What follows belongs to an exercise in optimizing a design on an open flow for small area, a short achievable clock period and few clock cycles; a production flow would make more cautious choices.
Only simulation tests tie the RTL to the original design; equivalence was not proved.
Some runs may be left out. An edit can pass the tests and still lose a function that they never use.

==> flow/design.v <==
`default_nettype none
module fabs (
    input wire [31:0] x,
    output wire [31:0] y,
    input wire clk,
    input wire rstn);
assign y = {1'b0, x[30:0]};
endmodule
module fneg (
    input wire [31:0] x,
    output wire [31:0] y,
    input wire clk,
    input wire rstn);
wire s = x[31];
assign y = {~s, x[30:0]};
endmodule
`default_nettype wire
`default_nettype none
module fadd #(NSTAGE = 2)(
    input wire [31:0] x1,
    input wire [31:0] x2,
    output wire [31:0] y,
    output wire ovf,
    input wire clk,
    input wire rstn); 
wire [31:0] lx = (x1[30:0] >= x2[30:0]) ? x1 : x2;
wire [31:0] sx = (x1[30:0] >= x2[30:0]) ? x2 : x1;
wire [7:0] shift = lx[30:23] - sx[30:23];
wire [25:0] lf25 = {1'b1, lx[22:0], 2'b00};
wire [23:0] sfp1 = (sx[30:23] == 8'b0) ? 0 : {1'b1, sx[22:0]};
wire [25:0] sf25 =  (shift == 0) ? {sfp1, 2'b00} :
                    (shift == 1) ? {1'b0, sfp1, 1'b0} :
                    (shift == 2) ? {2'b0, sfp1} :
                    (shift == 3) ? {3'b0, sfp1[23:1]} :
                    (shift == 4) ? {4'b0, sfp1[23:2]} :
                    (shift == 5) ? {5'b0, sfp1[23:3]} :
                    (shift == 6) ? {6'b0, sfp1[23:4]} :
                    (shift == 7) ? {7'b0, sfp1[23:5]} :
                    (shift == 8) ? {8'b0, sfp1[23:6]} :
                    (shift == 9) ? {9'b0, sfp1[23:7]} :
                    (shift == 10) ? {10'b0, sfp1[23:8]} :
                    (shift == 11) ? {11'b0, sfp1[23:9]} :
                    (shift == 12) ? {12'b0, sfp1[23:10]} :
                    (shift == 13) ? {13'b0, sfp1[23:11]} :
                    (shift == 14) ? {14'b0, sfp1[23:12]} :
                    (shift == 15) ? {15'b0, sfp1[23:13]} :
                    (shift == 16) ? {16'b0, sfp1[23:14]} :
                    (shift == 17) ? {17'b0, sfp1[23:15]} :
                    (shift == 18) ? {18'b0, sfp1[23:16]} :
                    (shift == 19) ? {19'b0, sfp1[23:17]} :
                    (shift == 20) ? {20'b0, sfp1[23:18]} :
                    (shift == 21) ? {21'b0, sfp1[23:19]} :
                    (shift == 22) ? {22'b0, sfp1[23:20]} :
                    (shift == 23) ? {23'b0, sfp1[23:21]} :
                    (shift == 24) ? {24'b0, sfp1[23:22]} :
                    (shift == 25) ? {25'b0, sfp1[23]} : 26'b0;
reg [31:0] lxr[1:0];
reg [31:0] sxr;
reg [25:0] lf25r, sf25r;
wire [26:0] af26 = (lxr[0][31]^sxr[31]) ? lf25r - sf25r : lf25r + sf25r;
wire inc =  (af26[26]) ? af26[2] :
            (af26[25]) ? af26[1] :
            (af26[24]) ? af26[0] : 0;
wire [23:0] afnc =  (af26[26]) ? af26[26:3] :
                    (af26[25]) ? af26[25:2] :
                    (af26[24]) ? af26[24:1] :
                    (af26[23]) ? af26[23:0] : 
                    (af26[22]) ? {af26[22:0], 1'b0} :
                    (af26[21]) ? {af26[21:0], 2'b0} :
                    (af26[20]) ? {af26[20:0], 3'b0} :
                    (af26[19]) ? {af26[19:0], 4'b0} :
                    (af26[18]) ? {af26[18:0], 5'b0} :
                    (af26[17]) ? {af26[17:0], 6'b0} :
                    (af26[16]) ? {af26[16:0], 7'b0} :
                    (af26[15]) ? {af26[15:0], 8'b0} :
                    (af26[14]) ? {af26[14:0], 9'b0} :
                    (af26[13]) ? {af26[13:0], 10'b0} :
                    (af26[12]) ? {af26[12:0], 11'b0} :
                    (af26[11]) ? {af26[11:0], 12'b0} :
                    (af26[10]) ? {af26[10:0], 13'b0} :
                    (af26[9]) ? {af26[9:0], 14'b0} :
                    (af26[8]) ? {af26[8:0], 15'b0} :
                    (af26[7]) ? {af26[7:0], 16'b0} :
                    (af26[6]) ? {af26[6:0], 17'b0} :
                    (af26[5]) ? {af26[5:0], 18'b0} :
                    (af26[4]) ? {af26[4:0], 19'b0} :
                    (af26[3]) ? {af26[3:0], 20'b0} :
                    (af26[2]) ? {af26[2:0], 21'b0} :
                    (af26[1]) ? {af26[1:0], 22'b0} :
                    (af26[0]) ? {af26[0], 23'b0} : 0;
wire [4:0] top =    (af26[26]) ? 26 :
                    (af26[25]) ? 25 :
                    (af26[24]) ? 24 :
                    (af26[23]) ? 23 : 
                    (af26[22]) ? 22 :
                    (af26[21]) ? 21 :
                    (af26[20]) ? 20 :
                    (af26[19]) ? 19 :
                    (af26[18]) ? 18 :
                    (af26[17]) ? 17 :
                    (af26[16]) ? 16 :
                    (af26[15]) ? 15 :
                    (af26[14]) ? 14 :
                    (af26[13]) ? 13 :
                    (af26[12]) ? 12 :
                    (af26[11]) ? 11 :
                    (af26[10]) ? 10 :
                    (af26[9]) ? 9 :
                    (af26[8]) ? 8 :
                    (af26[7]) ? 7 :
                    (af26[6]) ? 6 :
                    (af26[5]) ? 5 :
                    (af26[4]) ? 4 :
                    (af26[3]) ? 3 :
                    (af26[2]) ? 2 :
                    (af26[1]) ? 1 :
                    (af26[0]) ? 0 : 0;
reg [23:0] afncr;
reg incr;
reg [4:0] topr;
wire [24:0] af = afncr + incr;
wire [4:0] ttop = topr + af[24];
wire [8:0] ae = lxr[1][30:23] + ttop - 25;
wire ys = lxr[1][31];
wire [7:0] ye = (ae[8]) ? ((ttop >= 25) ? 8'b11111111 : 8'b0) : ae[7:0];
wire [22:0] yf = (ye == 8'b0 || ye == 8'b11111111) ? 23'b0 : af[22:0];
assign y = (&lxr[1][30:23]) ? lxr[1] : {ys, ye, yf};
assign ovf = (ye == 8'b0 || ye == 8'b11111111) && (|af[22:0]);
always @(posedge clk) begin
    if(~rstn) begin
        lxr[0] <= 'b0;
        sxr <= 'b0;
        lf25r <= 'b0;
        sf25r <= 'b0;
        afncr <= 'b0;
        incr <= 'b0;
        topr <= 'b0;
    end else begin
        lxr[0] <= lx;
        lxr[1] <= lxr[0];
        sxr <= sx;
        lf25r <= lf25;
        sf25r <= sf25;
        afncr <= afnc;
        incr <= inc;
        topr <= top;
    end
end
endmodule
`default_nettype wire
`default_nettype none
module fsub #(NSTAGE = 2)(
    input wire [31:0] x1,
    input wire [31:0] x2,
    output wire [31:0] y,
    output wire ovf,
    input wire clk,
    input wire rstn); 
wire [31:0] lx = (x1[30:0] >= x2[30:0]) ? x1 : {~x2[31], x2[30:0]};
wire [31:0] sx = (x1[30:0] >= x2[30:0]) ? {~x2[31], x2[30:0]} : x1;
wire [7:0] shift = lx[30:23] - sx[30:23];
wire [25:0] lf25 = {1'b1, lx[22:0], 2'b00};
wire [23:0] sfp1 = (sx[30:23] == 8'b0) ? 0 : {1'b1, sx[22:0]};
wire [25:0] sf25 =  (shift == 0) ? {sfp1, 2'b00} :
                    (shift == 1) ? {1'b0, sfp1, 1'b0} :
                    (shift == 2) ? {2'b0, sfp1} :
                    (shift == 3) ? {3'b0, sfp1[23:1]} :
                    (shift == 4) ? {4'b0, sfp1[23:2]} :
                    (shift == 5) ? {5'b0, sfp1[23:3]} :
                    (shift == 6) ? {6'b0, sfp1[23:4]} :
                    (shift == 7) ? {7'b0, sfp1[23:5]} :
                    (shift == 8) ? {8'b0, sfp1[23:6]} :
                    (shift == 9) ? {9'b0, sfp1[23:7]} :
                    (shift == 10) ? {10'b0, sfp1[23:8]} :
                    (shift == 11) ? {11'b0, sfp1[23:9]} :
                    (shift == 12) ? {12'b0, sfp1[23:10]} :
                    (shift == 13) ? {13'b0, sfp1[23:11]} :
                    (shift == 14) ? {14'b0, sfp1[23:12]} :
                    (shift == 15) ? {15'b0, sfp1[23:13]} :
                    (shift == 16) ? {16'b0, sfp1[23:14]} :
                    (shift == 17) ? {17'b0, sfp1[23:15]} :
                    (shift == 18) ? {18'b0, sfp1[23:16]} :
                    (shift == 19) ? {19'b0, sfp1[23:17]} :
                    (shift == 20) ? {20'b0, sfp1[23:18]} :
                    (shift == 21) ? {21'b0, sfp1[23:19]} :
                    (shift == 22) ? {22'b0, sfp1[23:20]} :
                    (shift == 23) ? {23'b0, sfp1[23:21]} :
                    (shift == 24) ? {24'b0, sfp1[23:22]} :
                    (shift == 25) ? {25'b0, sfp1[23]} : 26'b0;
reg [31:0] lxr[1:0];
reg [31:0] sxr;
reg [25:0] lf25r, sf25r;
wire [26:0] af26 = (lxr[0][31]^sxr[31]) ? lf25r - sf25r : lf25r + sf25r;
wire inc =  (af26[26]) ? af26[2] :
            (af26[25]) ? af26[1] :
            (af26[24]) ? af26[0] : 0;
wire [23:0] afnc =  (af26[26]) ? af26[26:3] :
                    (af26[25]) ? af26[25:2] :
                    (af26[24]) ? af26[24:1] :
                    (af26[23]) ? af26[23:0] : 
                    (af26[22]) ? {af26[22:0], 1'b0} :
                    (af26[21]) ? {af26[21:0], 2'b0} :
                    (af26[20]) ? {af26[20:0], 3'b0} :
                    (af26[19]) ? {af26[19:0], 4'b0} :
                    (af26[18]) ? {af26[18:0], 5'b0} :
                    (af26[17]) ? {af26[17:0], 6'b0} :
                    (af26[16]) ? {af26[16:0], 7'b0} :
                    (af26[15]) ? {af26[15:0], 8'b0} :
                    (af26[14]) ? {af26[14:0], 9'b0} :
                    (af26[13]) ? {af26[13:0], 10'b0} :
                    (af26[12]) ? {af26[12:0], 11'b0} :
                    (af26[11]) ? {af26[11:0], 12'b0} :
                    (af26[10]) ? {af26[10:0], 13'b0} :
                    (af26[9]) ? {af26[9:0], 14'b0} :
                    (af26[8]) ? {af26[8:0], 15'b0} :
                    (af26[7]) ? {af26[7:0], 16'b0} :
                    (af26[6]) ? {af26[6:0], 17'b0} :
                    (af26[5]) ? {af26[5:0], 18'b0} :
                    (af26[4]) ? {af26[4:0], 19'b0} :
                    (af26[3]) ? {af26[3:0], 20'b0} :
                    (af26[2]) ? {af26[2:0], 21'b0} :
                    (af26[1]) ? {af26[1:0], 22'b0} :
                    (af26[0]) ? {af26[0], 23'b0} : 0;
wire [4:0] top =    (af26[26]) ? 26 :
                    (af26[25]) ? 25 :
                    (af26[24]) ? 24 :
                    (af26[23]) ? 23 : 
                    (af26[22]) ? 22 :
                    (af26[21]) ? 21 :
                    (af26[20]) ? 20 :
                    (af26[19]) ? 19 :
                    (af26[18]) ? 18 :
                    (af26[17]) ? 17 :
                    (af26[16]) ? 16 :
                    (af26[15]) ? 15 :
                    (af26[14]) ? 14 :
                    (af26[13]) ? 13 :
                    (af26[12]) ? 12 :
                    (af26[11]) ? 11 :
                    (af26[10]) ? 10 :
                    (af26[9]) ? 9 :
                    (af26[8]) ? 8 :
                    (af26[7]) ? 7 :
                    (af26[6]) ? 6 :
                    (af26[5]) ? 5 :
                    (af26[4]) ? 4 :
                    (af26[3]) ? 3 :
                    (af26[2]) ? 2 :
                    (af26[1]) ? 1 :
                    (af26[0]) ? 0 : 0;
reg [23:0] afncr;
reg incr;
reg [4:0] topr;
wire [24:0] af = afncr + incr;
wire [4:0] ttop = topr + af[24];
wire [8:0] ae = lxr[1][30:23] + ttop - 25;
wire ys = lxr[1][31];
wire [7:0] ye = (ae[8]) ? ((ttop >= 25) ? 8'b11111111 : 8'b0) : ae[7:0];
wire [22:0] yf = (ye == 8'b0 || ye == 8'b11111111) ? 23'b0 : af[22:0];
assign y = (&lxr[1][30:23]) ? lxr[1] : {ys, ye, yf};
assign ovf = (ye == 8'b0 || ye == 8'b11111111) && (|af[22:0]);
always @(posedge clk) begin
    if(~rstn) begin
        lxr[0] <= 'b0;
        sxr <= 'b0;
        lf25r <= 'b0;
        sf25r <= 'b0;
        afncr <= 'b0;
        incr <= 'b0;
        topr <= 'b0;
    end else begin
        lxr[0] <= lx;
        lxr[1] <= lxr[0];
        sxr <= sx;
        lf25r <= lf25;
        sf25r <= sf25;
        afncr <= afnc;
        incr <= inc;
        topr <= top;
    end
end
endmodule
`default_nettype wire
`default_nettype none
module fmul #(parameter NSTAGE = 2)(
    input wire [31:0] x1,
    input wire [31:0] x2,
    output wire [31:0] y,
    output wire ovf,
    input wire clk,
    input wire rstn);
wire [22:0] m1 = x1[22:0];
wire [22:0] m2 = x2[22:0];
wire [12:0] hi1 = {1'b1, m1[22:11]};
wire [10:0] lo1 = m1[10:0];
wire [12:0] hi2 = {1'b1, m2[22:11]};
wire [10:0] lo2 = m2[10:0];
reg [31:0] x1r[2:0];
reg [31:0] x2r[2:0];
reg [12:0] hi1r, hi2r;
reg [10:0] lo1r, lo2r;
wire [25:0] hh = hi1r * hi2r;
wire [23:0] hl = hi1r * lo2r;
wire [23:0] lh = lo1r * hi2r;
reg [25:0] hhr;
reg [23:0] hlr;
reg [23:0] lhr;
wire [26:0] mmul = hhr + hlr[23:11] + lhr[23:11] + 2;
wire [22:0] ym0 =   (mmul[26] == 1) ? mmul[25:3] :
                    (mmul[25] == 1) ? mmul[24:2] :
                    (mmul[24] == 1) ? mmul[23:1] : mmul[22:0];
wire s1 = x1r[1][31];
wire s2 = x2r[1][31];
wire ys = s1 ^ s2;
wire [7:0] e1= x1r[1][30:23];
wire [7:0] e2= x2r[1][30:23];
wire [9:0] ye0 = e1 + e2 + 129;       
wire iszero = (~(|x1r[1][30:23]) | ~(|x2r[1][30:23]));
wire isinf = (&x1r[1][30:23]) | (&x2r[1][30:23]);
wire [8:0] ye1 =    (ye0[9] == 1) ? 255 :
                    (ye0[8] == 0) ? 0 :
                    (mmul[26] == 1) ? ye0[7:0] + 2 :
                    (mmul[25] == 1) ? ye0[7:0] + 1 : ye0[7:0];
wire [7:0] ye = (ye1[8]) ? 255 : ye1[7:0];
wire [22:0] ym = (ye == 255 || ye == 0) ? 0 : ym0;
assign y =  (iszero) ? {ys, 31'b0} :
            (isinf) ? {ys, 8'b11111111, 23'b0} : {ys, ye, ym};
assign ovf = (ye0[9] == 1) ? 1 : 0;
always @(posedge clk) begin
    if(~rstn) begin
        x1r[0] <= 'b0;
        x2r[0] <= 'b0;
        hhr <= 'b0;
        hlr <= 'b0;
        lhr <= 'b0;
        hi1r <= 'b0;
        hi2r <= 'b0;
        lo1r <= 'b0;
        lo2r <= 'b0;
    end else begin
        x1r[0] <= x1;
        x2r[0] <= x2;
        x1r[1] <= x1r[0];
        x2r[1] <= x2r[0];
        hi1r <= hi1;
        lo1r <= lo1;
        hi2r <= hi2;
        lo2r <= lo2;
        hhr <= hh;
        hlr <= hl;
        lhr <= lh;
    end
end
endmodule
`default_nettype wire
`default_nettype none
module fhalf (
    input wire [31:0] x,
    output wire [31:0] y,
    input wire clk,
    input wire rstn);
wire [7:0] e = x[30:23];
wire [22:0] m = x[22:0];
wire [7:0] xem1 =   (e == 8'b00000000) ? 8'b00000000 :
                    (e == 8'b11111111) ? 8'b11111111 : e - 1;
assign y = (e == 8'b00000001) ? ( (&m) ? {x[31], 8'b00000001, 23'b0} : {x[31], 8'b0, x[23:1]} + (x[0] & x[1])) :
            {x[31], xem1, x[22:0]};
endmodule
`default_nettype wire
`default_nettype none
module ftoi #(parameter NSTAGE = 1)(
    input wire [31:0] x,
    output wire [31:0] y,
    input wire clk,
    input wire rstn);
wire [7:0] e = x[30:23];
wire [22:0] m = x[22:0];
wire [31:0] absyni =(e < 8'b01111110) ? 32'b0 :
                    (e == 8'b01111110) ? 32'b1 :
                    (e == 8'b01111111) ? 32'b1 :
                    (e == 8'b10000000) ? {31'b1, m[22]}:
                    (e == 8'b10000001) ? {30'b1, m[22:21]} :
                    (e == 8'b10000010) ? {29'b1, m[22:20]} :
                    (e == 8'b10000011) ? {28'b1, m[22:19]} :
                    (e == 8'b10000100) ? {27'b1, m[22:18]} :
                    (e == 8'b10000101) ? {26'b1, m[22:17]} :
                    (e == 8'b10000110) ? {25'b1, m[22:16]} :
                    (e == 8'b10000111) ? {24'b1, m[22:15]} :
                    (e == 8'b10001000) ? {23'b1, m[22:14]} :
                    (e == 8'b10001001) ? {22'b1, m[22:13]} :
                    (e == 8'b10001010) ? {21'b1, m[22:12]} :
                    (e == 8'b10001011) ? {20'b1, m[22:11]} :
                    (e == 8'b10001100) ? {19'b1, m[22:10]} :
                    (e == 8'b10001101) ? {18'b1, m[22:9]} :
                    (e == 8'b10001110) ? {17'b1, m[22:8]} :
                    (e == 8'b10001111) ? {16'b1, m[22:7]} :
                    (e == 8'b10010000) ? {15'b1, m[22:6]} :
                    (e == 8'b10010001) ? {14'b1, m[22:5]} :
                    (e == 8'b10010010) ? {13'b1, m[22:4]} :
                    (e == 8'b10010011) ? {12'b1, m[22:3]} :
                    (e == 8'b10010100) ? {11'b1, m[22:2]} :
                    (e == 8'b10010101) ? {10'b1, m[22:1]} :
                    (e == 8'b10010110) ? {9'b1, m[22:0]} :
                    (e == 8'b10010111) ? {8'b1, m[22:0], 1'b0} :
                    (e == 8'b10011000) ? {7'b1, m[22:0], 2'b0} :
                    (e == 8'b10011001) ? {6'b1, m[22:0], 3'b0} :
                    (e == 8'b10011010) ? {5'b1, m[22:0], 4'b0} :
                    (e == 8'b10011011) ? {4'b1, m[22:0], 5'b0} :
                    (e == 8'b10011100) ? {3'b1, m[22:0], 6'b0} :
                    (e == 8'b10011101) ? {2'b1, m[22:0], 7'b0} :
                        {1'b1, 31'b0};
wire inc =  (e == 8'b01111111) ? m[22] :
            (e == 8'b10000000) ? m[21] :
            (e == 8'b10000001) ? m[20] :
            (e == 8'b10000010) ? m[19] :
            (e == 8'b10000011) ? m[18] :
            (e == 8'b10000100) ? m[17] :
            (e == 8'b10000101) ? m[16] :
            (e == 8'b10000110) ? m[15] :
            (e == 8'b10000111) ? m[14] :
            (e == 8'b10001000) ? m[13] :
            (e == 8'b10001001) ? m[12] :
            (e == 8'b10001010) ? m[11] :
            (e == 8'b10001011) ? m[10] :
            (e == 8'b10001100) ? m[9] :
            (e == 8'b10001101) ? m[8] :
            (e == 8'b10001110) ? m[7] :
            (e == 8'b10001111) ? m[6] :
            (e == 8'b10010000) ? m[5] :
            (e == 8'b10010001) ? m[4] :
            (e == 8'b10010010) ? m[3] :
            (e == 8'b10010011) ? m[2] :
            (e == 8'b10010100) ? m[1] :
            (e == 8'b10010101) ? m[0] : 1'b0;
reg [31:0] xr;
reg [31:0] absynir;
reg incr;
wire [31:0] absy = absynir + incr;
wire s = xr[31];
assign y = (s == 0) ? absy : (~absy) + 1'b1;
always @(posedge clk) begin
    if(~rstn) begin
        xr <= 'b0;
        absynir <= 'b0;
        incr <= 'b0;
    end else begin
        xr <= x;
        absynir <= absyni;
        incr <= inc;
    end
end
endmodule
`default_nettype wire
`default_nettype none
module itof #(parameter NSTAGE = 1) (
    input wire [31:0] x,
    output wire [31:0] y,
    input wire clk,
    input wire rstn);
wire s = x[31];      
wire [31:0] absx = (s == 0) ? x : (~x) + 1'b1;       
wire [31:0] yni =   (absx[30] == 1) ? {s, 8'b10011101, absx[29:7]} :
                    (absx[29] == 1) ? {s, 8'b10011100, absx[28:6]} :
                    (absx[28] == 1) ? {s, 8'b10011011, absx[27:5]} :
                    (absx[27] == 1) ? {s, 8'b10011010, absx[26:4]} :
                    (absx[26] == 1) ? {s, 8'b10011001, absx[25:3]} :
                    (absx[25] == 1) ? {s, 8'b10011000, absx[24:2]} :
                    (absx[24] == 1) ? {s, 8'b10010111, absx[23:1]} :
                    (absx[23] == 1) ? {s, 8'b10010110, absx[22:0]} :
                    (absx[22] == 1) ? {s, 8'b10010101, absx[21:0], 1'b0} :
                    (absx[21] == 1) ? {s, 8'b10010100, absx[20:0], 2'b0} :
                    (absx[20] == 1) ? {s, 8'b10010011, absx[19:0], 3'b0} :
                    (absx[19] == 1) ? {s, 8'b10010010, absx[18:0], 4'b0} :
                    (absx[18] == 1) ? {s, 8'b10010001, absx[17:0], 5'b0} :
                    (absx[17] == 1) ? {s, 8'b10010000, absx[16:0], 6'b0} :
                    (absx[16] == 1) ? {s, 8'b10001111, absx[15:0], 7'b0} :
                    (absx[15] == 1) ? {s, 8'b10001110, absx[14:0], 8'b0} :
                    (absx[14] == 1) ? {s, 8'b10001101, absx[13:0], 9'b0} :
                    (absx[13] == 1) ? {s, 8'b10001100, absx[12:0], 10'b0} :
                    (absx[12] == 1) ? {s, 8'b10001011, absx[11:0], 11'b0} :
                    (absx[11] == 1) ? {s, 8'b10001010, absx[10:0], 12'b0} :
                    (absx[10] == 1) ? {s, 8'b10001001, absx[9:0], 13'b0} :
                    (absx[9] == 1) ? {s, 8'b10001000, absx[8:0], 14'b0} :
                    (absx[8] == 1) ? {s, 8'b10000111, absx[7:0], 15'b0} :
                    (absx[7] == 1) ? {s, 8'b10000110, absx[6:0], 16'b0} :
                    (absx[6] == 1) ? {s, 8'b10000101, absx[5:0], 17'b0} :
                    (absx[5] == 1) ? {s, 8'b10000100, absx[4:0], 18'b0} :
                    (absx[4] == 1) ? {s, 8'b10000011, absx[3:0], 19'b0} :
                    (absx[3] == 1) ? {s, 8'b10000010, absx[2:0], 20'b0} :
                    (absx[2] == 1) ? {s, 8'b10000001, absx[1:0], 21'b0} :
                    (absx[1] == 1) ? {s, 8'b10000000, absx[0], 22'b0} :
                    (absx[0] == 1) ? {s, 8'b01111111, 23'b0} : 
                    (absx[31] == 1) ? {1'b1, 8'b10011110, 23'b0} : 32'b0;
wire inc =  (absx[30] == 1) ? absx[6] :
            (absx[29] == 1) ? absx[5] :
            (absx[28] == 1) ? absx[4] :
            (absx[27] == 1) ? absx[3] :
            (absx[26] == 1) ? absx[2] :
            (absx[25] == 1) ? absx[1] :
            (absx[24] == 1) ? absx[0] : 1'b0;
reg [31:0] ynir;
reg incr;
wire [23:0] mp = ynir[22:0] + incr;
wire [8:0] ep =  ynir[30:23] + mp[23];
wire ys = ynir[31];
wire [7:0] ye = ep[7:0];
wire [22:0] ym = (mp[23]) ? {1'b0, mp[22:1]} : mp[22:0];
assign y = {ys, ye, ym};
always @(posedge clk) begin
    if(~rstn) begin
        ynir <= 'b0;
        incr <= 'b0;
    end else begin
        ynir <= yni;
        incr <= inc;
    end
end
endmodule
`default_nettype wire
`default_nettype none
module floor #(parameter NSTAGE = 1)(
    input wire [31:0] x,
    output wire [31:0] y,
    input wire clk,
    input wire rstn);
wire s = x[31];
wire [7:0] e = x[30:23];
wire [22:0] m = x[22:0];
wire [23:0] mni =   (e <= 8'b01111111) ? 24'b0 :
                    (e == 8'b10000000) ? {1'b0, m[22], 22'b0} :
                    (e == 8'b10000001) ? {1'b0, m[22:21], 21'b0} :
                    (e == 8'b10000010) ? {1'b0, m[22:20], 20'b0} :
                    (e == 8'b10000011) ? {1'b0, m[22:19], 19'b0} :
                    (e == 8'b10000100) ? {1'b0, m[22:18], 18'b0} :
                    (e == 8'b10000101) ? {1'b0, m[22:17], 17'b0} :
                    (e == 8'b10000110) ? {1'b0, m[22:16], 16'b0} :
                    (e == 8'b10000111) ? {1'b0, m[22:15], 15'b0} :
                    (e == 8'b10001000) ? {1'b0, m[22:14], 14'b0} :
                    (e == 8'b10001001) ? {1'b0, m[22:13], 13'b0} :
                    (e == 8'b10001010) ? {1'b0, m[22:12], 12'b0} :
                    (e == 8'b10001011) ? {1'b0, m[22:11], 11'b0} :
                    (e == 8'b10001100) ? {1'b0, m[22:10], 10'b0} :
                    (e == 8'b10001101) ? {1'b0, m[22:9], 9'b0} :
                    (e == 8'b10001110) ? {1'b0, m[22:8], 8'b0} :
                    (e == 8'b10001111) ? {1'b0, m[22:7], 7'b0} :
                    (e == 8'b10010000) ? {1'b0, m[22:6], 6'b0} :
                    (e == 8'b10010001) ? {1'b0, m[22:5], 5'b0} :
                    (e == 8'b10010010) ? {1'b0, m[22:4], 4'b0} :
                    (e == 8'b10010011) ? {1'b0, m[22:3], 3'b0} :
                    (e == 8'b10010100) ? {1'b0, m[22:2], 2'b0} :
                    (e == 8'b10010101) ? {1'b0, m[22:1], 1'b0} : {1'b0, m};
wire [23:0] restbit =   (e < 8'b01111111) ? {|(x[30:0]), 23'b0} :
                        (e == 8'b01111111) ? {|(m[22:0]), 23'b0} :
                        (e == 8'b10000000) ? {1'b0, |(m[21:0]), 22'b0} :
                        (e == 8'b10000001) ? {2'b0, |(m[20:0]), 21'b0} :
                        (e == 8'b10000010) ? {3'b0, |(m[19:0]), 20'b0} :
                        (e == 8'b10000011) ? {4'b0, |(m[18:0]), 19'b0} :
                        (e == 8'b10000100) ? {5'b0, |(m[17:0]), 18'b0} :
                        (e == 8'b10000101) ? {6'b0, |(m[16:0]), 17'b0} :
                        (e == 8'b10000110) ? {7'b0, |(m[15:0]), 16'b0} :
                        (e == 8'b10000111) ? {8'b0, |(m[14:0]), 15'b0} :
                        (e == 8'b10001000) ? {9'b0, |(m[13:0]), 14'b0} :
                        (e == 8'b10001001) ? {10'b0, |(m[12:0]), 13'b0} :
                        (e == 8'b10001010) ? {11'b0, |(m[11:0]), 12'b0} :
                        (e == 8'b10001011) ? {12'b0, |(m[10:0]), 11'b0} :
                        (e == 8'b10001100) ? {13'b0, |(m[9:0]), 10'b0} :
                        (e == 8'b10001101) ? {14'b0, |(m[8:0]), 9'b0} :
                        (e == 8'b10001110) ? {15'b0, |(m[7:0]), 8'b0} :
                        (e == 8'b10001111) ? {16'b0, |(m[6:0]), 7'b0} :
                        (e == 8'b10010000) ? {17'b0, |(m[5:0]), 6'b0} :
                        (e == 8'b10010001) ? {18'b0, |(m[4:0]), 5'b0} :
                        (e == 8'b10010010) ? {19'b0, |(m[3:0]), 4'b0} :
                        (e == 8'b10010011) ? {20'b0, |(m[2:0]), 3'b0} :
                        (e == 8'b10010100) ? {21'b0, |(m[1:0]), 2'b0} :
                        (e == 8'b10010101) ? {22'b0, m[0], 1'b0} : 24'b0;
wire [7:0] xep = (e < 8'b01111111) ? 8'b0 : e;
reg [31:0] xr;
reg [31:0] mnir;
reg [23:0] restbitr;
reg [7:0] xepr;
wire ys = xr[31];
wire [23:0] mp = (ys) ? mnir + restbitr : mnir;
wire [8:0] ep = (xepr == 8'b0) ? ((mp[23]) ? 9'b001111111 : 9'b000000000) : xepr + mp[23];
wire [7:0] ye = ep[7:0];
wire [22:0] ym = (mp[23]) ? {1'b0, mp[22:1]} : mp[22:0];
always @(posedge clk) begin
    if(~rstn) begin
        xr <= 'b0;
        mnir <= 'b0;
        restbitr <= 'b0;
        xepr <= 'b0;
    end else begin
        xr <= x;
        mnir <= mni;
        restbitr <= restbit;
        xepr <= xep;
    end
end
assign y = {ys, ye, ym};
endmodule
`default_nettype wire
`default_nettype none
module feq (
    input wire [31:0] x1,
    input wire [31:0] x2,
    output wire y,
    input wire clk,
    input wire rstn);
assign y = (x1 == x2);
endmodule
`default_nettype wire
`default_nettype none
module fle (
    input wire [31:0] x1,
    input wire [31:0] x2,
    output wire y,
    input wire clk,
    input wire rstn);
wire s1 = x1[31];
wire [30:0] abs1 = x1[30:0];
wire s2 = x2[31];
wire [30:0] abs2 = x2[30:0];
wire absle, abseq;
assign absle = (abs1 <= abs2);
assign abseq = (abs1 == abs2);
assign y = (~s1 & ~s2 & absle) | (s1 & ~s2) | (s1 & s2 & (~absle | abseq));
endmodule
`default_nettype wire
`default_nettype none
module fless (
    input wire [31:0] x1,
    input wire [31:0] x2,
    output wire y,
    input wire clk,
    input wire rstn);
wire s1 = x1[31];
wire [30:0] abs1 = x1[30:0];
wire s2 = x2[31];
wire [30:0] abs2 = x2[30:0];
wire abslt, abseq;
assign abslt = (abs1 < abs2);
assign abseq = (abs1 == abs2);
assign y = (~s1 & ~s2 & abslt) | (s1 & ~s2 & ((|x1[30:0]) | (|x2[30:0]))) | (s1 & s2 & ~abslt & ~abseq);
endmodule
`default_nettype wire
`default_nettype none
module fmin (
    input wire [31:0] x1,
    input wire [31:0] x2,
    output wire [31:0] y,
    input wire clk,
    input wire rstn);
wire s1 = x1[31];
wire [30:0] abs1 = x1[30:0];
wire s2 = x2[31];
wire [30:0] abs2 = x2[30:0];
wire absle = (abs1 <= abs2);
wire abseq = (abs1 == abs2);
wire le = (~s1 & ~s2 & absle) | (s1 & ~s2) | (s1 & s2 & (~absle | abseq));
assign y = (le) ? x1 : x2;
endmodule
module fmax (
    input wire [31:0] x1,
    input wire [31:0] x2,
    output wire [31:0] y,
    input wire clk,
    input wire rstn);
wire s1 = x1[31];
wire [30:0] abs1 = x1[30:0];
wire s2 = x2[31];
wire [30:0] abs2 = x2[30:0];
wire absle = (abs1 <= abs2);
wire abseq = (abs1 == abs2);
wire le = (~s1 & ~s2 & absle) | (s1 & ~s2) | (s1 & s2 & (~absle | abseq));
assign y = (le) ? x2 : x1;
endmodule
`default_nettype wire
`default_nettype none
module fiszero (
    input wire [31:0] x,
    output wire y,
    input wire clk,
    input wire rstn);
assign y = ~(|x[30:0]);
endmodule
module fispos (
    input wire [31:0] x,
    output wire y,
    input wire clk,
    input wire rstn);
assign y = (~x[31] && |x);
endmodule
module fisneg (
    input wire [31:0] x,
    output wire y,
    input wire clk,
    input wire rstn);
assign y = (x[31] && |x[30:0]);
endmodule
`default_nettype wire
module FPU(clk, rstn, ctl, x1, x2, y, ready, en);
    input clk, rstn;
    input [4:0] ctl;
    input [31:0] x1, x2;
    input en;
    output reg ready;
    output reg [31:0] y;
    reg [3:0] count;
    wire fadd = (ctl == 0);
    wire fsub = (ctl == 1);
    wire fmul = (ctl == 2);
    wire fhalf = (ctl == 5);
    wire ftoi = (ctl == 6);
    wire itof = (ctl == 7);
    wire floor = (ctl == 8);
    wire feq = (ctl == 9);
    wire fle = (ctl == 10);
    wire fabs = (ctl == 11);
    wire fneg = (ctl == 12);
    wire fless = (ctl == 13);
    wire fmin = (ctl == 14);
    wire fmax = (ctl == 15);
    wire fiszero = (ctl == 16);
    wire fispos = (ctl == 17);
    wire fisneg = (ctl == 18);
    wire fsqr = (ctl == 20);
    wire [31:0] fadd_y, fsub_y, fmul_y, fhalf_y, fabs_y, fneg_y;
    wire [31:0] ftoi_y, itof_y, floor_y, fmin_y, fmax_y, fsqr_y;
    wire feq_y, fle_y, fiszero_y, fispos_y, fisneg_y, fless_y;
    wire fadd_ovf, fsub_ovf, fmul_ovf, fsqr_ovf;
    fadd fadd_instance(x1, x2, fadd_y, fadd_ovf, clk, rstn);
    fsub fsub_instance(x1, x2, fsub_y, fsub_ovf, clk, rstn);
    fmul fmul_instance(x1, x2, fmul_y, fmul_ovf, clk, rstn);
    fhalf fhalf_instance(x1, fhalf_y, clk, rstn);
    ftoi ftoi_instance(x1, ftoi_y, clk, rstn);
    itof itof_instance(x1, itof_y, clk, rstn);
    floor floor_instance(x1, floor_y, clk, rstn);
    feq feq_instance(x1, x2, feq_y, clk, rstn);
    fle fle_instance(x1, x2, fle_y, clk, rstn);
    fabs fabs_instance(x1, fabs_y, clk, rstn);
    fneg fneg_instance(x1, fneg_y, clk, rstn);
    fless fless_instance(x1, x2, fless_y, clk, rstn);
    fmin fmin_instance(x1, x2, fmin_y, clk, rstn);
    fmax fmax_instance(x1, x2, fmax_y, clk, rstn);
    fiszero fiszero_instance(x1, fiszero_y, clk, rstn);
    fispos fis_instance(x1, fispos_y, clk, rstn);
    fisneg fisneg_instance(x1, fisneg_y, clk, rstn);
    fmul fsqr_instance(x1, x1, fsqr_y, fsqr_ovf, clk, rstn);
    localparam FADD_NSTAGE = 2;
    localparam FSUB_NSTAGE = 2;
    localparam FMUL_NSTAGE = 2;
    localparam FHALF_NSTAGE = 0;
    localparam FTOI_NSTAGE = 1;
    localparam ITOF_NSTAGE = 1;
    localparam FLOOR_NSTAGE = 1;
    localparam FEQ_NSTAGE = 0;
    localparam FLE_NSTAGE = 0;
    localparam FABS_NSTAGE = 0;
    localparam FNEG_NSTAGE = 0;
    localparam FLESS_NSTAGE = 0;
    localparam FMIN_NSTAGE = 0;
    localparam FMAX_NSTAGE = 0;
    localparam FISZERO_NSTAGE = 0;
    localparam FISPOS_NSTAGE = 0;
    localparam FISNEG_NSTAGE = 0;
    localparam FSQR_NSTAGE = FMUL_NSTAGE;
    always @(posedge clk) begin
        if(~rstn) begin
            ready <= 0;
            y <= 0;
            count <= 0;
        end else if (en) begin
            if(fadd) begin
                count <= FADD_NSTAGE;
                ready <= 0;
            end else if(fsub) begin
                count <= FSUB_NSTAGE;
                ready <= 0;
            end else if(fmul) begin
                count <= FMUL_NSTAGE;
                ready <= 0;
            end else if(fhalf) begin
                count <= FHALF_NSTAGE;
                y <= fhalf_y;
                ready <= 1;
            end else if(ftoi) begin
                count <= FTOI_NSTAGE;
                ready <= 0;
            end else if(itof) begin
                count <= ITOF_NSTAGE;
                ready <= 0;
            end else if(floor) begin
                count <= FLOOR_NSTAGE;
                ready <= 0;
            end else if(feq) begin
                count <= FEQ_NSTAGE;
                y <= {31'b0, feq_y};
                ready <= 1;
            end else if(fle) begin
                count <= FLE_NSTAGE;
                y <= {31'b0, fle_y};
                ready <= 1;
            end else if(fabs) begin
                count <= FABS_NSTAGE;
                y <= fabs_y;
                ready <= 1;
            end else if(fneg) begin
                count <= FNEG_NSTAGE;
                y <= fneg_y;
                ready <= 1;
            end else if(fless) begin
                count <= FLESS_NSTAGE;
                y <= {31'b0, fless_y};
                ready <= 1;
            end else if(fmin) begin
                count <= FMIN_NSTAGE;
                y <= fmin_y;
                ready <= 1;
            end else if(fmax) begin
                count <= FMAX_NSTAGE;
                y <= fmax_y;
                ready <= 1;
            end else if(fiszero) begin
                count <= FISZERO_NSTAGE;
                y <= {31'b0, fiszero_y};
                ready <= 1;
            end else if(fispos) begin
                count <= FISPOS_NSTAGE;
                y <= {31'b0, fispos_y};
                ready <= 1;
            end else if(fisneg) begin
                count <= FISNEG_NSTAGE;
                y <= {31'b0, fisneg_y};
                ready <= 1;
            end else if(fsqr) begin
                count <= FSQR_NSTAGE;
                ready <= 0;
            end
        end else if (count == 1) begin
            if(fadd) begin
                y <= fadd_y;
            end else if (fsub) begin
                y <= fsub_y;
            end else if (fmul) begin
                y <= fmul_y;
            end else if (ftoi) begin
                y <= ftoi_y;
            end else if (itof) begin
                y <= itof_y;
            end else if (floor) begin
                y <= floor_y;
            end else if (fsqr) begin
                y <= fsqr_y;
            end
            ready <= 1;
            count <= 0;
        end else if (count == 0) begin
            ready <= 0;
        end else begin
            count <= count - 1;
        end
    end
endmodule
==> flow/run.sh <==
#!/bin/bash
# synth_recipe.tcl (not shown) runs the flow's synth.tcl, then flattens the netlist and writes it again
# the make line also repeats each setting of config.mk as NAME=value (left out here)
make -C /OpenROAD-flow-scripts/flow DESIGN_CONFIG=/design/flow/config.mk WORK_HOME=/design/flow/orfs CLKGATE_MAP_FILE= SYNTH_SCRIPT=/design/flow/synth_recipe.tcl finish
==> flow/config.mk <==
export PLATFORM = sky130hd
export DESIGN_NAME = FPU
export DESIGN_NICKNAME = FPU
export VERILOG_FILES = /design/flow/design.v
export SDC_FILE = /design/flow/constraint.sdc
export NUM_CORES = 4
export LEC_CHECK = 0
export CAP_MARGIN = 20
export CORE_MARGIN = 2
export CORE_UTILIZATION = 35
export GPL_TIMING_DRIVEN = 0
export SLEW_MARGIN = 20
==> flow/constraint.sdc <==
create_clock -name core_clock -period 12.0 [get_ports {clk}]
set_input_delay 2.4000 -clock core_clock [delete_from_list [all_inputs] [get_ports {clk}]]
set_output_delay 2.4000 -clock core_clock [all_outputs]
set_load 0.01 [all_outputs]
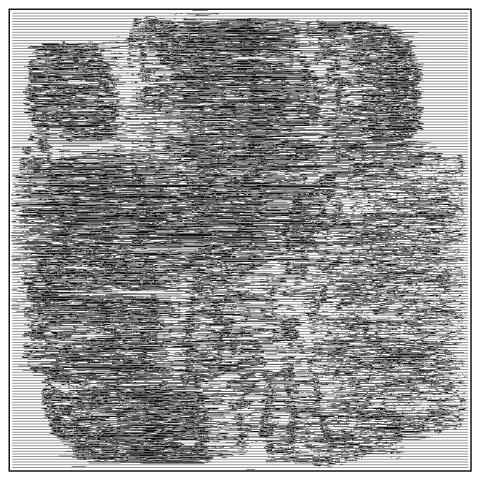
(run_1/met1.png)
Drawn at 1 px/micron. Supply wires on this layer in grey.
- wire length on this layer: 170 mm
- main direction: horizontal

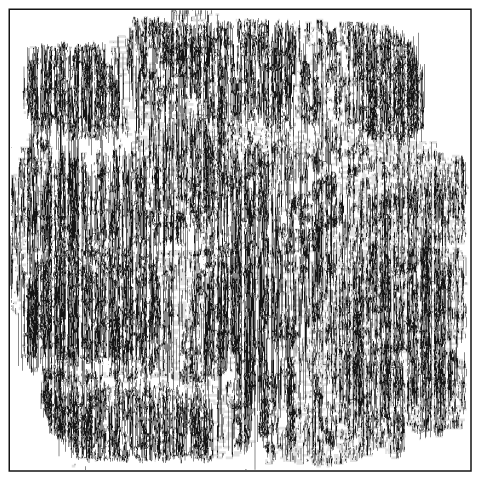
(run_1/met2.png)
Drawn at 1 px/micron. Cells faint in the background.
- wire length on this layer: 172 mm
- nets with wire on the layer: 9358
final wirelength: 416.3 mm
vias: 82.28k
met2 usage: 55.78%

==> metrics.md, run 1 <==
| Metric | Value |
|---|---|
| Status | timing/DRC/antenna clean |
| Max Cap Viol | 0 |
| Slew @ Worst Pin | 1304 ps |
| Relative slew slack | between 10% and 20% |
| Final min period | 10630 ps |
| Worst Setup Start Kind | primary input |
| Crit path buffers/inverters | 10 |
| Routing usage on met1 | approximately half |
| Post-synth top area share | 14.48% |
| Setup Buffers After CTS | 0 |
| Gr usage total | 38.10% |
| Worst Hold Class | flop to flop |
| Cell count after synthesis | 9762 |
| Crit end category | flop |
| Area leader, netlist | fa_1 |
| GRT Max-Usage Layer | met2 |
| R2r worst-path depth | 25 |
| Area grow syn2layout | 9.598% |
| Worst-path fanout max | 10 |
| FFs w/ async S/R, synth | 0% |
| Final Skew | 67.80 ps |
| Setup_tns | 0 ps |
| Final Hold Violating Endpoints | 0 |
| First DRT Iteration DRCs | 12.06k |
| Core Region | 0.2071 sq mm |
| Post-CTS Hold Buffers | 0 |
| WHS | 403.2 ps |
| Mean post-synth cell area | 7.462 sq um |
| Vias per inst | around 6.4 |
| R2R Path End | fadd_instance.afncr[12] |
| Sequential area share after synthesis | 13.97% |
| Worst setup slack after placement | roughly 1000 ps |
| # DRC | 0 |
| RSZ-0062 raised after global routing | no |
| WL met2 | 171.7 mm |
| Layout Cells excl Fill | 12.80k |
| DIE AREA | 0.2118 sq mm |
| WS Path Type | primary input to flop |
| Crit path arrival time | 11190 ps |
| Global-route met3 utilization | a little under a tenth |
| Reg-to-reg slack, setup | between 1500 and 2000 ps |
| Hold path cells | 0 |
| Top_reg_cell synth | dfxtp_1 |
| CTS root buf | clkbuf_16 |
| DP Wirelength | 334.4 mm |
Testbench counts for the RTL of run 1, summed over its fixed seeds: cycles 193,782.
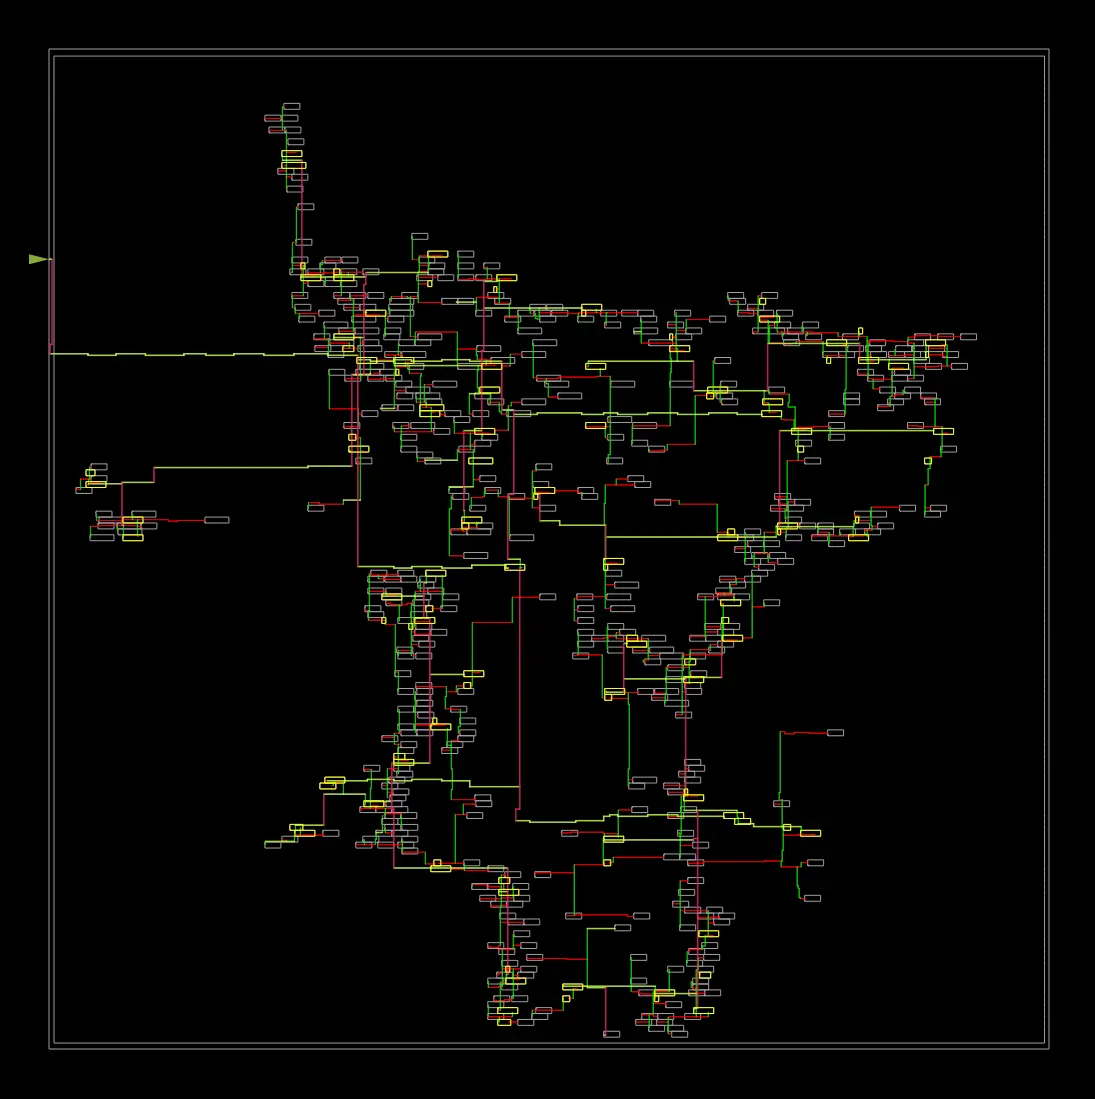
(run_1/final_clocks.png)
CTS sink count: 483
Num CTS Buffers: 60
layout clock buffer count: 76
Clock Latency Late Sink: 750 ps
FFs & Latches: 483

[run 1: worst max path at each step]
| stage | start | to | slack (ps) | depth (start not counted) |
|---|---|---|---|---|
| global placement | x1[0] | fsub_instance.sf25r[9] | 790 | 26 |
| detailed placement | x2[23] | fsub_instance.sf25r[20] | 1010 | 28 |
| floorplan | x2[23] | fsub_instance.sf25r[9] | 4270 | 27 |
| global route | x2[23] | fsub_instance.sf25r[20] | 1180 | 28 |
| CTS | x2[23] | fsub_instance.sf25r[20] | 1760 | 28 |
| finish | x2[23] | fsub_instance.sf25r[5] | 1370 | 28 |
[run 1: cells by family (layout without fill, tap and decap cells)]
logic type	after synthesis	in the layout	synth area share [%]
buffers and inverters	1532	1760	7.957
multiplexers	90	90	1.297
XOR/XNOR	489	489	5.879
flip-flops	483	483	13.97
AND/OR/NAND/NOR	3277	3277	21.43
AO/OA/AOI/OAI	2825	2825	25.73
other	0	18	0
adder cells (fa/ha/maj)	1066	1066	23.74
[run 1: final cells by class]
class | count | area [sq um] | area share [%]
Multi-Input combinational cell | 7747 | 56950 | 71.33
Sequential cell | 483 | 10180 | 12.75
Tap cell | 2788 | 3488 | 4.369
Buffer | 779 | 3010 | 3.771
Inverter | 753 | 2826 | 3.540
Clock buffer | 76 | 1707 | 2.138
Timing Repair Buffer | 115 | 1261 | 1.580
Clock inverter | 37 | 374.1 | 0.4686
Antenna cell | 18 | 45.04 | 0.05642
[run 1: synthesized netlist by cell type (103+ instances only)]
master / count
nand2_1: 973
nor2_1: 832
inv_1: 745
clkbuf_1: 721
a21oi_1: 663
o21ai_0: 615
ha_1: 539
fa_1: 527
dfxtp_1: 432
and2_1: 375
xnor2_1: 305
nand3_1: 300
nor3_1: 252
o211ai_1: 218
xor2_1: 184
a211oi_1: 182
a31oi_1: 134
and3_1: 106
a221oi_1: 103
[run 1: placed cells by master (no fill, tap or decap), types with 71 or more instances in the layout]
cell type        instances
and2_1                 375
o22ai_1                 97
a31oi_1                133
nand3_1                300
nor2_1                 832
xnor2_1                301
ha_1                   539
nor3_1                 251
o211ai_1               218
a211oi_1               182
o21ai_0                614
a221oi_1               103
clkbuf_1               699
nand4_1                 71
clkdlybuf4s50_1        103
inv_1                  745
xor2_1                 182
a21oi_1                663
fa_1                   527
nand2_1                973
dfxtp_1                432
and3_1                 106
o221ai_1                99
==> run_1/met3.png <==
Drawn at 1.5 px/micron.
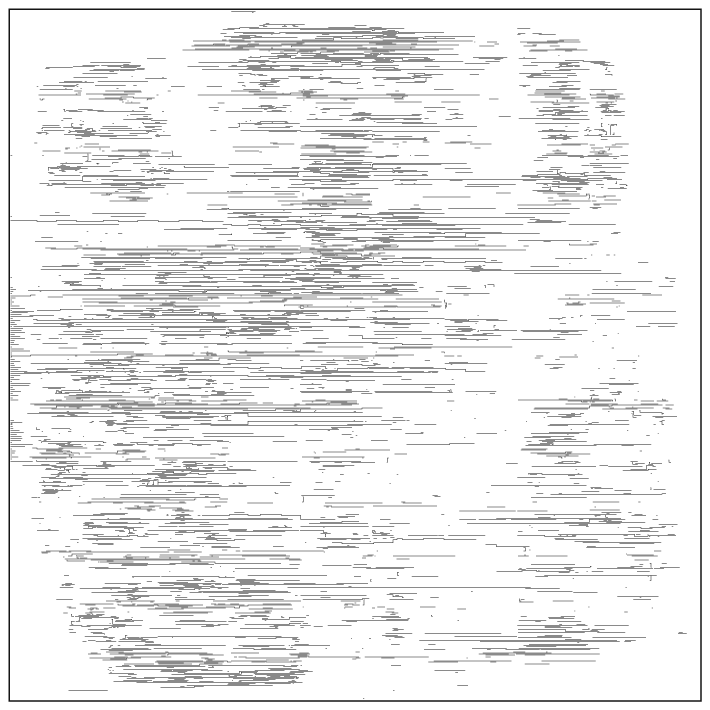

## Run 2: large edit since run 1, in outline
flow/design.v: 863 -> 1050 lines; modules unchanged: 0
  fadd_core: new, 68 lines
  fmul_core: new, 845 lines
  FPU: edited, 163 -> 15 lines
  fpu_comb: new, 118 lines
  removed: fabs, fneg, fadd, fsub, fmul, fhalf, ftoi, itof, floor, feq, fle, fless, fmin, fmax, fiszero, fispos, fisneg
==> module FPU as of run 2 <==
module FPU(clk, rstn, ctl, x1, x2, y, ready, en);
    input wire clk, rstn;
    input wire [4:0] ctl;
    input wire [31:0] x1, x2;
    input wire en;
    output reg ready;
    output reg [31:0] y;
    wire [31:0] res;
    fpu_comb core(.ctl(ctl), .x1(x1), .x2(x2), .y(res));
    always @(posedge clk) begin
        if (~rstn) ready <= 1'b0;
        else ready <= en;
        y <= res;
    end
endmodule
==> module fpu_comb as of run 2 <==
module fpu_comb(
    input wire [4:0] ctl,
    input wire [31:0] x1,
    input wire [31:0] x2,
    output wire [31:0] y);
    wire is_add  = (ctl[4:1] == 4'd0);           
    wire is_mul  = (ctl == 5'd2) | (ctl == 5'd20);
    wire is_sqr  = ctl[4] & ctl[2];              
    wire is_half = (ctl == 5'd5);
    wire is_ftoi = (ctl == 5'd6);
    wire is_itof = (ctl == 5'd7);
    wire is_floor = (ctl == 5'd8);
    wire s1 = x1[31];
    wire s2 = x2[31];
    wire [30:0] a1 = x1[30:0];
    wire [30:0] a2 = x2[30:0];
    wire [7:0] e = x1[30:23];
    wire [22:0] m = x1[22:0];
    wire abslt = (a1 < a2);
    wire abseq = (a1 == a2);
    wire absgt = ~abslt & ~abseq;
    wire nz1 = |a1;
    wire nz2 = |a2;
    wire le_y   = (~s1 & ~s2 & ~absgt) | (s1 & ~s2) | (s1 & s2 & ~abslt);
    wire less_y = (~s1 & ~s2 & abslt) | (s1 & ~s2 & (nz1 | nz2)) | (s1 & s2 & absgt);
    wire eq_y   = abseq & (s1 == s2);
    wire [31:0] b = {s2 ^ ctl[0], a2};
    wire [30:0] far_r;
    wire [24:0] N;
    wire near, add_special, sL;
    wire [7:0] eL;
    wire [31:0] add_spec_y;
    fadd_core adder(.x1(x1), .b(b), .x1ge(~abslt), .far_r(far_r), .N(N), .near(near),
                    .eL(eL), .special(add_special), .spec_y(add_spec_y), .sL(sL));
    wire [31:0] absx = s1 ? (~x1) + 32'd1 : x1;
    wire [31:0] tsrc = {1'b1, m, 8'b0};
    reg [31:0] trev;
    integer i;
    always @(*)
        for (i = 0; i < 32; i = i + 1) trev[i] = tsrc[31 - i];
    wire [31:0] Z = is_itof ? {absx[30:0], 1'b0} : is_ftoi ? trev : {N, 7'b0};
    wire [31:0] zp = {Z[31:1], 1'b1};
    wire z16 = ~|zp[31:16];
    wire [15:0] h16 = z16 ? zp[15:0] : zp[31:16];
    wire z8 = ~|h16[15:8];
    wire [7:0] h8 = z8 ? h16[7:0] : h16[15:8];
    wire z4 = ~|h8[7:4];
    wire [3:0] h4 = z4 ? h8[3:0] : h8[7:4];
    wire z2 = ~|h4[3:2];
    wire [1:0] h2 = z2 ? h4[1:0] : h4[3:2];
    wire zzero = ~|Z[31:1];
    wire [4:0] lzz = zzero ? 5'd25 : {z16, z8, z4, z2, ~h2[1]};
    wire [7:0] tsh = 8'd157 - e;
    wire [4:0] amt = is_ftoi ? tsh[4:0] : lzz;
    wire [31:0] Zs = Z << amt;
    wire [22:0] nmant = Zs[30:8];
    wire [8:0] en = {1'b0, eL} - {4'b0, lzz};
    wire ye_z = en[8] | (en[7:0] == 8'h00);
    wire [30:0] near_r = ye_z ? 31'b0 : {en[7:0], nmant};
    wire [31:0] add_y = add_special ? add_spec_y : {sL, near ? near_r : far_r};
    wire [31:0] m2x = is_sqr ? x1 : x2;
    wire [25:0] mmul;
    fmul_core mult(.m1(x1[22:0]), .m2(m2x[22:0]), .mm(mmul));
    wire [22:0] ym0 = mmul[25] ? mmul[24:2] : mmul[23:1];
    wire [7:0] e2 = m2x[30:23];
    wire [9:0] ye0 = e + e2 + 10'd129;
    wire [8:0] ye0p1 = ye0[7:0] + 9'd1;
    wire [7:0] ye_c0 = ye0[9] ? 8'hff : (ye0[8] == 1'b0) ? 8'h00 : ye0[7:0];
    wire [7:0] ye_c1 = ye0[9] ? 8'hff : (ye0[8] == 1'b0) ? 8'h00 : ye0p1[8] ? 8'hff : ye0p1[7:0];
    wire ext_c0 = (ye_c0 == 8'hff) | (ye_c0 == 8'h00);
    wire ext_c1 = (ye_c1 == 8'hff) | (ye_c1 == 8'h00);
    wire [7:0] ye_m = mmul[25] ? ye_c1 : ye_c0;
    wire [22:0] ym = (mmul[25] ? ext_c1 : ext_c0) ? 23'b0 : ym0;
    wire ys_m = s1 ^ m2x[31];
    wire mzero = ~(|e) | ~(|e2);
    wire minf = (&e) | (&e2);
    wire [31:0] mul_y = mzero ? {ys_m, 31'b0} : minf ? {ys_m, 8'hff, 23'b0} : {ys_m, ye_m, ym};
    reg [31:0] W;
    always @(*)
        for (i = 0; i < 32; i = i + 1) W[i] = Zs[31 - i];
    wire [31:0] ti_a = (e < 8'd126) ? 32'd0 : (e == 8'd126) ? 32'd1 : (e > 8'd157) ? 32'h80000000 : {1'b0, W[31:1]};
    wire ti_inc = (e >= 8'd127) & (e <= 8'd157) & W[0];
    wire [31:0] ftoi_a = ti_a ^ {32{s1}};
    wire ftoi_b = ti_inc ^ s1;
    wire [7:0] ie = 8'd157 - {3'b0, lzz};
    wire [31:0] itof_a = absx[31] ? {1'b1, 8'h9e, 23'b0} : zzero ? 32'd0 : {s1, ie, nmant};
    wire itof_b = ~absx[31] & ~zzero & (lzz <= 5'd6) & Zs[7];
    wire [22:0] fm = (e >= 8'd150) ? 23'h0 : (e <= 8'd127) ? 23'h7fffff : (23'h7fffff >> (e - 8'd127));
    wire fl_frac = (e < 8'd127) ? nz1 : |(m & fm);
    wire fl_up = s1 & fl_frac;
    wire [31:0] floor_a = (e < 8'd127) ? (fl_up ? {s1, 8'd126, 23'h7fffff} : {s1, 31'b0})
                                       : {s1, e, fl_up ? (m | fm) : (m & ~fm)};
    wire [7:0] xem1 = (e == 8'h00) ? 8'h00 : (e == 8'hff) ? 8'hff : e - 8'd1;
    wire e_is1 = (e == 8'h01);
    wire [31:0] half_a = e_is1 ? ((&m) ? {s1, 8'h01, 23'b0} : {s1, 8'b0, x1[23:1]}) : {s1, xem1, m};
    wire half_b = e_is1 & ~(&m) & x1[0] & x1[1];
    wire [31:0] inc_a = is_ftoi ? ftoi_a : is_itof ? itof_a : is_floor ? floor_a : half_a;
    wire inc_b = is_ftoi ? ftoi_b : is_itof ? itof_b : is_floor ? 1'b0 | fl_up : half_b;
    wire [31:0] inc_y = inc_a + {31'b0, inc_b};
    reg [31:0] res;    
    always @(*) begin
        case (ctl)
            5'd5, 5'd6, 5'd7, 5'd8: res = inc_y;
            5'd9: res = {31'b0, eq_y};
            5'd10: res = {31'b0, le_y};
            5'd11: res = {1'b0, a1};
            5'd12: res = {~s1, a1};
            5'd13: res = {31'b0, less_y};
            5'd14: res = le_y ? x1 : x2;
            5'd15: res = le_y ? x2 : x1;
            5'd16: res = {31'b0, ~nz1};
            5'd17: res = {31'b0, ~s1 & nz1};
            5'd18: res = {31'b0, s1 & nz1};
            default: res = 32'bx;
        endcase
    end
    assign y = is_add ? add_y : is_mul ? mul_y : res;
endmodule
==> module fadd_core as of run 2 <==
module fadd_core(
    input wire [31:0] x1,
    input wire [31:0] b,
    input wire x1ge,
    output wire [30:0] far_r,     
    output wire [24:0] N,         
    output wire near,             
    output wire [7:0] eL,         
    output wire special,          
    output wire [31:0] spec_y,
    output wire sL);              
wire [7:0] e1 = x1[30:23];
wire [7:0] e2 = b[30:23];
wire [22:0] m1 = x1[22:0];
wire [22:0] m2 = b[22:0];
wire op = x1[31] ^ b[31];
wire [8:0] d12 = {1'b0, e1} - {1'b0, e2};
wire [8:0] d21 = {1'b0, e2} - {1'b0, e1};
wire e2gt = d12[8];                  
wire ee = (e1 == e2);
wire [7:0] shift = e2gt ? d21[7:0] : d12[7:0];
assign eL = e2gt ? e2 : e1;
wire sh1 = (shift == 8'd1);
wire x1big = ~e2gt & ~ee;
wire [22:0] mLf = x1big ? m1 : m2;
wire [22:0] mSf = x1big ? m2 : m1;
wire [25:0] lf = {1'b1, mLf, 2'b00};
wire [25:0] sf = {1'b1, mSf, 2'b00} >> shift;
wire [26:0] sum = op ? {1'b0, lf} - {1'b0, sf} : {1'b0, lf} + {1'b0, sf};
wire [24:0] r26 = {1'b0, sum[26:3]} + {24'b0, sum[2]};
wire [24:0] r25 = {1'b0, sum[25:2]} + {24'b0, sum[1]};
wire [24:0] r24 = {1'b0, sum[24:1]} + {24'b0, sum[0]};
wire [9:0] eLm1 = {2'b0, eL} - 10'd1;
wire [9:0] eLp1 = {2'b0, eL} + 10'd1;
wire [9:0] eLp2 = {2'b0, eL} + 10'd2;
wire [7:0] xm1 = eLm1[7:0];
wire [7:0] x0 = eL;
wire [7:0] xp1 = eLp1[8] ? 8'hff : eLp1[7:0];
wire [7:0] xp2 = eLp2[8] ? 8'hff : eLp2[7:0];
wire zm1 = (xm1 == 8'h00) | (xm1 == 8'hff);
wire z0 = (x0 == 8'h00) | (x0 == 8'hff);
wire zp1 = (xp1 == 8'h00) | (xp1 == 8'hff);
wire zp2 = (xp2 == 8'h00) | (xp2 == 8'hff);
wire [7:0] ye_26 = r26[24] ? xp2 : xp1;
wire z_26 = r26[24] ? zp2 : zp1;
wire [7:0] ye_25 = r25[24] ? xp1 : x0;
wire z_25 = r25[24] ? zp1 : z0;
wire [7:0] ye_24 = r24[24] ? x0 : xm1;
wire z_24 = r24[24] ? z0 : zm1;
wire [30:0] f26 = {ye_26, z_26 ? 23'b0 : r26[22:0]};
wire [30:0] f25 = {ye_25, z_25 ? 23'b0 : r25[22:0]};
wire [30:0] f24 = {ye_24, z_24 ? 23'b0 : r24[22:0]};
assign far_r = sum[26] ? f26 : sum[25] ? f25 : f24;
wire [23:0] A = {1'b1, m1};
wire [23:0] B = {1'b1, m2};
wire [23:0] P = x1ge ? A : B;
wire [23:0] Q = x1ge ? B : A;
wire [24:0] D = (ee ? {1'b0, P} : {P, 1'b0}) - {1'b0, Q};
assign N = ee ? {D[23:0], 1'b0} : D;
assign near = op & (ee | (sh1 & ~D[24]));
assign sL = x1ge ? x1[31] : b[31];
wire [31:0] lx = x1ge ? x1 : b;
wire eSz = (e1 == 8'h00) | (e2 == 8'h00);
wire eLz = (e1 == 8'h00) & (e2 == 8'h00);
wire eLinf = (e1 == 8'hff) | (e2 == 8'hff);
assign special = eLinf | eSz;
assign spec_y = (~eLinf & eLz) ? {sL, 31'b0} : lx;
endmodule
--- a/flow/config.mk
+++ b/flow/config.mk
@@ -6,7 +6,9 @@
 export NUM_CORES = 4
 export LEC_CHECK = 0
+export ABC_AREA = 1
 export CAP_MARGIN = 20
 export CORE_MARGIN = 2
 export CORE_UTILIZATION = 35
-export GPL_TIMING_DRIVEN = 0
+export GPL_TIMING_DRIVEN = 1
+export SETUP_SLACK_MARGIN = 0.1
 export SLEW_MARGIN = 20
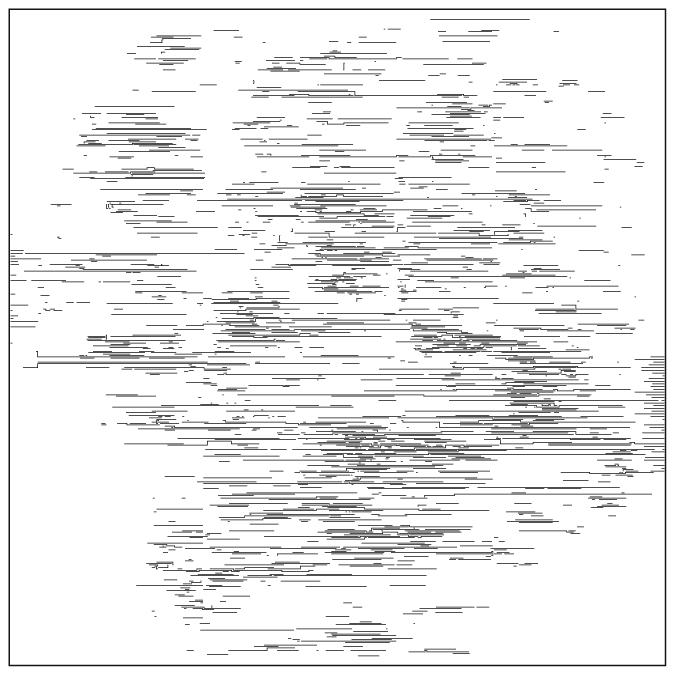
(run_2/met3.png)
Drawn at 2 px/micron.
- nets with wire on the layer: 853
- share of all routed wire: 11%
- main direction: horizontal
- longest straight run: 152 microns
final wirelength: 197.2 mm
global-route met3 utilization: 7.067%
vias: 46.23k

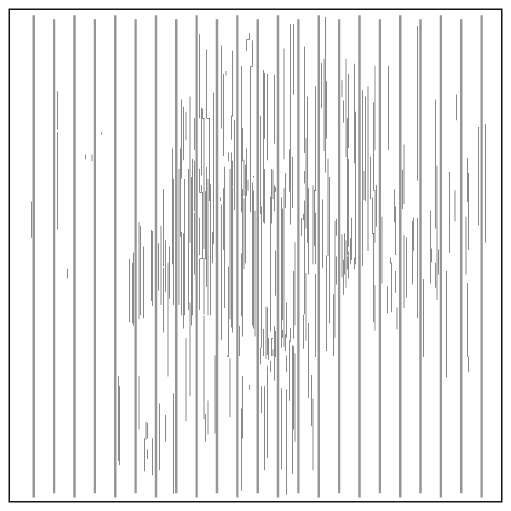
(run_2/met4.png)
Drawn at 1.5 px/micron. Supply wires on this layer in grey.
- nets with wire on the layer: 207
- main direction: vertical
- share of all routed wire: 5.9%
- wire length on this layer: 11600 microns

==> metrics.md, run 2 <==
| Metric | Value |
|---|---|
| Worst Hold Class | primary input to flop (was flop to flop) |
| Worst-path fanout max | 29 (was 10) |
| Cell count after synthesis | 6329 (was 9762) |
| XOR/XNOR Fraction of Synth Area | 7.608% (was 5.879%) |
| Count leader, synth | nand2_1 (unchanged) |
| Multi-input logic area | 0.03122 sq mm (was 0.05695 sq mm) |
| Status | timing/DRC/antenna clean (unchanged) |
| Final Hold Violating Endpoints | 0 (unchanged) |
| Num CTS Buffers | 5 (was 60) |
| Gr usage total | 35.29% (was 38.10%) |
| Area leader, netlist | nand2_1 (was fa_1) |
| Crit path launch | x1[16] (was x2[23]) |
| Vias per inst | 5.894 (was 6.430) |
| Simple logic cell fraction of the synthesized area | 36.15% (was 21.43%) |
| Post-synth top area share | 15.26% (was 14.48%) |
| WS Path Type | primary input to flop (unchanged) |
| RSZ-0062 raised after global routing | no (unchanged) |
| Proportion of synthesized area in mux cells | 0.1367% (was 1.297%) |
| Layout Cells excl Fill | 7843 (was 12.80k) |
| Final min period | 11460 ps (was 10630 ps) |
| CTS sink count | 33 (was 483) |
| Max Cap Viol | 0 (unchanged) |
| Worst Setup Start Kind | primary input (unchanged) |
| Core Region | 0.1036 sq mm (was 0.2071 sq mm) |
| Commonest non-fill, non-tap cell in the layout | nand2_1 (unchanged) |
| First DRT Iteration DRCs | 6029 (was 12.06k) |
| Compound-Gate Fraction of Synth Area | 21.25% (was 25.73%) |
| Top_reg_cell synth | dfxtp_1 (unchanged) |
| Most frequent cells in the layout | nand2_1, inv_1, nand3_1 (was nand2_1, nor2_1, inv_1) |
| # DRC | 0 (unchanged) |
| Synth warn | 2 (was 11) |
| Crit path arrival time | 11650 ps (was 11190 ps) |
| Sequential area share after synthesis | 1.805% (was 13.97%) |
| DIE AREA | 0.1072 sq mm (was 0.2118 sq mm) |
| FFs w/ async S/R, synth | 0% (unchanged) |
| Crit end category | flop (unchanged) |
| CTS root buf | clkbuf_16 (unchanged) |
| Area grow syn2layout | 12.53% (was 9.598%) |
| Final setup fails | 0 (unchanged) |
| Worst setup endpoint | y[14] (was fsub_instance.sf25r[5]) |
| CTS tree | yes (unchanged) |
| Relative slew slack | 20.73% (was 12.29%) |
| Largest family of logic cells by synthesized area | simple AND/OR/NAND/NOR gates (was compound AO/OA/AOI/OAI gates) |
Testbench counts for the RTL of run 2, summed over its fixed seeds: cycles 80,000.
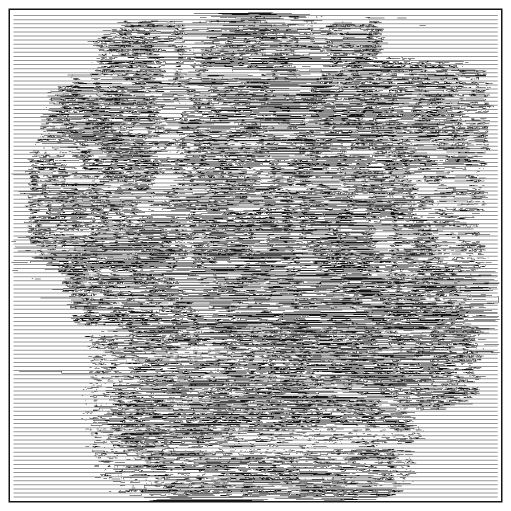
(run_2/met1.png)
Drawn at 1.5 px/micron. Supply wires on this layer in grey.
- share of all routed wire: 42%
- longest straight run: 112 microns
- main direction: horizontal
routing usage on met1: 49.32%

==> run 2: cell count changes after synthesis, sizes merged, moves of 300 or more <==
cell and delta:
a21oi -300, and2 -373, clkbuf -497, dfxtp -399, fa -329, nand2 +595
nand3 +320, nor2 -351
==> run 2: worst min-delay path by stage <==
stage / start / end / slack [ps] / depth (start not counted)
final: en / ready / 2650 / 3
after global placement: en / ready / 2930 / 3
after CTS: en / ready / 2650 / 3
after global routing: en / ready / 2670 / 3
after detailed placement: en / ready / 2950 / 3
after floorplan: en / ready / 2490 / 2
==> run 2: what timing repair did <==
action	CTS	global route
buffers inserted	0	1
endpoints found under the setup margin	0	32
gates resized for setup	0	66
==> run 2: kinds of logic (layout without fill, tap and decap cells) <==
kind of cell | count (synthesis) | count (layout)
AND/OR/NAND/NOR | 2924 | 2927
XOR/XNOR | 318 | 318
adder cells (fa/ha/maj) | 452 | 452
flip-flops | 33 | 33
buffers and inverters | 1252 | 1375
other | 0 | 8
AO/OA/AOI/OAI | 1345 | 1345
multiplexers | 5 | 5
==> run 2: cell type report <==
class	instances	area share, %
diodes	8	0.04860
clock buffers	6	0.3371
clock inverters	2	0.09112
inverters	893	8.161
multi-input cells	5047	75.80
flip-flops and latches	33	1.604
well taps	1380	4.192
repair buffers	474	9.768
==> run 2: per-stage QoR <==
stage	setup slack, ps	setup TNS (ps)	utilization, %	cell area [sq um]	hold WS, ps
floorplan	1270	0	-	36610	2493
global placement	-161.4	-255.0	39.36	40790	2928
detailed placement	-108.7	-115.2	39.36	40790	2952
CTS	136.2	0	39.53	40970	2649
global route	74.73	0	39.73	41180	2669
finish	542.6	0	39.74	41190	2647
==> run 2: worst max-delay path: cells and delay by family <==
family / cells / cell delay [ps]
and+or+nand+nor: 40 / 4200
buffers and inverters: 9 / 1430
adders and majority gates: 4 / 1330
AOI/OAI and AO/OA: 8 / 1830
xor gates and xnor gates: 2 / 410
==> run 2: per-layer routing <==
metal  routed length [microns]  GRT usage [%]
met5                       186              0
met4                     11590          17.20
met2                     80070          51.34
met1                     83030          49.32
met3                     22300          7.067
==> run_2/final_clocks.png <==
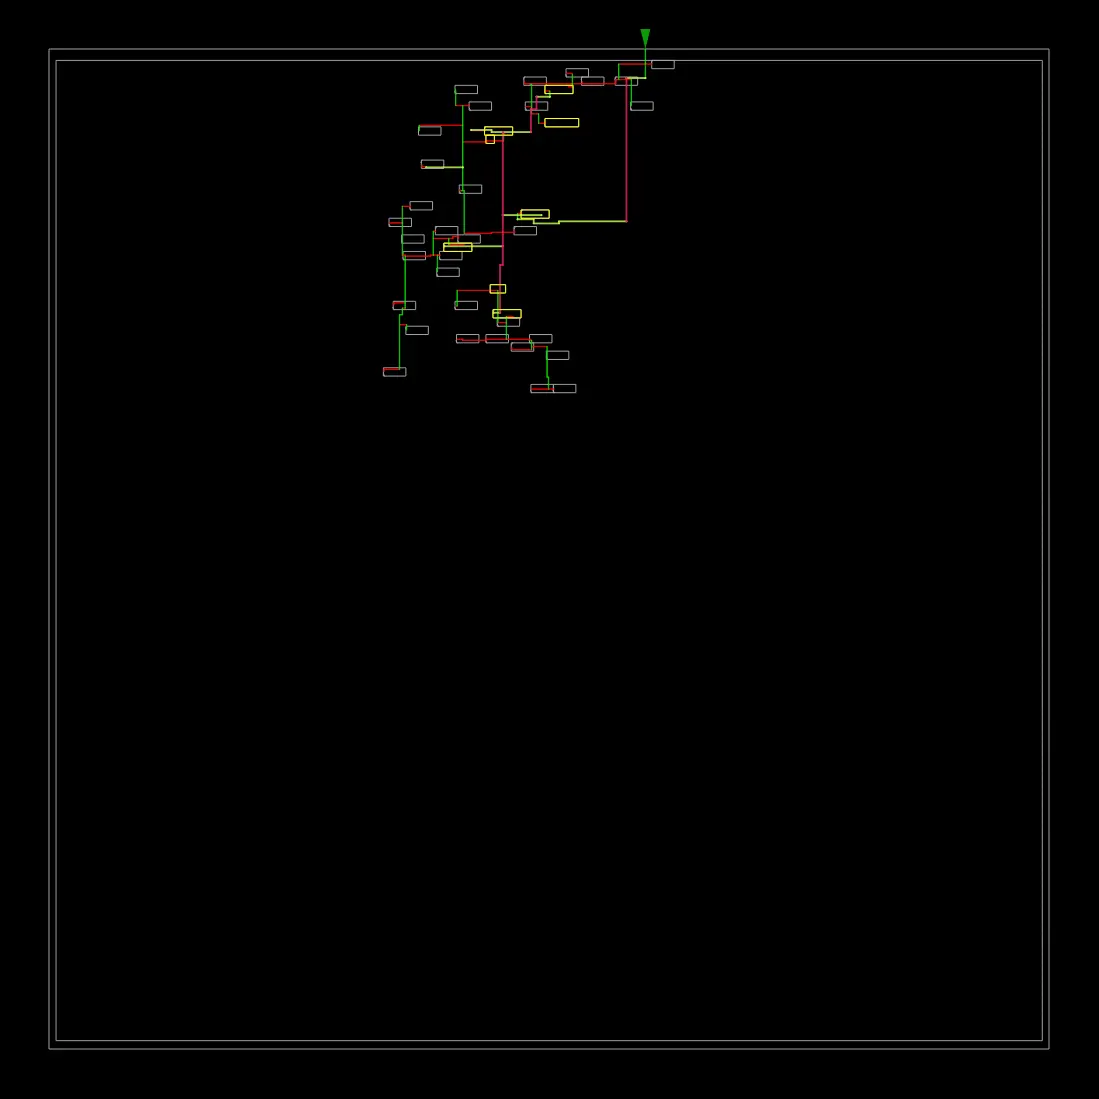

--- run 3 (diff from run 2) ---
--- a/flow/design.v
+++ b/flow/design.v
@@ -990,3 +990,2 @@
     wire [30:0] near_r = ye_z ? 31'b0 : {en[7:0], nmant};
-    wire [31:0] add_y = add_special ? add_spec_y : {sL, near ? near_r : far_r};
     wire [31:0] m2x = is_sqr ? x1 : x2;
@@ -1047,3 +1046,14 @@
     end
-    assign y = is_add ? add_y : is_mul ? mul_y : res;
+    wire sel_spec = is_add & add_special;
+    wire sel_add = is_add & ~add_special;
+    wire sel_near = sel_add & near;
+    wire sel_far = sel_add & ~near;
+    wire sel_mul = is_mul;
+    wire sel_res = ~is_add & ~is_mul;
+    assign y = ({32{sel_spec}} & add_spec_y)
+             | ({32{sel_add}} & {sL, 31'b0})
+             | ({32{sel_near}} & {1'b0, near_r})
+             | ({32{sel_far}} & {1'b0, far_r})
+             | ({32{sel_mul}} & mul_y)
+             | ({32{sel_res}} & res);
 endmodule
--- a/flow/config.mk
+++ b/flow/config.mk
@@ -12,3 +12,3 @@
 export GPL_TIMING_DRIVEN = 1
-export SETUP_SLACK_MARGIN = 0.1
+export SETUP_SLACK_MARGIN = 0.3
 export SLEW_MARGIN = 20
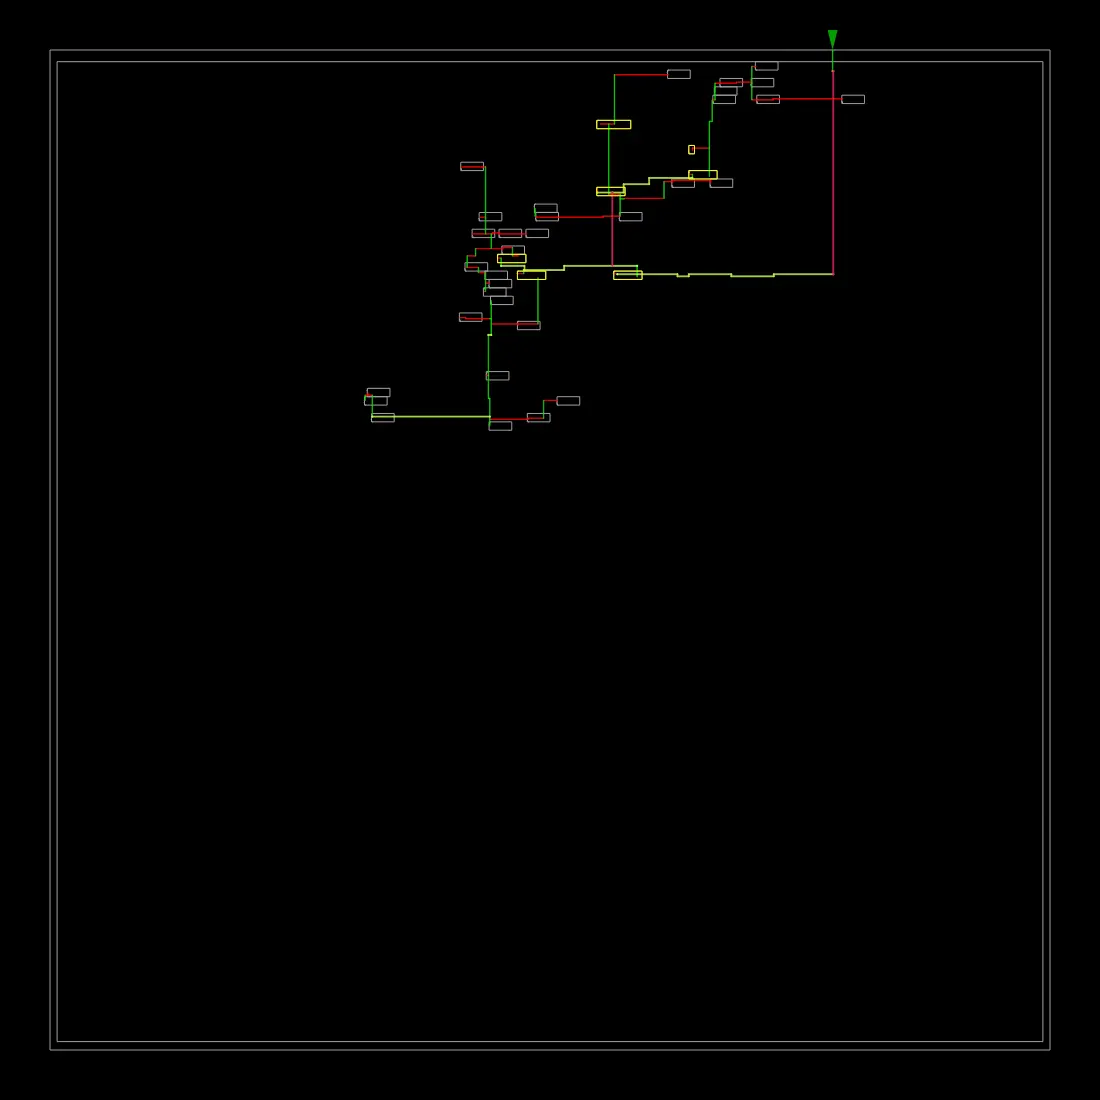
(run_3/final_clocks.png)
layout clock buffer count: 5
Num CTS Buffers: 5
CTS sink count: 33
FFs & Latches: 33

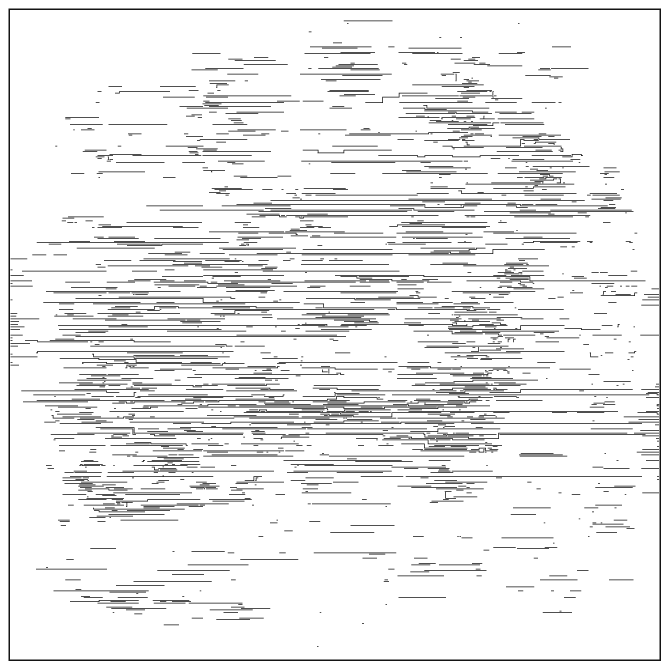
(run_3/met3.png)
Drawn at 2 px/micron.
- nets with wire on the layer: 910
- wire length on this layer: 22.2 mm
- share of all routed wire: 11%
vias: 47.28k
global-route met3 utilization: 7.114%
final wirelength: 201.9 mm

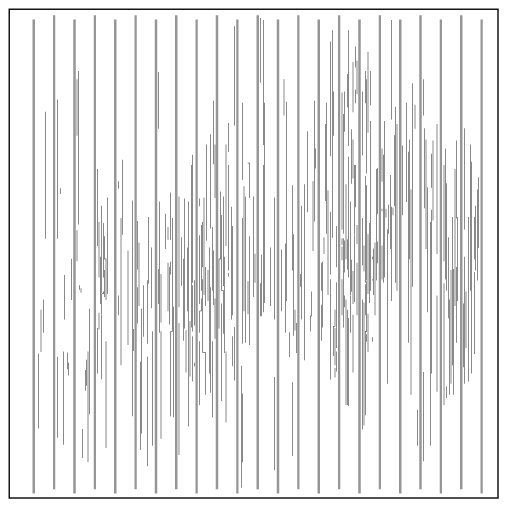
(run_3/met4.png)
Drawn at 1.5 px/micron. Supply wires on this layer in grey.
- nets with wire on the layer: 247
- share of all routed wire: 7.3%

==> metrics.md, run 3 <==
| Metric | Value |
|---|---|
| Final min period | 11250 ps (was 11460 ps) |
| Synth top cells by count | nand2_1, inv_1, nand3_1 (unchanged) |
| Status | timing/DRC/antenna clean (unchanged) |
| Max Cap Viol | 0 (unchanged) |
| Slew @ Worst Pin | 975.3 ps (was 1181 ps) |
| DIE AREA | 0.1055 sq mm (was 0.1072 sq mm) |
| Mean post-synth cell area | 5.701 sq um (was 5.784 sq um) |
| Post-layout util | 42.29% (was 39.74%) |
| Final setup fails | 0 (unchanged) |
| Relative slew slack | 34.54% (was 20.73%) |
| Core Region | 0.1019 sq mm (was 0.1036 sq mm) |
| Final Hold Violating Endpoints | 0 (unchanged) |
| WS Path Type | primary input to flop (unchanged) |
| Setup_tns | 0 ps (unchanged) |
| # DRC | 0 (unchanged) |
| Post-synth top area share | 15.51% (was 15.26%) |
| Hold wc startpoint | en (unchanged) |
| Crit end category | flop (unchanged) |
| Register area | 660.6 sq um (unchanged) |
Testbench counts for the RTL of run 3, summed over its fixed seeds: cycles 80,000.
==> run 3: kinds of logic (layout without fill, tap and decap cells) <==
| family | after synthesis | in the layout | share of synthesized area (%) |
|---|---|---|---|
| flip-flops | 33 | 33 | 1.835 |
| multiplexers | 3 | 3 | 0.08339 |
| buffers and inverters | 1242 | 1640 | 13.45 |
| other | 0 | 1 | 0 |
| AO/OA/AOI/OAI | 1293 | 1293 | 20.46 |
| adder cells (fa/ha/maj) | 453 | 453 | 19.87 |
| XOR/XNOR | 343 | 343 | 8.342 |
| AND/OR/NAND/NOR | 2950 | 2950 | 35.96 |
==> run 3: area by class of cell <==
type,instances,area share (%)
Antenna cell,1,0.005808
Inverter,879,7.695
Timing Repair Buffer,754,14.48
Tap cell,1368,3.972
Multi-Input combinational cell,5042,71.94
Clock inverter,2,0.08131
Clock buffer,5,0.2904
Sequential cell,33,1.533
==> run 3: timing repair <==
item / CTS / global route
buffers inserted: 0 / 17
endpoints found under the hold margin: 0 / 0
cloned: 0 / 4
resized for setup: 11 / 165
pin swaps: 0 / 28
endpoints found under the setup margin: 32 / 32
hold buffers: 0 / 0
==> run 3: through the flow <==
step	hold slack [ps]	worst slack, ps	area [sq um]	instances
final	2640	750.1	43090	8084
after global routing	2651	292.8	43090	8083
after CTS	2639	315.6	42350	8062
after detailed placement	2941	-557.1	42180	8055
after global placement	2922	-679.7	42180	8055
after floorplan	2493	1181	36010	6317
==> run 3: routing by layer <==
| layer | GRT usage [%] | share of wire [%] | vias up |
|---|---|---|---|
| met5 | 0 | 0.020 | - |
| met4 | 21.31 | 7.3 | 6 |
| met3 | 7.114 | 11 | 618 |
| met2 | 54.75 | 41 | 2876 |
| met1 | 48.64 | 41 | 22060 |
| li1 | - | - | 21720 |
==> run 3: worst max-delay path: cells and delay by family <==
| family | cells | cell delay, ps |
|---|---|---|
| xor gates and xnor gates | 1 | 400 |
| and+or+nand+nor | 10 | 1350 |
| adders and majority gates | 6 | 2790 |
| buffers and inverters | 10 | 2070 |
| AOI/OAI and AO/OA | 12 | 2400 |
==> run 3: path summary, 6_finish.rpt <==
path	cells after the start	to
setup / recovery	39	y[22]
hold / removal	3	ready
==> run_3/met1.png <==
Drawn at 2 px/micron. Supply wires on this layer in grey.
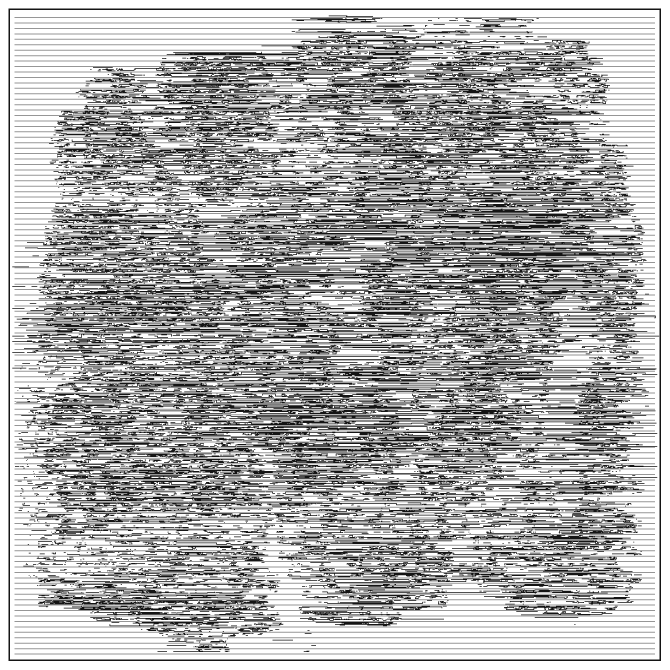

--- run 4 (diff from run 3) ---
--- a/flow/design.v
+++ b/flow/design.v
@@ -29,6 +29,14 @@
 wire [25:0] sf = {1'b1, mSf, 2'b00} >> shift;
-wire [26:0] sum = op ? {1'b0, lf} - {1'b0, sf} : {1'b0, lf} + {1'b0, sf};
-wire [24:0] r26 = {1'b0, sum[26:3]} + {24'b0, sum[2]};
-wire [24:0] r25 = {1'b0, sum[25:2]} + {24'b0, sum[1]};
-wire [24:0] r24 = {1'b0, sum[24:1]} + {24'b0, sum[0]};
+wire [24:0] U = {1'b0, lf[25:2]};
+wire [24:0] V = {1'b0, sf[25:2]};
+wire [24:0] Vp = op ? ~V : V;
+wire [25:0] S0 = {1'b0, U} + {1'b0, Vp};
+wire [25:0] S1 = {1'b0, U} + {1'b0, Vp} + 26'd1;
+wire c0 = (sf[1:0] == 2'b00);
+wire [24:0] Qs = c0 ? S1[24:0] : S0[24:0];
+wire hi26 = ~op & S0[24];             
+wire hi25 = op ? Qs[23] : ~S0[24];    
+wire [24:0] r26 = S1[25:1];
+wire [24:0] r25 = (op ? (sf[1:0] != 2'b11) : sf[1]) ? S1[24:0] : S0[24:0];
+wire [24:0] r24 = {(sf[1] ? S0[23:0] : S1[23:0]), sf[1]};
 wire [9:0] eLm1 = {2'b0, eL} - 10'd1;
@@ -53,3 +61,3 @@
 wire [30:0] f24 = {ye_24, z_24 ? 23'b0 : r24[22:0]};
-assign far_r = sum[26] ? f26 : sum[25] ? f25 : f24;
+assign far_r = hi26 ? f26 : hi25 ? f25 : f24;
 wire [23:0] A = {1'b1, m1};
@@ -938,3 +946,3 @@
     wire is_mul  = (ctl == 5'd2) | (ctl == 5'd20);
-    wire is_sqr  = ctl[4] & ctl[2];              
+    wire is_sqr  = ctl[4];
     wire is_half = (ctl == 5'd5);
@@ -1029,19 +1037,22 @@
     wire [31:0] inc_y = inc_a + {31'b0, inc_b};
-    reg [31:0] res;    
+    reg bit_y;
     always @(*) begin
         case (ctl)
-            5'd5, 5'd6, 5'd7, 5'd8: res = inc_y;
-            5'd9: res = {31'b0, eq_y};
-            5'd10: res = {31'b0, le_y};
-            5'd11: res = {1'b0, a1};
-            5'd12: res = {~s1, a1};
-            5'd13: res = {31'b0, less_y};
-            5'd14: res = le_y ? x1 : x2;
-            5'd15: res = le_y ? x2 : x1;
-            5'd16: res = {31'b0, ~nz1};
-            5'd17: res = {31'b0, ~s1 & nz1};
-            5'd18: res = {31'b0, s1 & nz1};
-            default: res = 32'bx;
+            5'd9: bit_y = eq_y;
+            5'd10: bit_y = le_y;
+            5'd13: bit_y = less_y;
+            5'd16: bit_y = ~nz1;
+            5'd17: bit_y = ~s1 & nz1;
+            5'd18: bit_y = s1 & nz1;
+            default: bit_y = 1'b0;
         endcase
     end
+    wire sel_inc = (ctl == 5'd5) | (ctl == 5'd6) | (ctl == 5'd7) | (ctl == 5'd8);
+    wire sel_mm = (ctl == 5'd14) | (ctl == 5'd15);
+    wire sel_ab = (ctl == 5'd11) | (ctl == 5'd12);
+    wire [31:0] mm_y = (le_y ^ ctl[0]) ? x1 : x2;
+    wire [31:0] res = ({32{sel_inc}} & inc_y)
+                    | ({32{sel_mm}} & mm_y)
+                    | ({32{sel_ab}} & {ctl[2] & ~s1, a1})
+                    | {31'b0, bit_y};
     wire sel_spec = is_add & add_special;
--- a/flow/config.mk
+++ b/flow/config.mk
@@ -12,3 +12,3 @@
 export GPL_TIMING_DRIVEN = 1
-export SETUP_SLACK_MARGIN = 0.3
+export SETUP_SLACK_MARGIN = 0.1
 export SLEW_MARGIN = 20
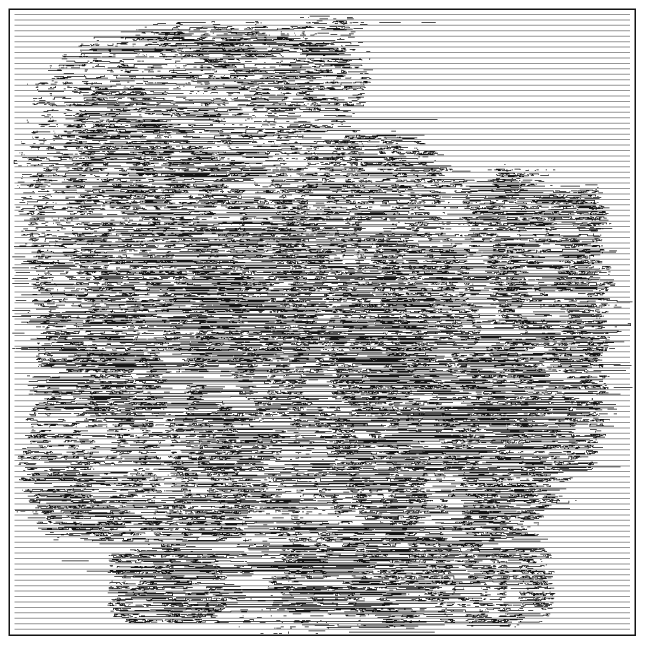
(run_4/met1.png)
Drawn at 2 px/micron. Supply wires on this layer in grey.
- share of all routed wire: 41%
- nets with wire on the layer: 5897
- wire length on this layer: 71.8 mm
- longest straight run: 113 microns
- main direction: horizontal
routing usage on met1: 47.80%
final wirelength: 176.6 mm
vias: 42.15k

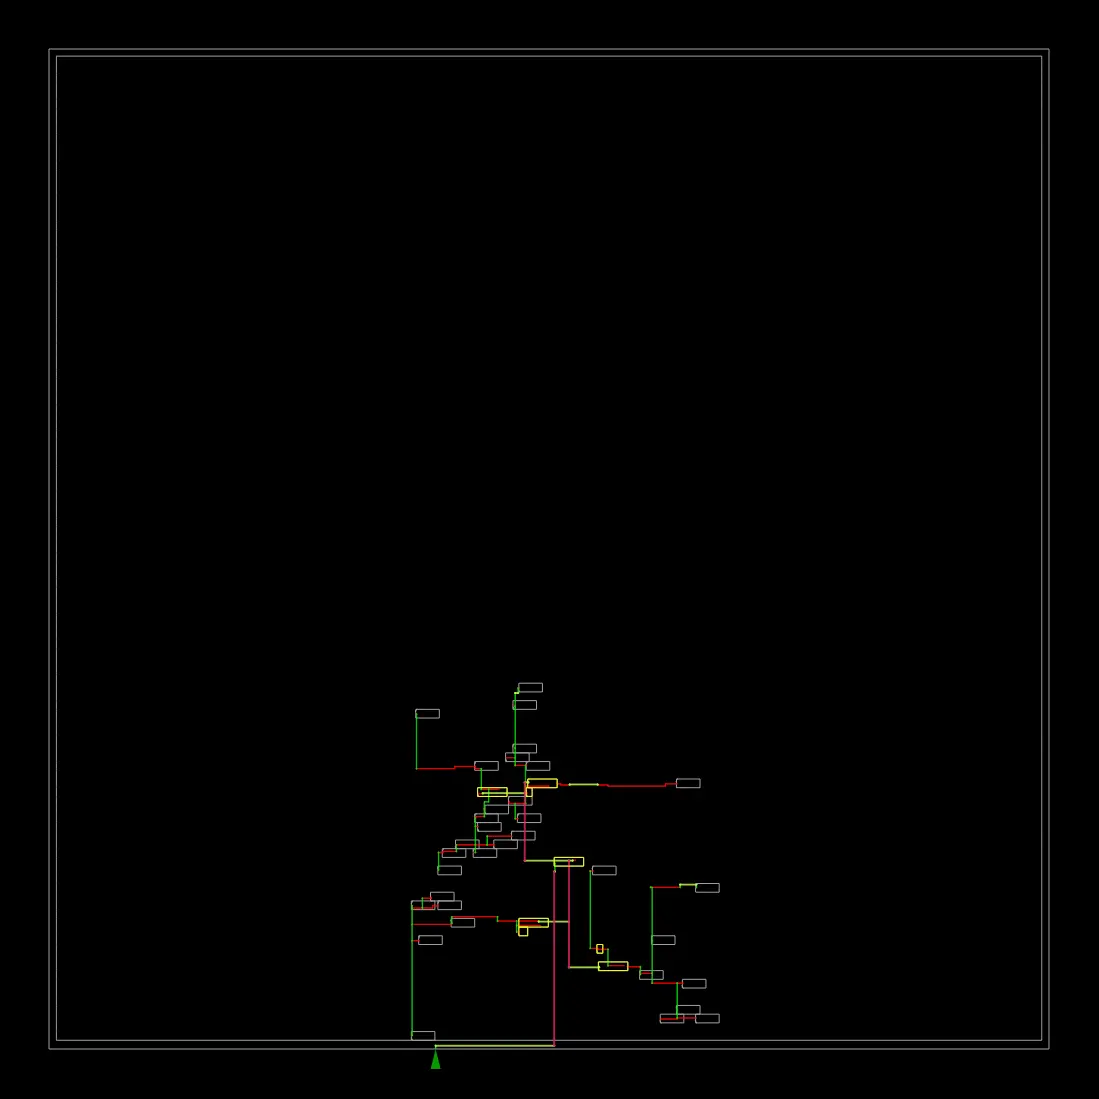
(run_4/final_clocks.png)

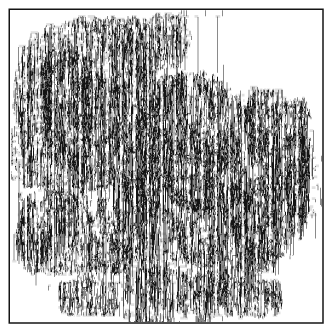
(run_4/met2.png)
Drawn at 1 px/micron. Cells faint in the background.
- wire length on this layer: 71.8 mm
- main direction: vertical
- longest straight run: 147 microns
- nets with wire on the layer: 4953
- share of all routed wire: 41%
met2 usage: 50.54%

==> metrics.md, run 4 <==
| Metric | Value |
|---|---|
| Crit path buffers/inverters | 12 (was 10) |
| Placed insts | 7003 (was 8055) |
| Final setup fails | 0 (unchanged) |
| Status | timing/DRC/antenna clean (unchanged) |
| Most frequent cells in the layout | nand2_1, inv_1, nand3_1 (unchanged) |
| Final min period | 11650 ps (was 11250 ps) |
| Vias per inst | 6.002 (was 5.848) |
| Worst setup slack after placement | -234.3 ps (was -557.1 ps) |
| Max reg flops | 32 (unchanged) |
| Commonest non-fill, non-tap cell in the layout | nand2_1 (unchanged) |
| Hold path cells | 3 (unchanged) |
| GP Congestion | 1.101 (was 1.072) |
| Setup_tns | 0 ps (unchanged) |
| Die Span Y | 312.3 microns (was 324.8 microns) |
| Synth warn | 2 (unchanged) |
| Layout Cells excl Fill | 7023 (was 8084) |
| Crit end category | flop (unchanged) |
| CTS sink count | 33 (unchanged) |
| CTS tree | yes (unchanged) |
| Post-layout util | 39.69% (was 42.29%) |
| Worst Setup Start Kind | primary input (unchanged) |
| DP Wirelength | 141.3 mm (was 163.1 mm) |
| CP Depth | 40 (was 39) |
| DIE AREA | 0.09753 sq mm (was 0.1055 sq mm) |
| Final Hold Violating Endpoints | 0 (unchanged) |
| # DRC | 0 (unchanged) |
| CTS root buf | clkbuf_16 (unchanged) |
| Crit path arrival time | 11810 ps (was 11430 ps) |
| Gr usage total | 34.75% (was 36.56%) |
| Max Cap Viol | 0 (unchanged) |
| Sequential area share after synthesis | 1.986% (was 1.835%) |
| Slew @ Worst Pin | 1192 ps (was 975.3 ps) |
| Post-synth top area share | 13.86% (was 15.51%) |
| RSZ-0062 raised after global routing | no (unchanged) |
| Area leader, netlist | nand2_1 (unchanged) |
| WS Path Type | primary input to flop (unchanged) |
| Synth top cells by count | nand2_1, inv_1, nand3_1 (unchanged) |
| Worst Hold Class | primary input to flop (unchanged) |
| Area grow syn2layout | 12.84% (was 19.66%) |
| Cell count after synthesis | 5664 (was 6317) |
| Worst-path fanout max | 20 (was 17) |
| Relative slew slack | 20.45% (was 34.54%) |
| Max Buffers Root-to-Sink | 2 (unchanged) |
| First DRT Iteration DRCs | 5910 (was 6345) |
| Delay-heaviest family, CP | adder cells (unchanged) |
| Count leader, synth | nand2_1 (unchanged) |
| Ant diodes | 0 (was 1) |
| Core Region | 0.09459 sq mm (was 0.1019 sq mm) |
| Setup ws final | 348.3 ps (was 750.1 ps) |
| Top_reg_cell synth | dfxtp_1 (unchanged) |
| Mean post-synth cell area | 5.874 sq um (was 5.701 sq um) |
| FFs w/ async S/R, synth | 0% (unchanged) |
Testbench counts for the RTL of run 4, summed over its fixed seeds: cycles 80,000.
==> run 4: path summary, 6_finish.rpt <==
check	from	end	slack [ps]
worst max-delay path	x2[14]	y[17]	350
worst min-delay path	en	ready	2640
==> run 4: layout make-up <==
type                    instances  area, sq um
fillers                     10430        57050
multi-input cells            4498        28550
repair buffers                428         3615
inverters                     790         2979
well taps                    1265         1583
flip-flops and latches         33        660.6
clock buffers                   5        125.1
clock inverters                 3        17.52
repair inverters                1        7.507
==> run 4: cell families (layout without fill, tap and decap cells) <==
kind of cell / after synthesis / count (layout) / share of synthesized area (%)
flops: 33 / 33 / 1.986
buf+inv: 1133 / 1227 / 13.31
simple gates: 2454 / 2454 / 32.49
xor+xnor: 347 / 347 / 9.135
compound gates: 1261 / 1261 / 22.29
mux: 10 / 10 / 0.3009
fa+ha+maj: 426 / 426 / 20.49
==> run 4: tightest hold or removal path, stage by stage <==
cell and delay [ps]:
clkdlybuf4s50_1 400, nand2_1 50, inv_1 30
==> run 4: what timing repair did <==
action / in CTS / in global routing
pin swaps: 0 / 8
gates resized for setup: 1 / 106
hold buffers: 0 / 0
gates cloned: 0 / 2
buffers inserted: 0 / 10
endpoints found under the hold margin: 0 / 0
setup endpoints to repair: 1 / 32
==> run 4: stage by stage <==
stage                     hold WS (ps)  area [sq um]
after global routing              2691         37540
after floorplan                   2493         33270
after CTS                         2636         37090
after detailed placement          2933         36950
after global placement            2924         36950
final                             2640         37540
==> run 4: metal layers <==
metal	global-route usage, %	share of wire (%)
met5	0	0.014
met4	17.14	6.2
met3	8.248	12
met2	50.54	41
met1	47.80	41
==> run_4/final_ir_drop.png <==
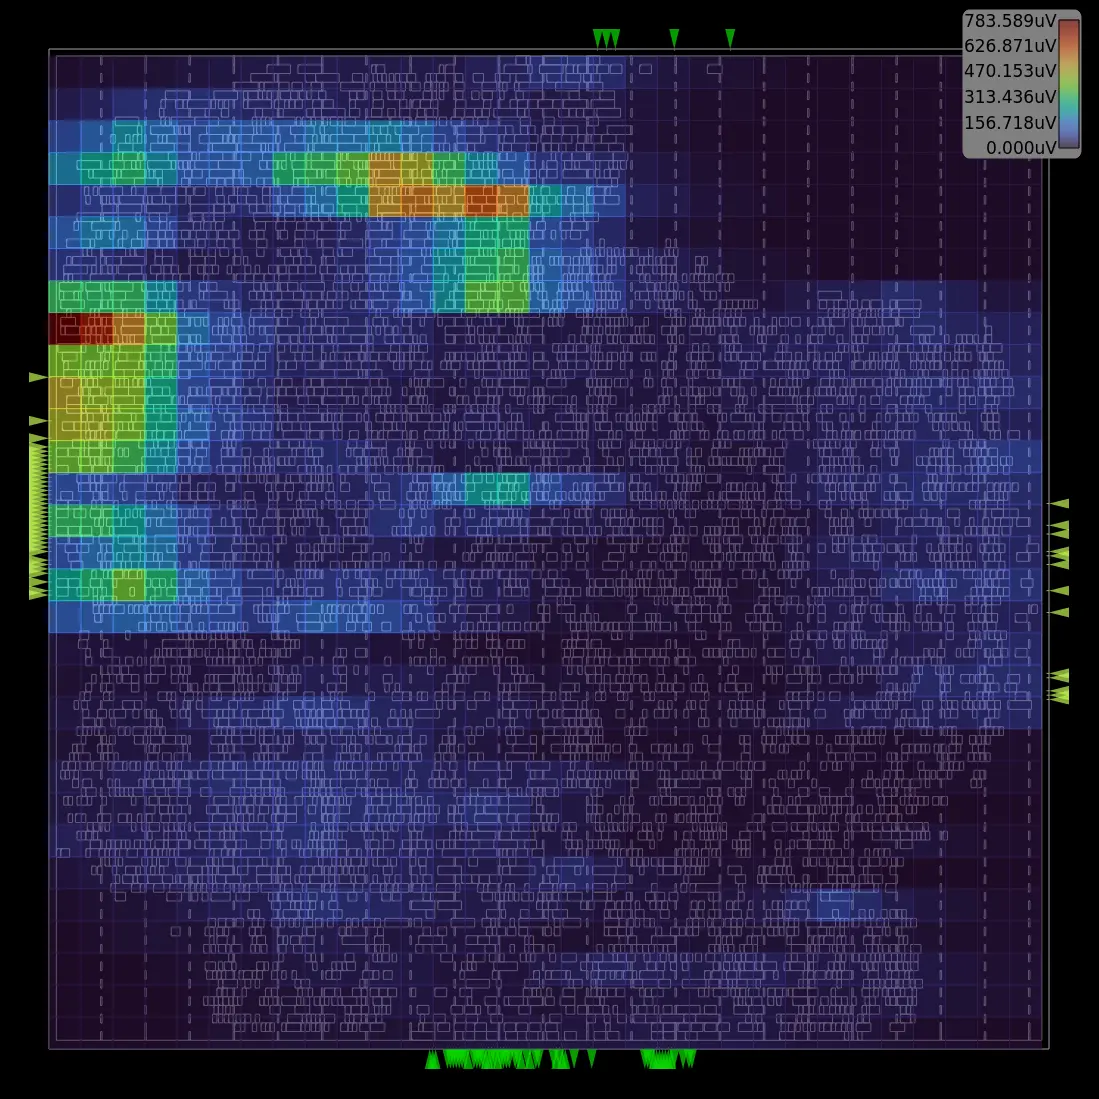

--- run 5 (diff from run 4) ---
--- a/flow/design.v
+++ b/flow/design.v
@@ -32,4 +32,18 @@
 wire [24:0] Vp = op ? ~V : V;
-wire [25:0] S0 = {1'b0, U} + {1'b0, Vp};
-wire [25:0] S1 = {1'b0, U} + {1'b0, Vp} + 26'd1;
+wire [24:0] ap = U ^ Vp;
+wire [24:0] ag = U & Vp;
+reg [24:0] pg, pp;
+integer k, l;
+always @(*) begin
+    pg = ag;
+    pp = ap;
+    for (l = 1; l < 32; l = l * 2)
+        for (k = 0; k < 25; k = k + 1)
+            if ((k / l) % 2 == 1) begin
+                pg[k] = pg[k] | (pp[k] & pg[(k / l) * l - 1]);
+                pp[k] = pp[k] & pp[(k / l) * l - 1];
+            end
+end
+wire [25:0] S0 = {pg[24], ap ^ {pg[23:0], 1'b0}};
+wire [25:0] S1 = {pg[24] | pp[24], ap ^ {pg[23:0] | pp[23:0], 1'b1}};
 wire c0 = (sf[1:0] == 2'b00);
@@ -38,3 +52,3 @@
 wire hi25 = op ? Qs[23] : ~S0[24];    
-wire [24:0] r26 = S1[25:1];
+wire [23:0] r26 = S1[24:1];
 wire [24:0] r25 = (op ? (sf[1:0] != 2'b11) : sf[1]) ? S1[24:0] : S0[24:0];
@@ -43,3 +57,2 @@
 wire [9:0] eLp1 = {2'b0, eL} + 10'd1;
-wire [9:0] eLp2 = {2'b0, eL} + 10'd2;
 wire [7:0] xm1 = eLm1[7:0];
@@ -47,3 +60,2 @@
 wire [7:0] xp1 = eLp1[8] ? 8'hff : eLp1[7:0];
-wire [7:0] xp2 = eLp2[8] ? 8'hff : eLp2[7:0];
 wire zm1 = (xm1 == 8'h00) | (xm1 == 8'hff);
@@ -51,12 +63,5 @@
 wire zp1 = (xp1 == 8'h00) | (xp1 == 8'hff);
-wire zp2 = (xp2 == 8'h00) | (xp2 == 8'hff);
-wire [7:0] ye_26 = r26[24] ? xp2 : xp1;
-wire z_26 = r26[24] ? zp2 : zp1;
-wire [7:0] ye_25 = r25[24] ? xp1 : x0;
-wire z_25 = r25[24] ? zp1 : z0;
-wire [7:0] ye_24 = r24[24] ? x0 : xm1;
-wire z_24 = r24[24] ? z0 : zm1;
-wire [30:0] f26 = {ye_26, z_26 ? 23'b0 : r26[22:0]};
-wire [30:0] f25 = {ye_25, z_25 ? 23'b0 : r25[22:0]};
-wire [30:0] f24 = {ye_24, z_24 ? 23'b0 : r24[22:0]};
+wire [30:0] f26 = {xp1, zp1 ? 23'b0 : r26[22:0]};
+wire [30:0] f25 = {r25[24] ? xp1 : x0, z0 ? 23'b0 : r25[22:0]};
+wire [30:0] f24 = {r24[24] ? x0 : xm1, zm1 ? 23'b0 : r24[22:0]};
 assign far_r = hi26 ? f26 : hi25 ? f25 : f24;
--- a/flow/config.mk
+++ b/flow/config.mk
@@ -10,5 +10,6 @@
 export CORE_MARGIN = 2
-export CORE_UTILIZATION = 35
+export CORE_UTILIZATION = 45
 export GPL_TIMING_DRIVEN = 1
-export SETUP_SLACK_MARGIN = 0.1
+export PLACE_DENSITY = 0.65
+export SETUP_SLACK_MARGIN = 0.2
 export SLEW_MARGIN = 20
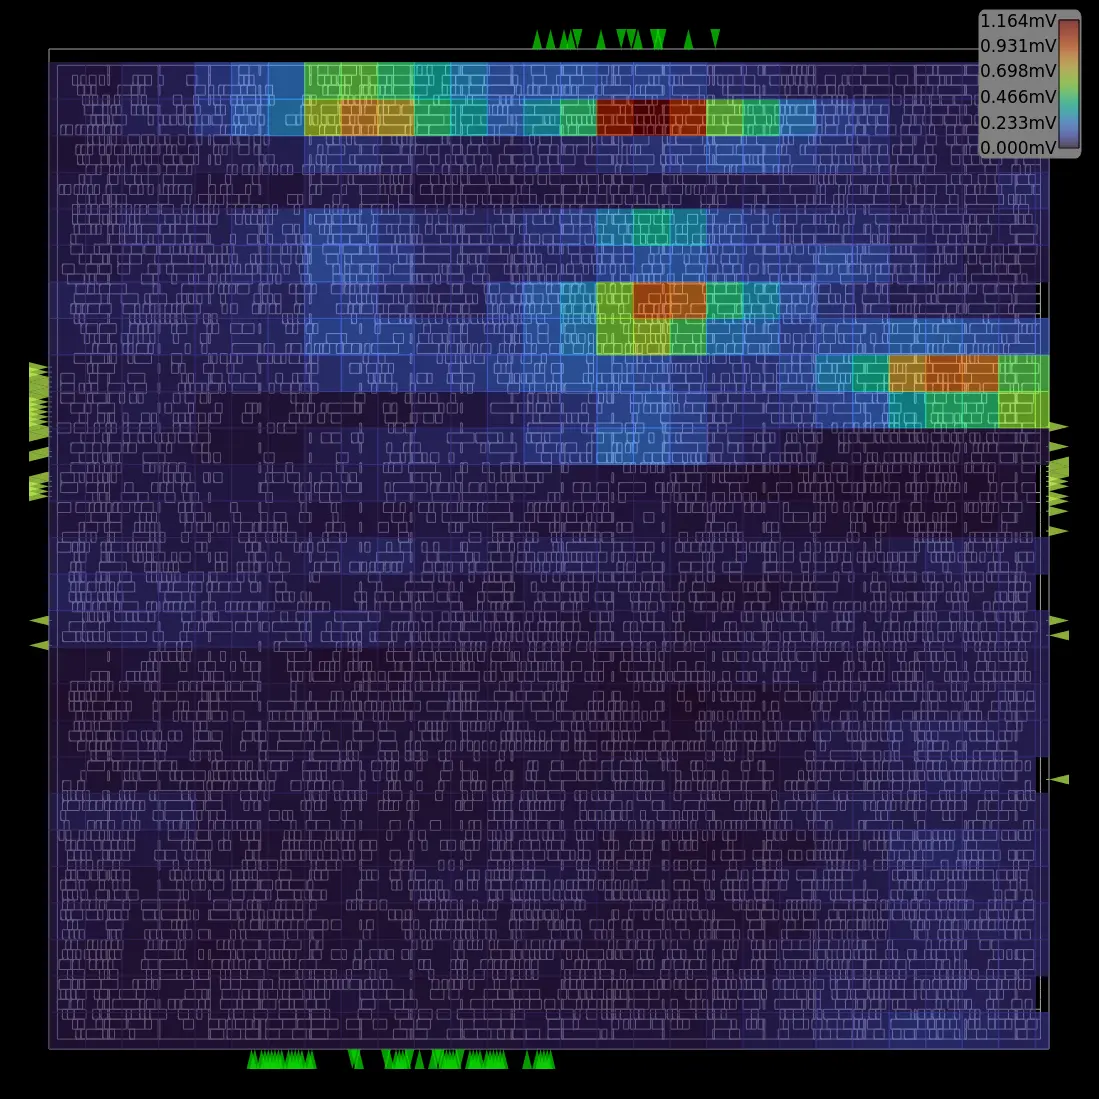
(run_5/final_ir_drop.png)

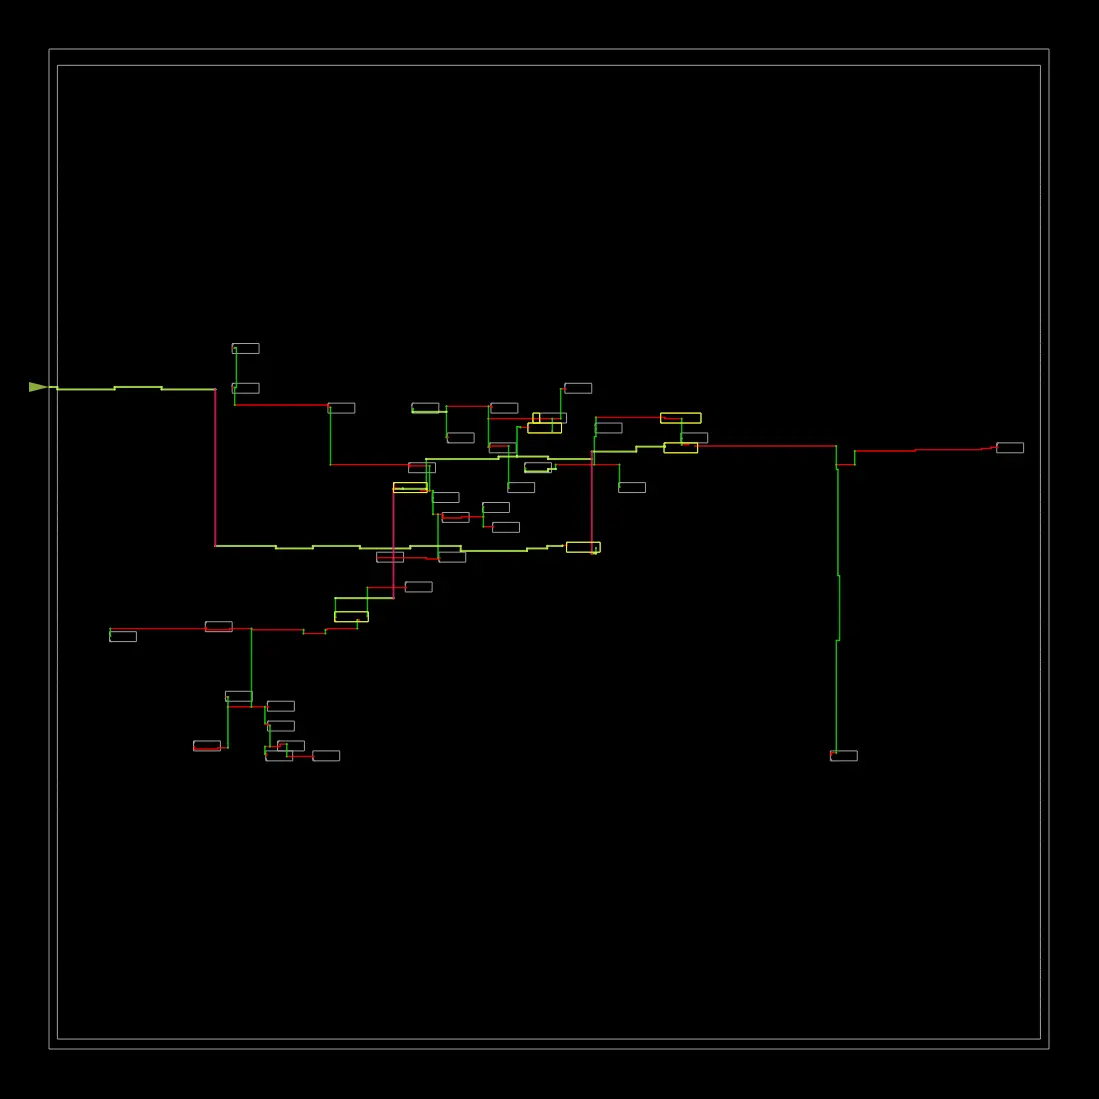
(run_5/final_clocks.png)

==> metrics.md, run 5 <==
| Metric | Value |
|---|---|
| Final min period | 11490 ps (was 11650 ps) |
| WS Path Type | primary input to flop (unchanged) |
| Core Region | 0.07173 sq mm (was 0.09459 sq mm) |
| First DRT Iteration DRCs | 5946 (was 5910) |
| DRT met1 WL | 69.01 mm (was 71.84 mm) |
| Final wirelength | 174.2 mm (was 176.6 mm) |
| Delay-heaviest family, CP | adder cells (unchanged) |
| Commonest non-fill, non-tap cell in the layout | nand2_1 (unchanged) |
| Synth top cells by count | nand2_1, inv_1, nand3_1 (unchanged) |
| Status | timing/DRC/antenna clean (unchanged) |
| RSZ-0062 raised after global routing | no (unchanged) |
| Crit path arrival time | 11680 ps (was 11810 ps) |
| Max Cap Viol | 0 (unchanged) |
| Largest family of logic cells by synthesized area | simple AND/OR/NAND/NOR gates (unchanged) |
| Post-synth top area share | 14.73% (was 13.86%) |
| Proportion of synthesized area in mux cells | 0.1872% (was 0.3009%) |
| Mean post-synth cell area | 5.903 sq um (was 5.874 sq um) |
| Num CTS Buffers | 5 (unchanged) |
| CP Depth | 38 (was 40) |
| Sequential area share after synthesis | 2.018% (was 1.986%) |
| # DRC | 0 (unchanged) |
| Gr usage total | 44.98% (was 34.75%) |
| CTS tree | yes (unchanged) |
| DIE AREA | 0.07494 sq mm (was 0.09753 sq mm) |
| Crit path launch | x1[14] (was x2[14]) |
| Placed insts | 6753 (was 7003) |
| Max layer used | met5 (unchanged) |
| Count leader, synth | nand2_1 (unchanged) |
| Area leader, netlist | nand2_1 (unchanged) |
| Most frequent cells in the layout | nand2_1, inv_1, nand3_1 (unchanged) |
| CTS root buf | clkbuf_16 (unchanged) |
Testbench counts for the RTL of run 5, summed over its fixed seeds: cycles 80,000.
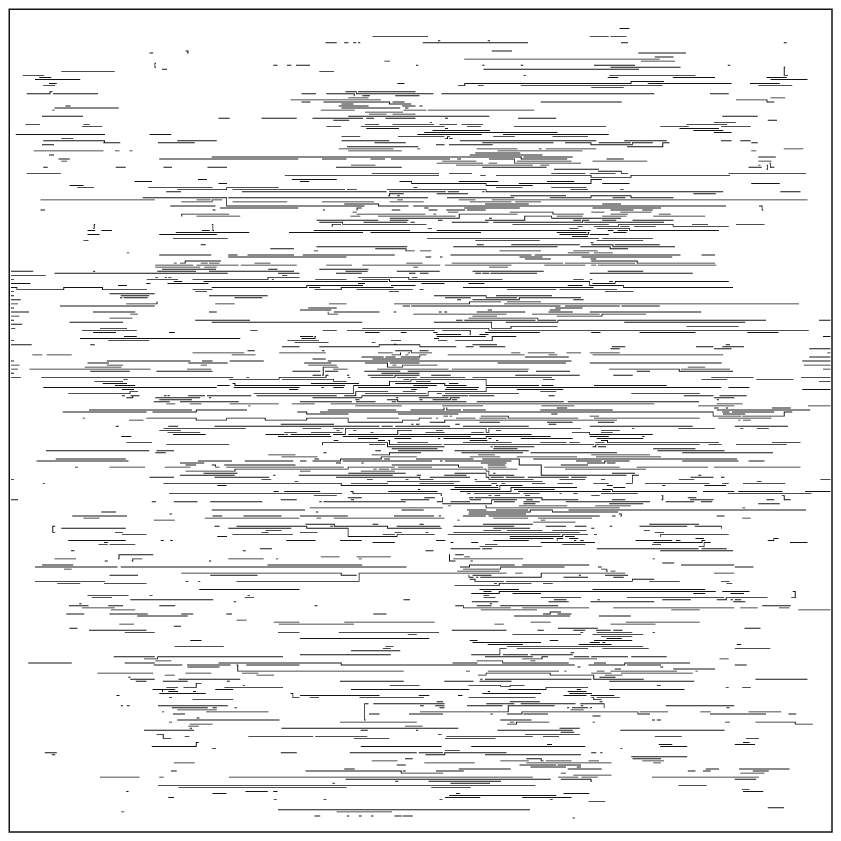
(run_5/met3.png)
Drawn at 3 px/micron.
- main direction: horizontal
- share of all routed wire: 12%
- wire length on this layer: 20.9 mm

[run 5: cell types whose count changed after synthesis, moves of 18 or more]
cell	before	now
o21ai_0	491	423
nand2_1	1228	1285
nor2_1	376	326
inv_2	38	64
nand3_1	547	523
xor2_1	321	298
clkbuf_1	236	218
[run 5: kinds of logic after synthesis]
| kind of cell | Yosys count |
|---|---|
| and+or+nand+nor | 2442 |
| AOI/OAI and AO/OA | 1186 |
| buffers and inverters | 1129 |
| adders and majority gates | 425 |
| xor gates and xnor gates | 326 |
| DFF | 33 |
| muxes | 6 |
[run 5: how the worst min path moves through the flow]
stage | to | slack (ps) | cells after the start
detailed placement | ready | 2940 | 3
floorplan | ready | 2490 | 2
global placement | ready | 2940 | 3
global route | ready | 2640 | 3
CTS | ready | 2610 | 3
finish | ready | 2600 | 3
[run 5: cell type report]
cell class              count  area (sq um)
diodes                      5         12.51
clock inverters             2         35.03
repair buffers            620          5146
inverters                 790          2975
clock buffers               5         125.1
fillers                  7593         33600
multi-input cells        4387         27990
flip-flops and latches     33         660.6
well taps                 950          1189
[run 5: metal layers]
metal	global-route usage (%)	vias to the layer above
li1	-	19060
met1	59.34	19570
met2	66.35	2784
met3	10.58	599
met4	26.91	8
met5	0	-
[run 5: timing repair]
action                                  in CTS  in global routing
setup buffers                                0                 22
resized for setup                            0                110
endpoints found under the setup margin       0                 32
[run 5: metrics by stage]
| stage | utilization [%] | setup TNS, ps | cell area [sq um] |
|---|---|---|---|
| floorplan | - | 0 | 32740 |
| global placement | 52.16 | 0 | 37420 |
| detailed placement | 52.17 | -418.2 | 37420 |
| CTS | 52.39 | 0 | 37580 |
| global route | 53.14 | 0 | 38120 |
| finish | 53.16 | 0 | 38130 |
==> run_5/met1.png <==
Drawn at 2 px/micron. Supply wires on this layer in grey.
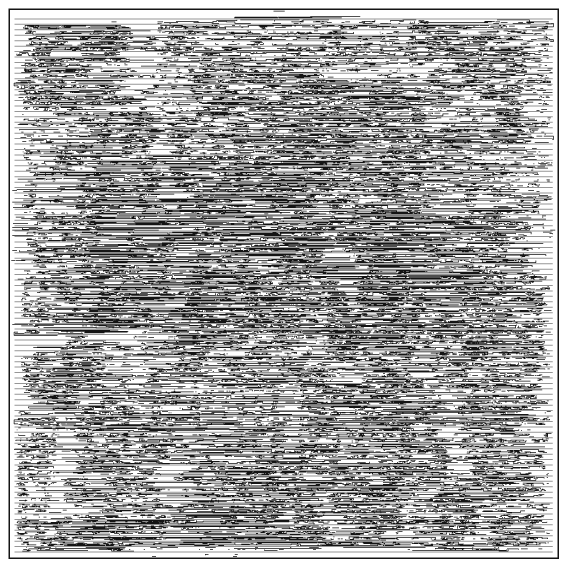

--- run 6 (diff from run 5) ---
--- a/flow/config.mk
+++ b/flow/config.mk
@@ -10,6 +10,6 @@
 export CORE_MARGIN = 2
-export CORE_UTILIZATION = 45
+export CORE_UTILIZATION = 40
 export GPL_TIMING_DRIVEN = 1
 export PLACE_DENSITY = 0.65
-export SETUP_SLACK_MARGIN = 0.2
+export SETUP_SLACK_MARGIN = 0.15
 export SLEW_MARGIN = 20
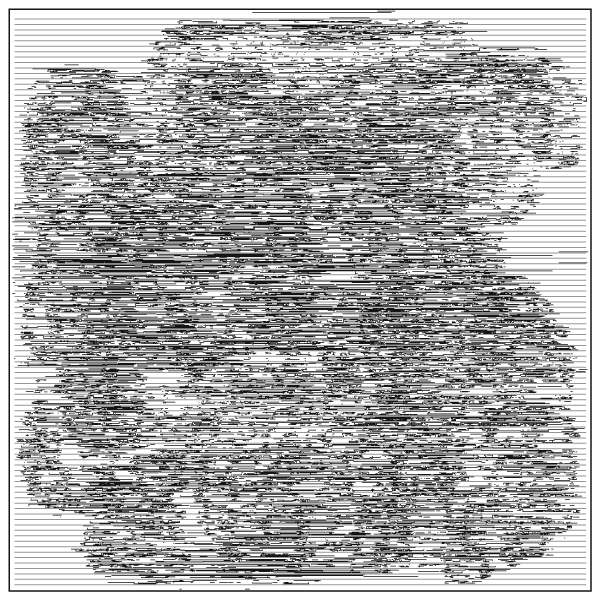
(run_6/met1.png)
Drawn at 2 px/micron. Supply wires on this layer in grey.
- share of all routed wire: 40%
- wire length on this layer: 69.3 mm
- nets with wire on the layer: 5926
- main direction: horizontal
routing usage on met1: 52.08%
final wirelength: 175.0 mm
vias: 41.69k

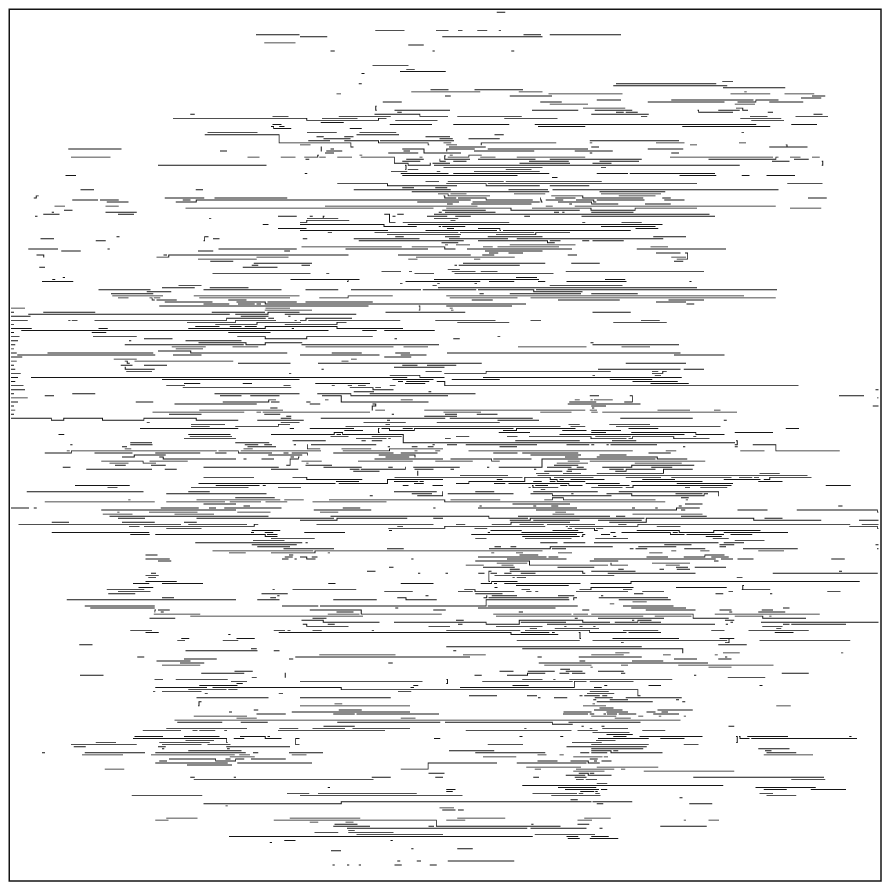
(run_6/met3.png)
Drawn at 3 px/micron.
- longest straight run: 168 microns
- nets with wire on the layer: 798
global-route met3 utilization: 10.32%

==> metrics.md, run 6 <==
| Metric | Value |
|---|---|
| Slew @ Worst Pin | 1077 ps (was 1232 ps) |
| Compound-Gate Fraction of Synth Area | 21.51% (unchanged) |
| WS Path Type | primary input to flop (unchanged) |
| Area grow syn2layout | 16.55% (was 16.46%) |
| Status | timing/DRC/antenna clean (unchanged) |
| Die Span Y | 290.1 microns (was 273.7 microns) |
| Num CTS Buffers | 5 (unchanged) |
| Adder-cell share of the synthesized area | 20.87% (unchanged) |
| CTS root buf | clkbuf_16 (unchanged) |
| Cell count after synthesis | 5547 (unchanged) |
| Vias per inst | 6.045 (was 6.187) |
| WHS | 2610 ps (was 2602 ps) |
| # DRC | 0 (unchanged) |
| DRT met1 WL | 69.25 mm (was 69.01 mm) |
| CTS sink count | 33 (unchanged) |
| Count leader, synth | nand2_1 (unchanged) |
| Final setup fails | 0 (unchanged) |
| Worst-path fanout max | 10 (was 17) |
| DIE AREA | 0.08416 sq mm (was 0.07494 sq mm) |
| Met3 wire length | 20.75 mm (was 20.90 mm) |
| Crit end category | flop (unchanged) |
| Final min period | 11440 ps (was 11490 ps) |
| First DRT Iteration DRCs | 5810 (was 5946) |
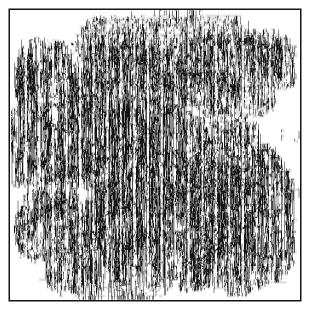
(run_6/met2.png)
Drawn at 1 px/micron. Cells faint in the background.
- wire length on this layer: 71.9 mm
- nets with wire on the layer: 5016
- longest straight run: 127 microns
- main direction: vertical
met2 usage: 59.43%

## run 6: cell counts after synthesis
No cell type changed its count.
## run 6: worst max-delay path: cells and delay by family
kind            cells  cell delay, ps
fa+ha+maj           7            3220
buf+inv            13            2520
compound gates     10            1890
simple gates       10            1430
xor+xnor            1             120
## run 6: metal layers
metal	up-vias	global-route usage, %
met4	12	23.25
met1	19290	52.08
li1	19070	-
met2	2675	59.43
met3	640	10.32
met5	-	0
## run 6: path summary, 6_finish.rpt
kind,endpoint,slack (ps),cells after the start
setup / recovery,y[0],560,41
hold / removal,ready,2610,3
## run 6: timing repair
item	in CTS	in global routing
resized for setup	0	129
setup endpoints to repair	0	32
setup buffers	0	20
## run 6: per-stage QoR
stage / instance area, sq um / util, % / instances
2_1_floorplan: 32740 / - / 5547
3_3_place_gp: 37500 / 46.41 / 6862
3_5_place_dp: 37500 / 46.41 / 6862
4_1_cts: 37650 / 46.59 / 6869
5_1_grt: 38150 / 47.21 / 6891
6_report: 38160 / 47.23 / 6896
## run 6: final cells by class
class	instances	area, sq um
Clock inverter	1	7.507
Fill cell	8740	42640
Inverter	790	2973
Tap cell	1060	1326
Clock buffer	6	138.9
Timing Repair Buffer	614	5035
Multi-Input combinational cell	4386	28010
Sequential cell	33	660.6
Antenna cell	6	15.01

==> layout pictures side by side <==
Signal wires on met4.
Plate I
Drawn at 1.5 px/micron. Supply wires on this layer in grey.
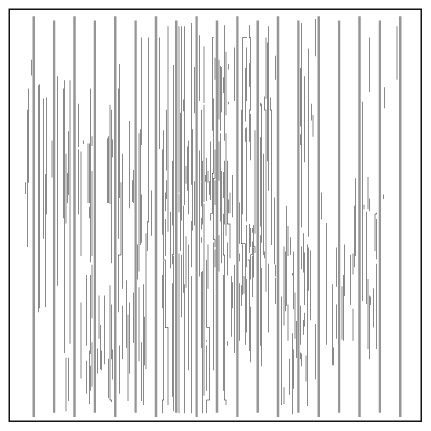
Plate II
Drawn at 1 px/micron. Supply wires on this layer in grey.
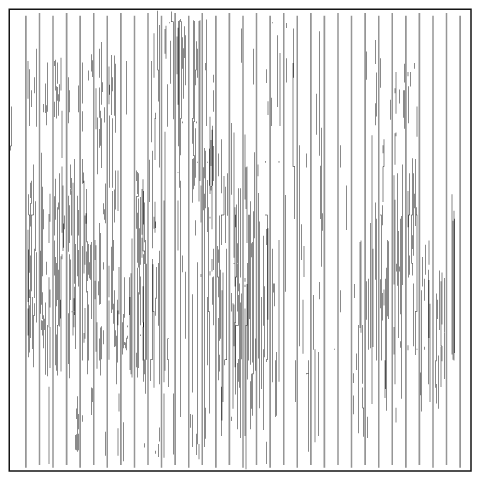
Plate III
Drawn at 1.5 px/micron. Supply wires on this layer in grey.
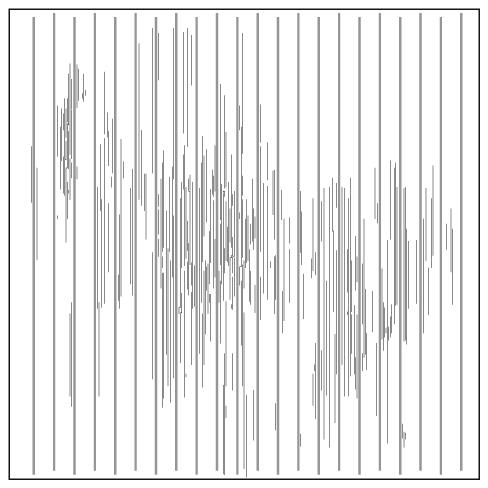
Plate III comes from run 4.
Plate I comes from run 5.
Plate II comes from run 1.


==> gallery <==
Supply voltage drop heat map.
image #1
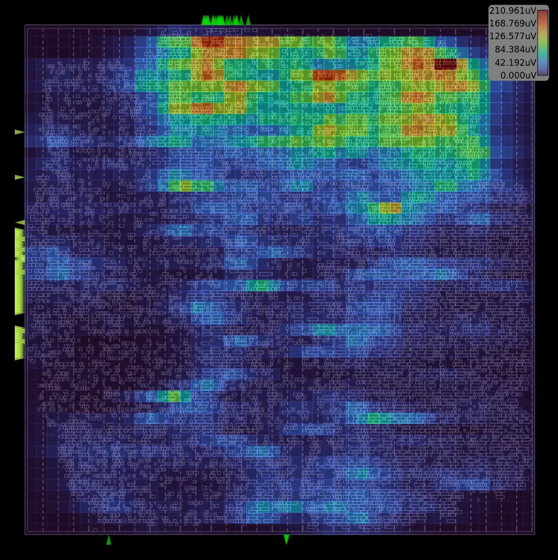
image #2
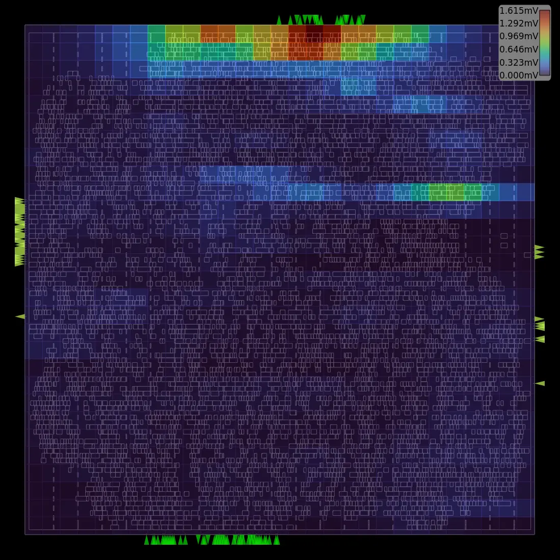
image #3
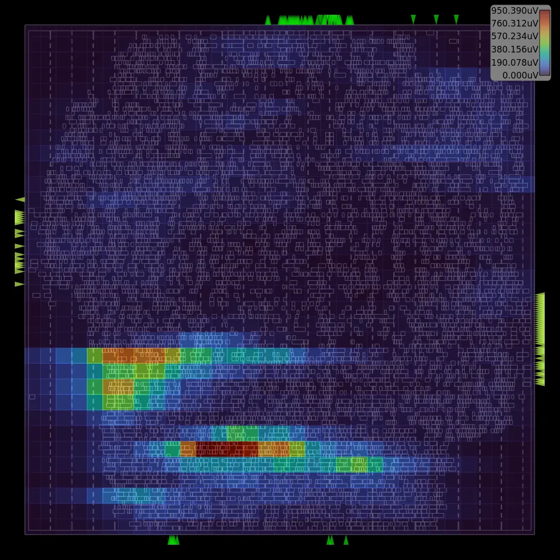
image #4
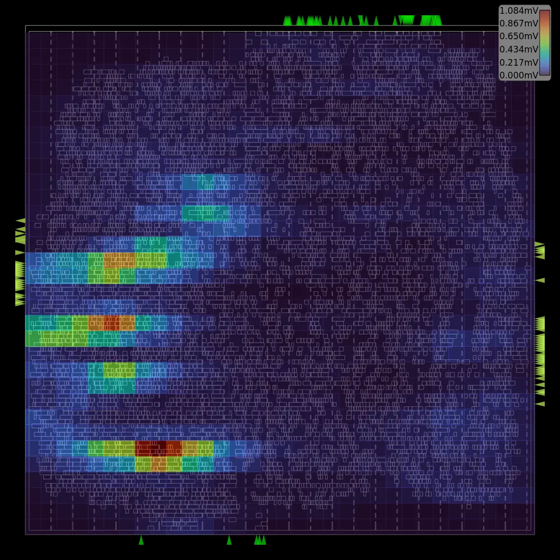
| picture | from |
|---|---|
| image #3 | run 2 |
| image #1 | run 1 |
| image #4 | run 3 |
| image #2 | run 6 |

==> re-timing with driven ports <==
How much do the figures lean on ideal ports? The routed layouts below were timed once more, with nothing changed but the port constraints.
Step 1, drivers: a clkbuf_16 drives clk and a buf_2 each remaining input, both assumed.
Step 2, shift: input delay + t, output delay - t, t = (earliest + latest rising clock arrival at the registers) / 2. This alone moves slack from input paths to output paths.
Three values: ideal, step 1, step 2; two values: the first two.
run	t, ns	setup WS [ns]	hold WS [ns]	worst setup path after step 2	latest minus earliest clock arrival (ns)
run 1	0.799	1.372 / 1.422 / 0.623	0.403 / 0.403 / 0.403	input to register	0.068 / 0.068
run 2	0.333	0.543 / 0.556 / 0.223	2.647 / 2.628 / 2.961	input to register	0.006 / 0.005
run 3	0.340	0.750 / 0.774 / 0.434	2.640 / 2.611 / 2.951	input to register	0.013 / 0.014
run 4	0.325	0.348 / 0.359 / 0.034	2.640 / 2.626 / 2.951	input to register	0.004 / 0.004
run 5	0.373	0.507 / 0.543 / 0.170	2.602 / 2.563 / 2.936	input to register	0.022 / 0.022
run 6	0.354	0.563 / 0.540 / 0.186	2.610 / 2.580 / 2.935	input to register	0.009 / 0.009
After both steps every run listed still meets setup and hold. For run 1, which loses most, drivers alone change the setup slack by +0.050 ns; drivers and shift together by -0.749 ns.
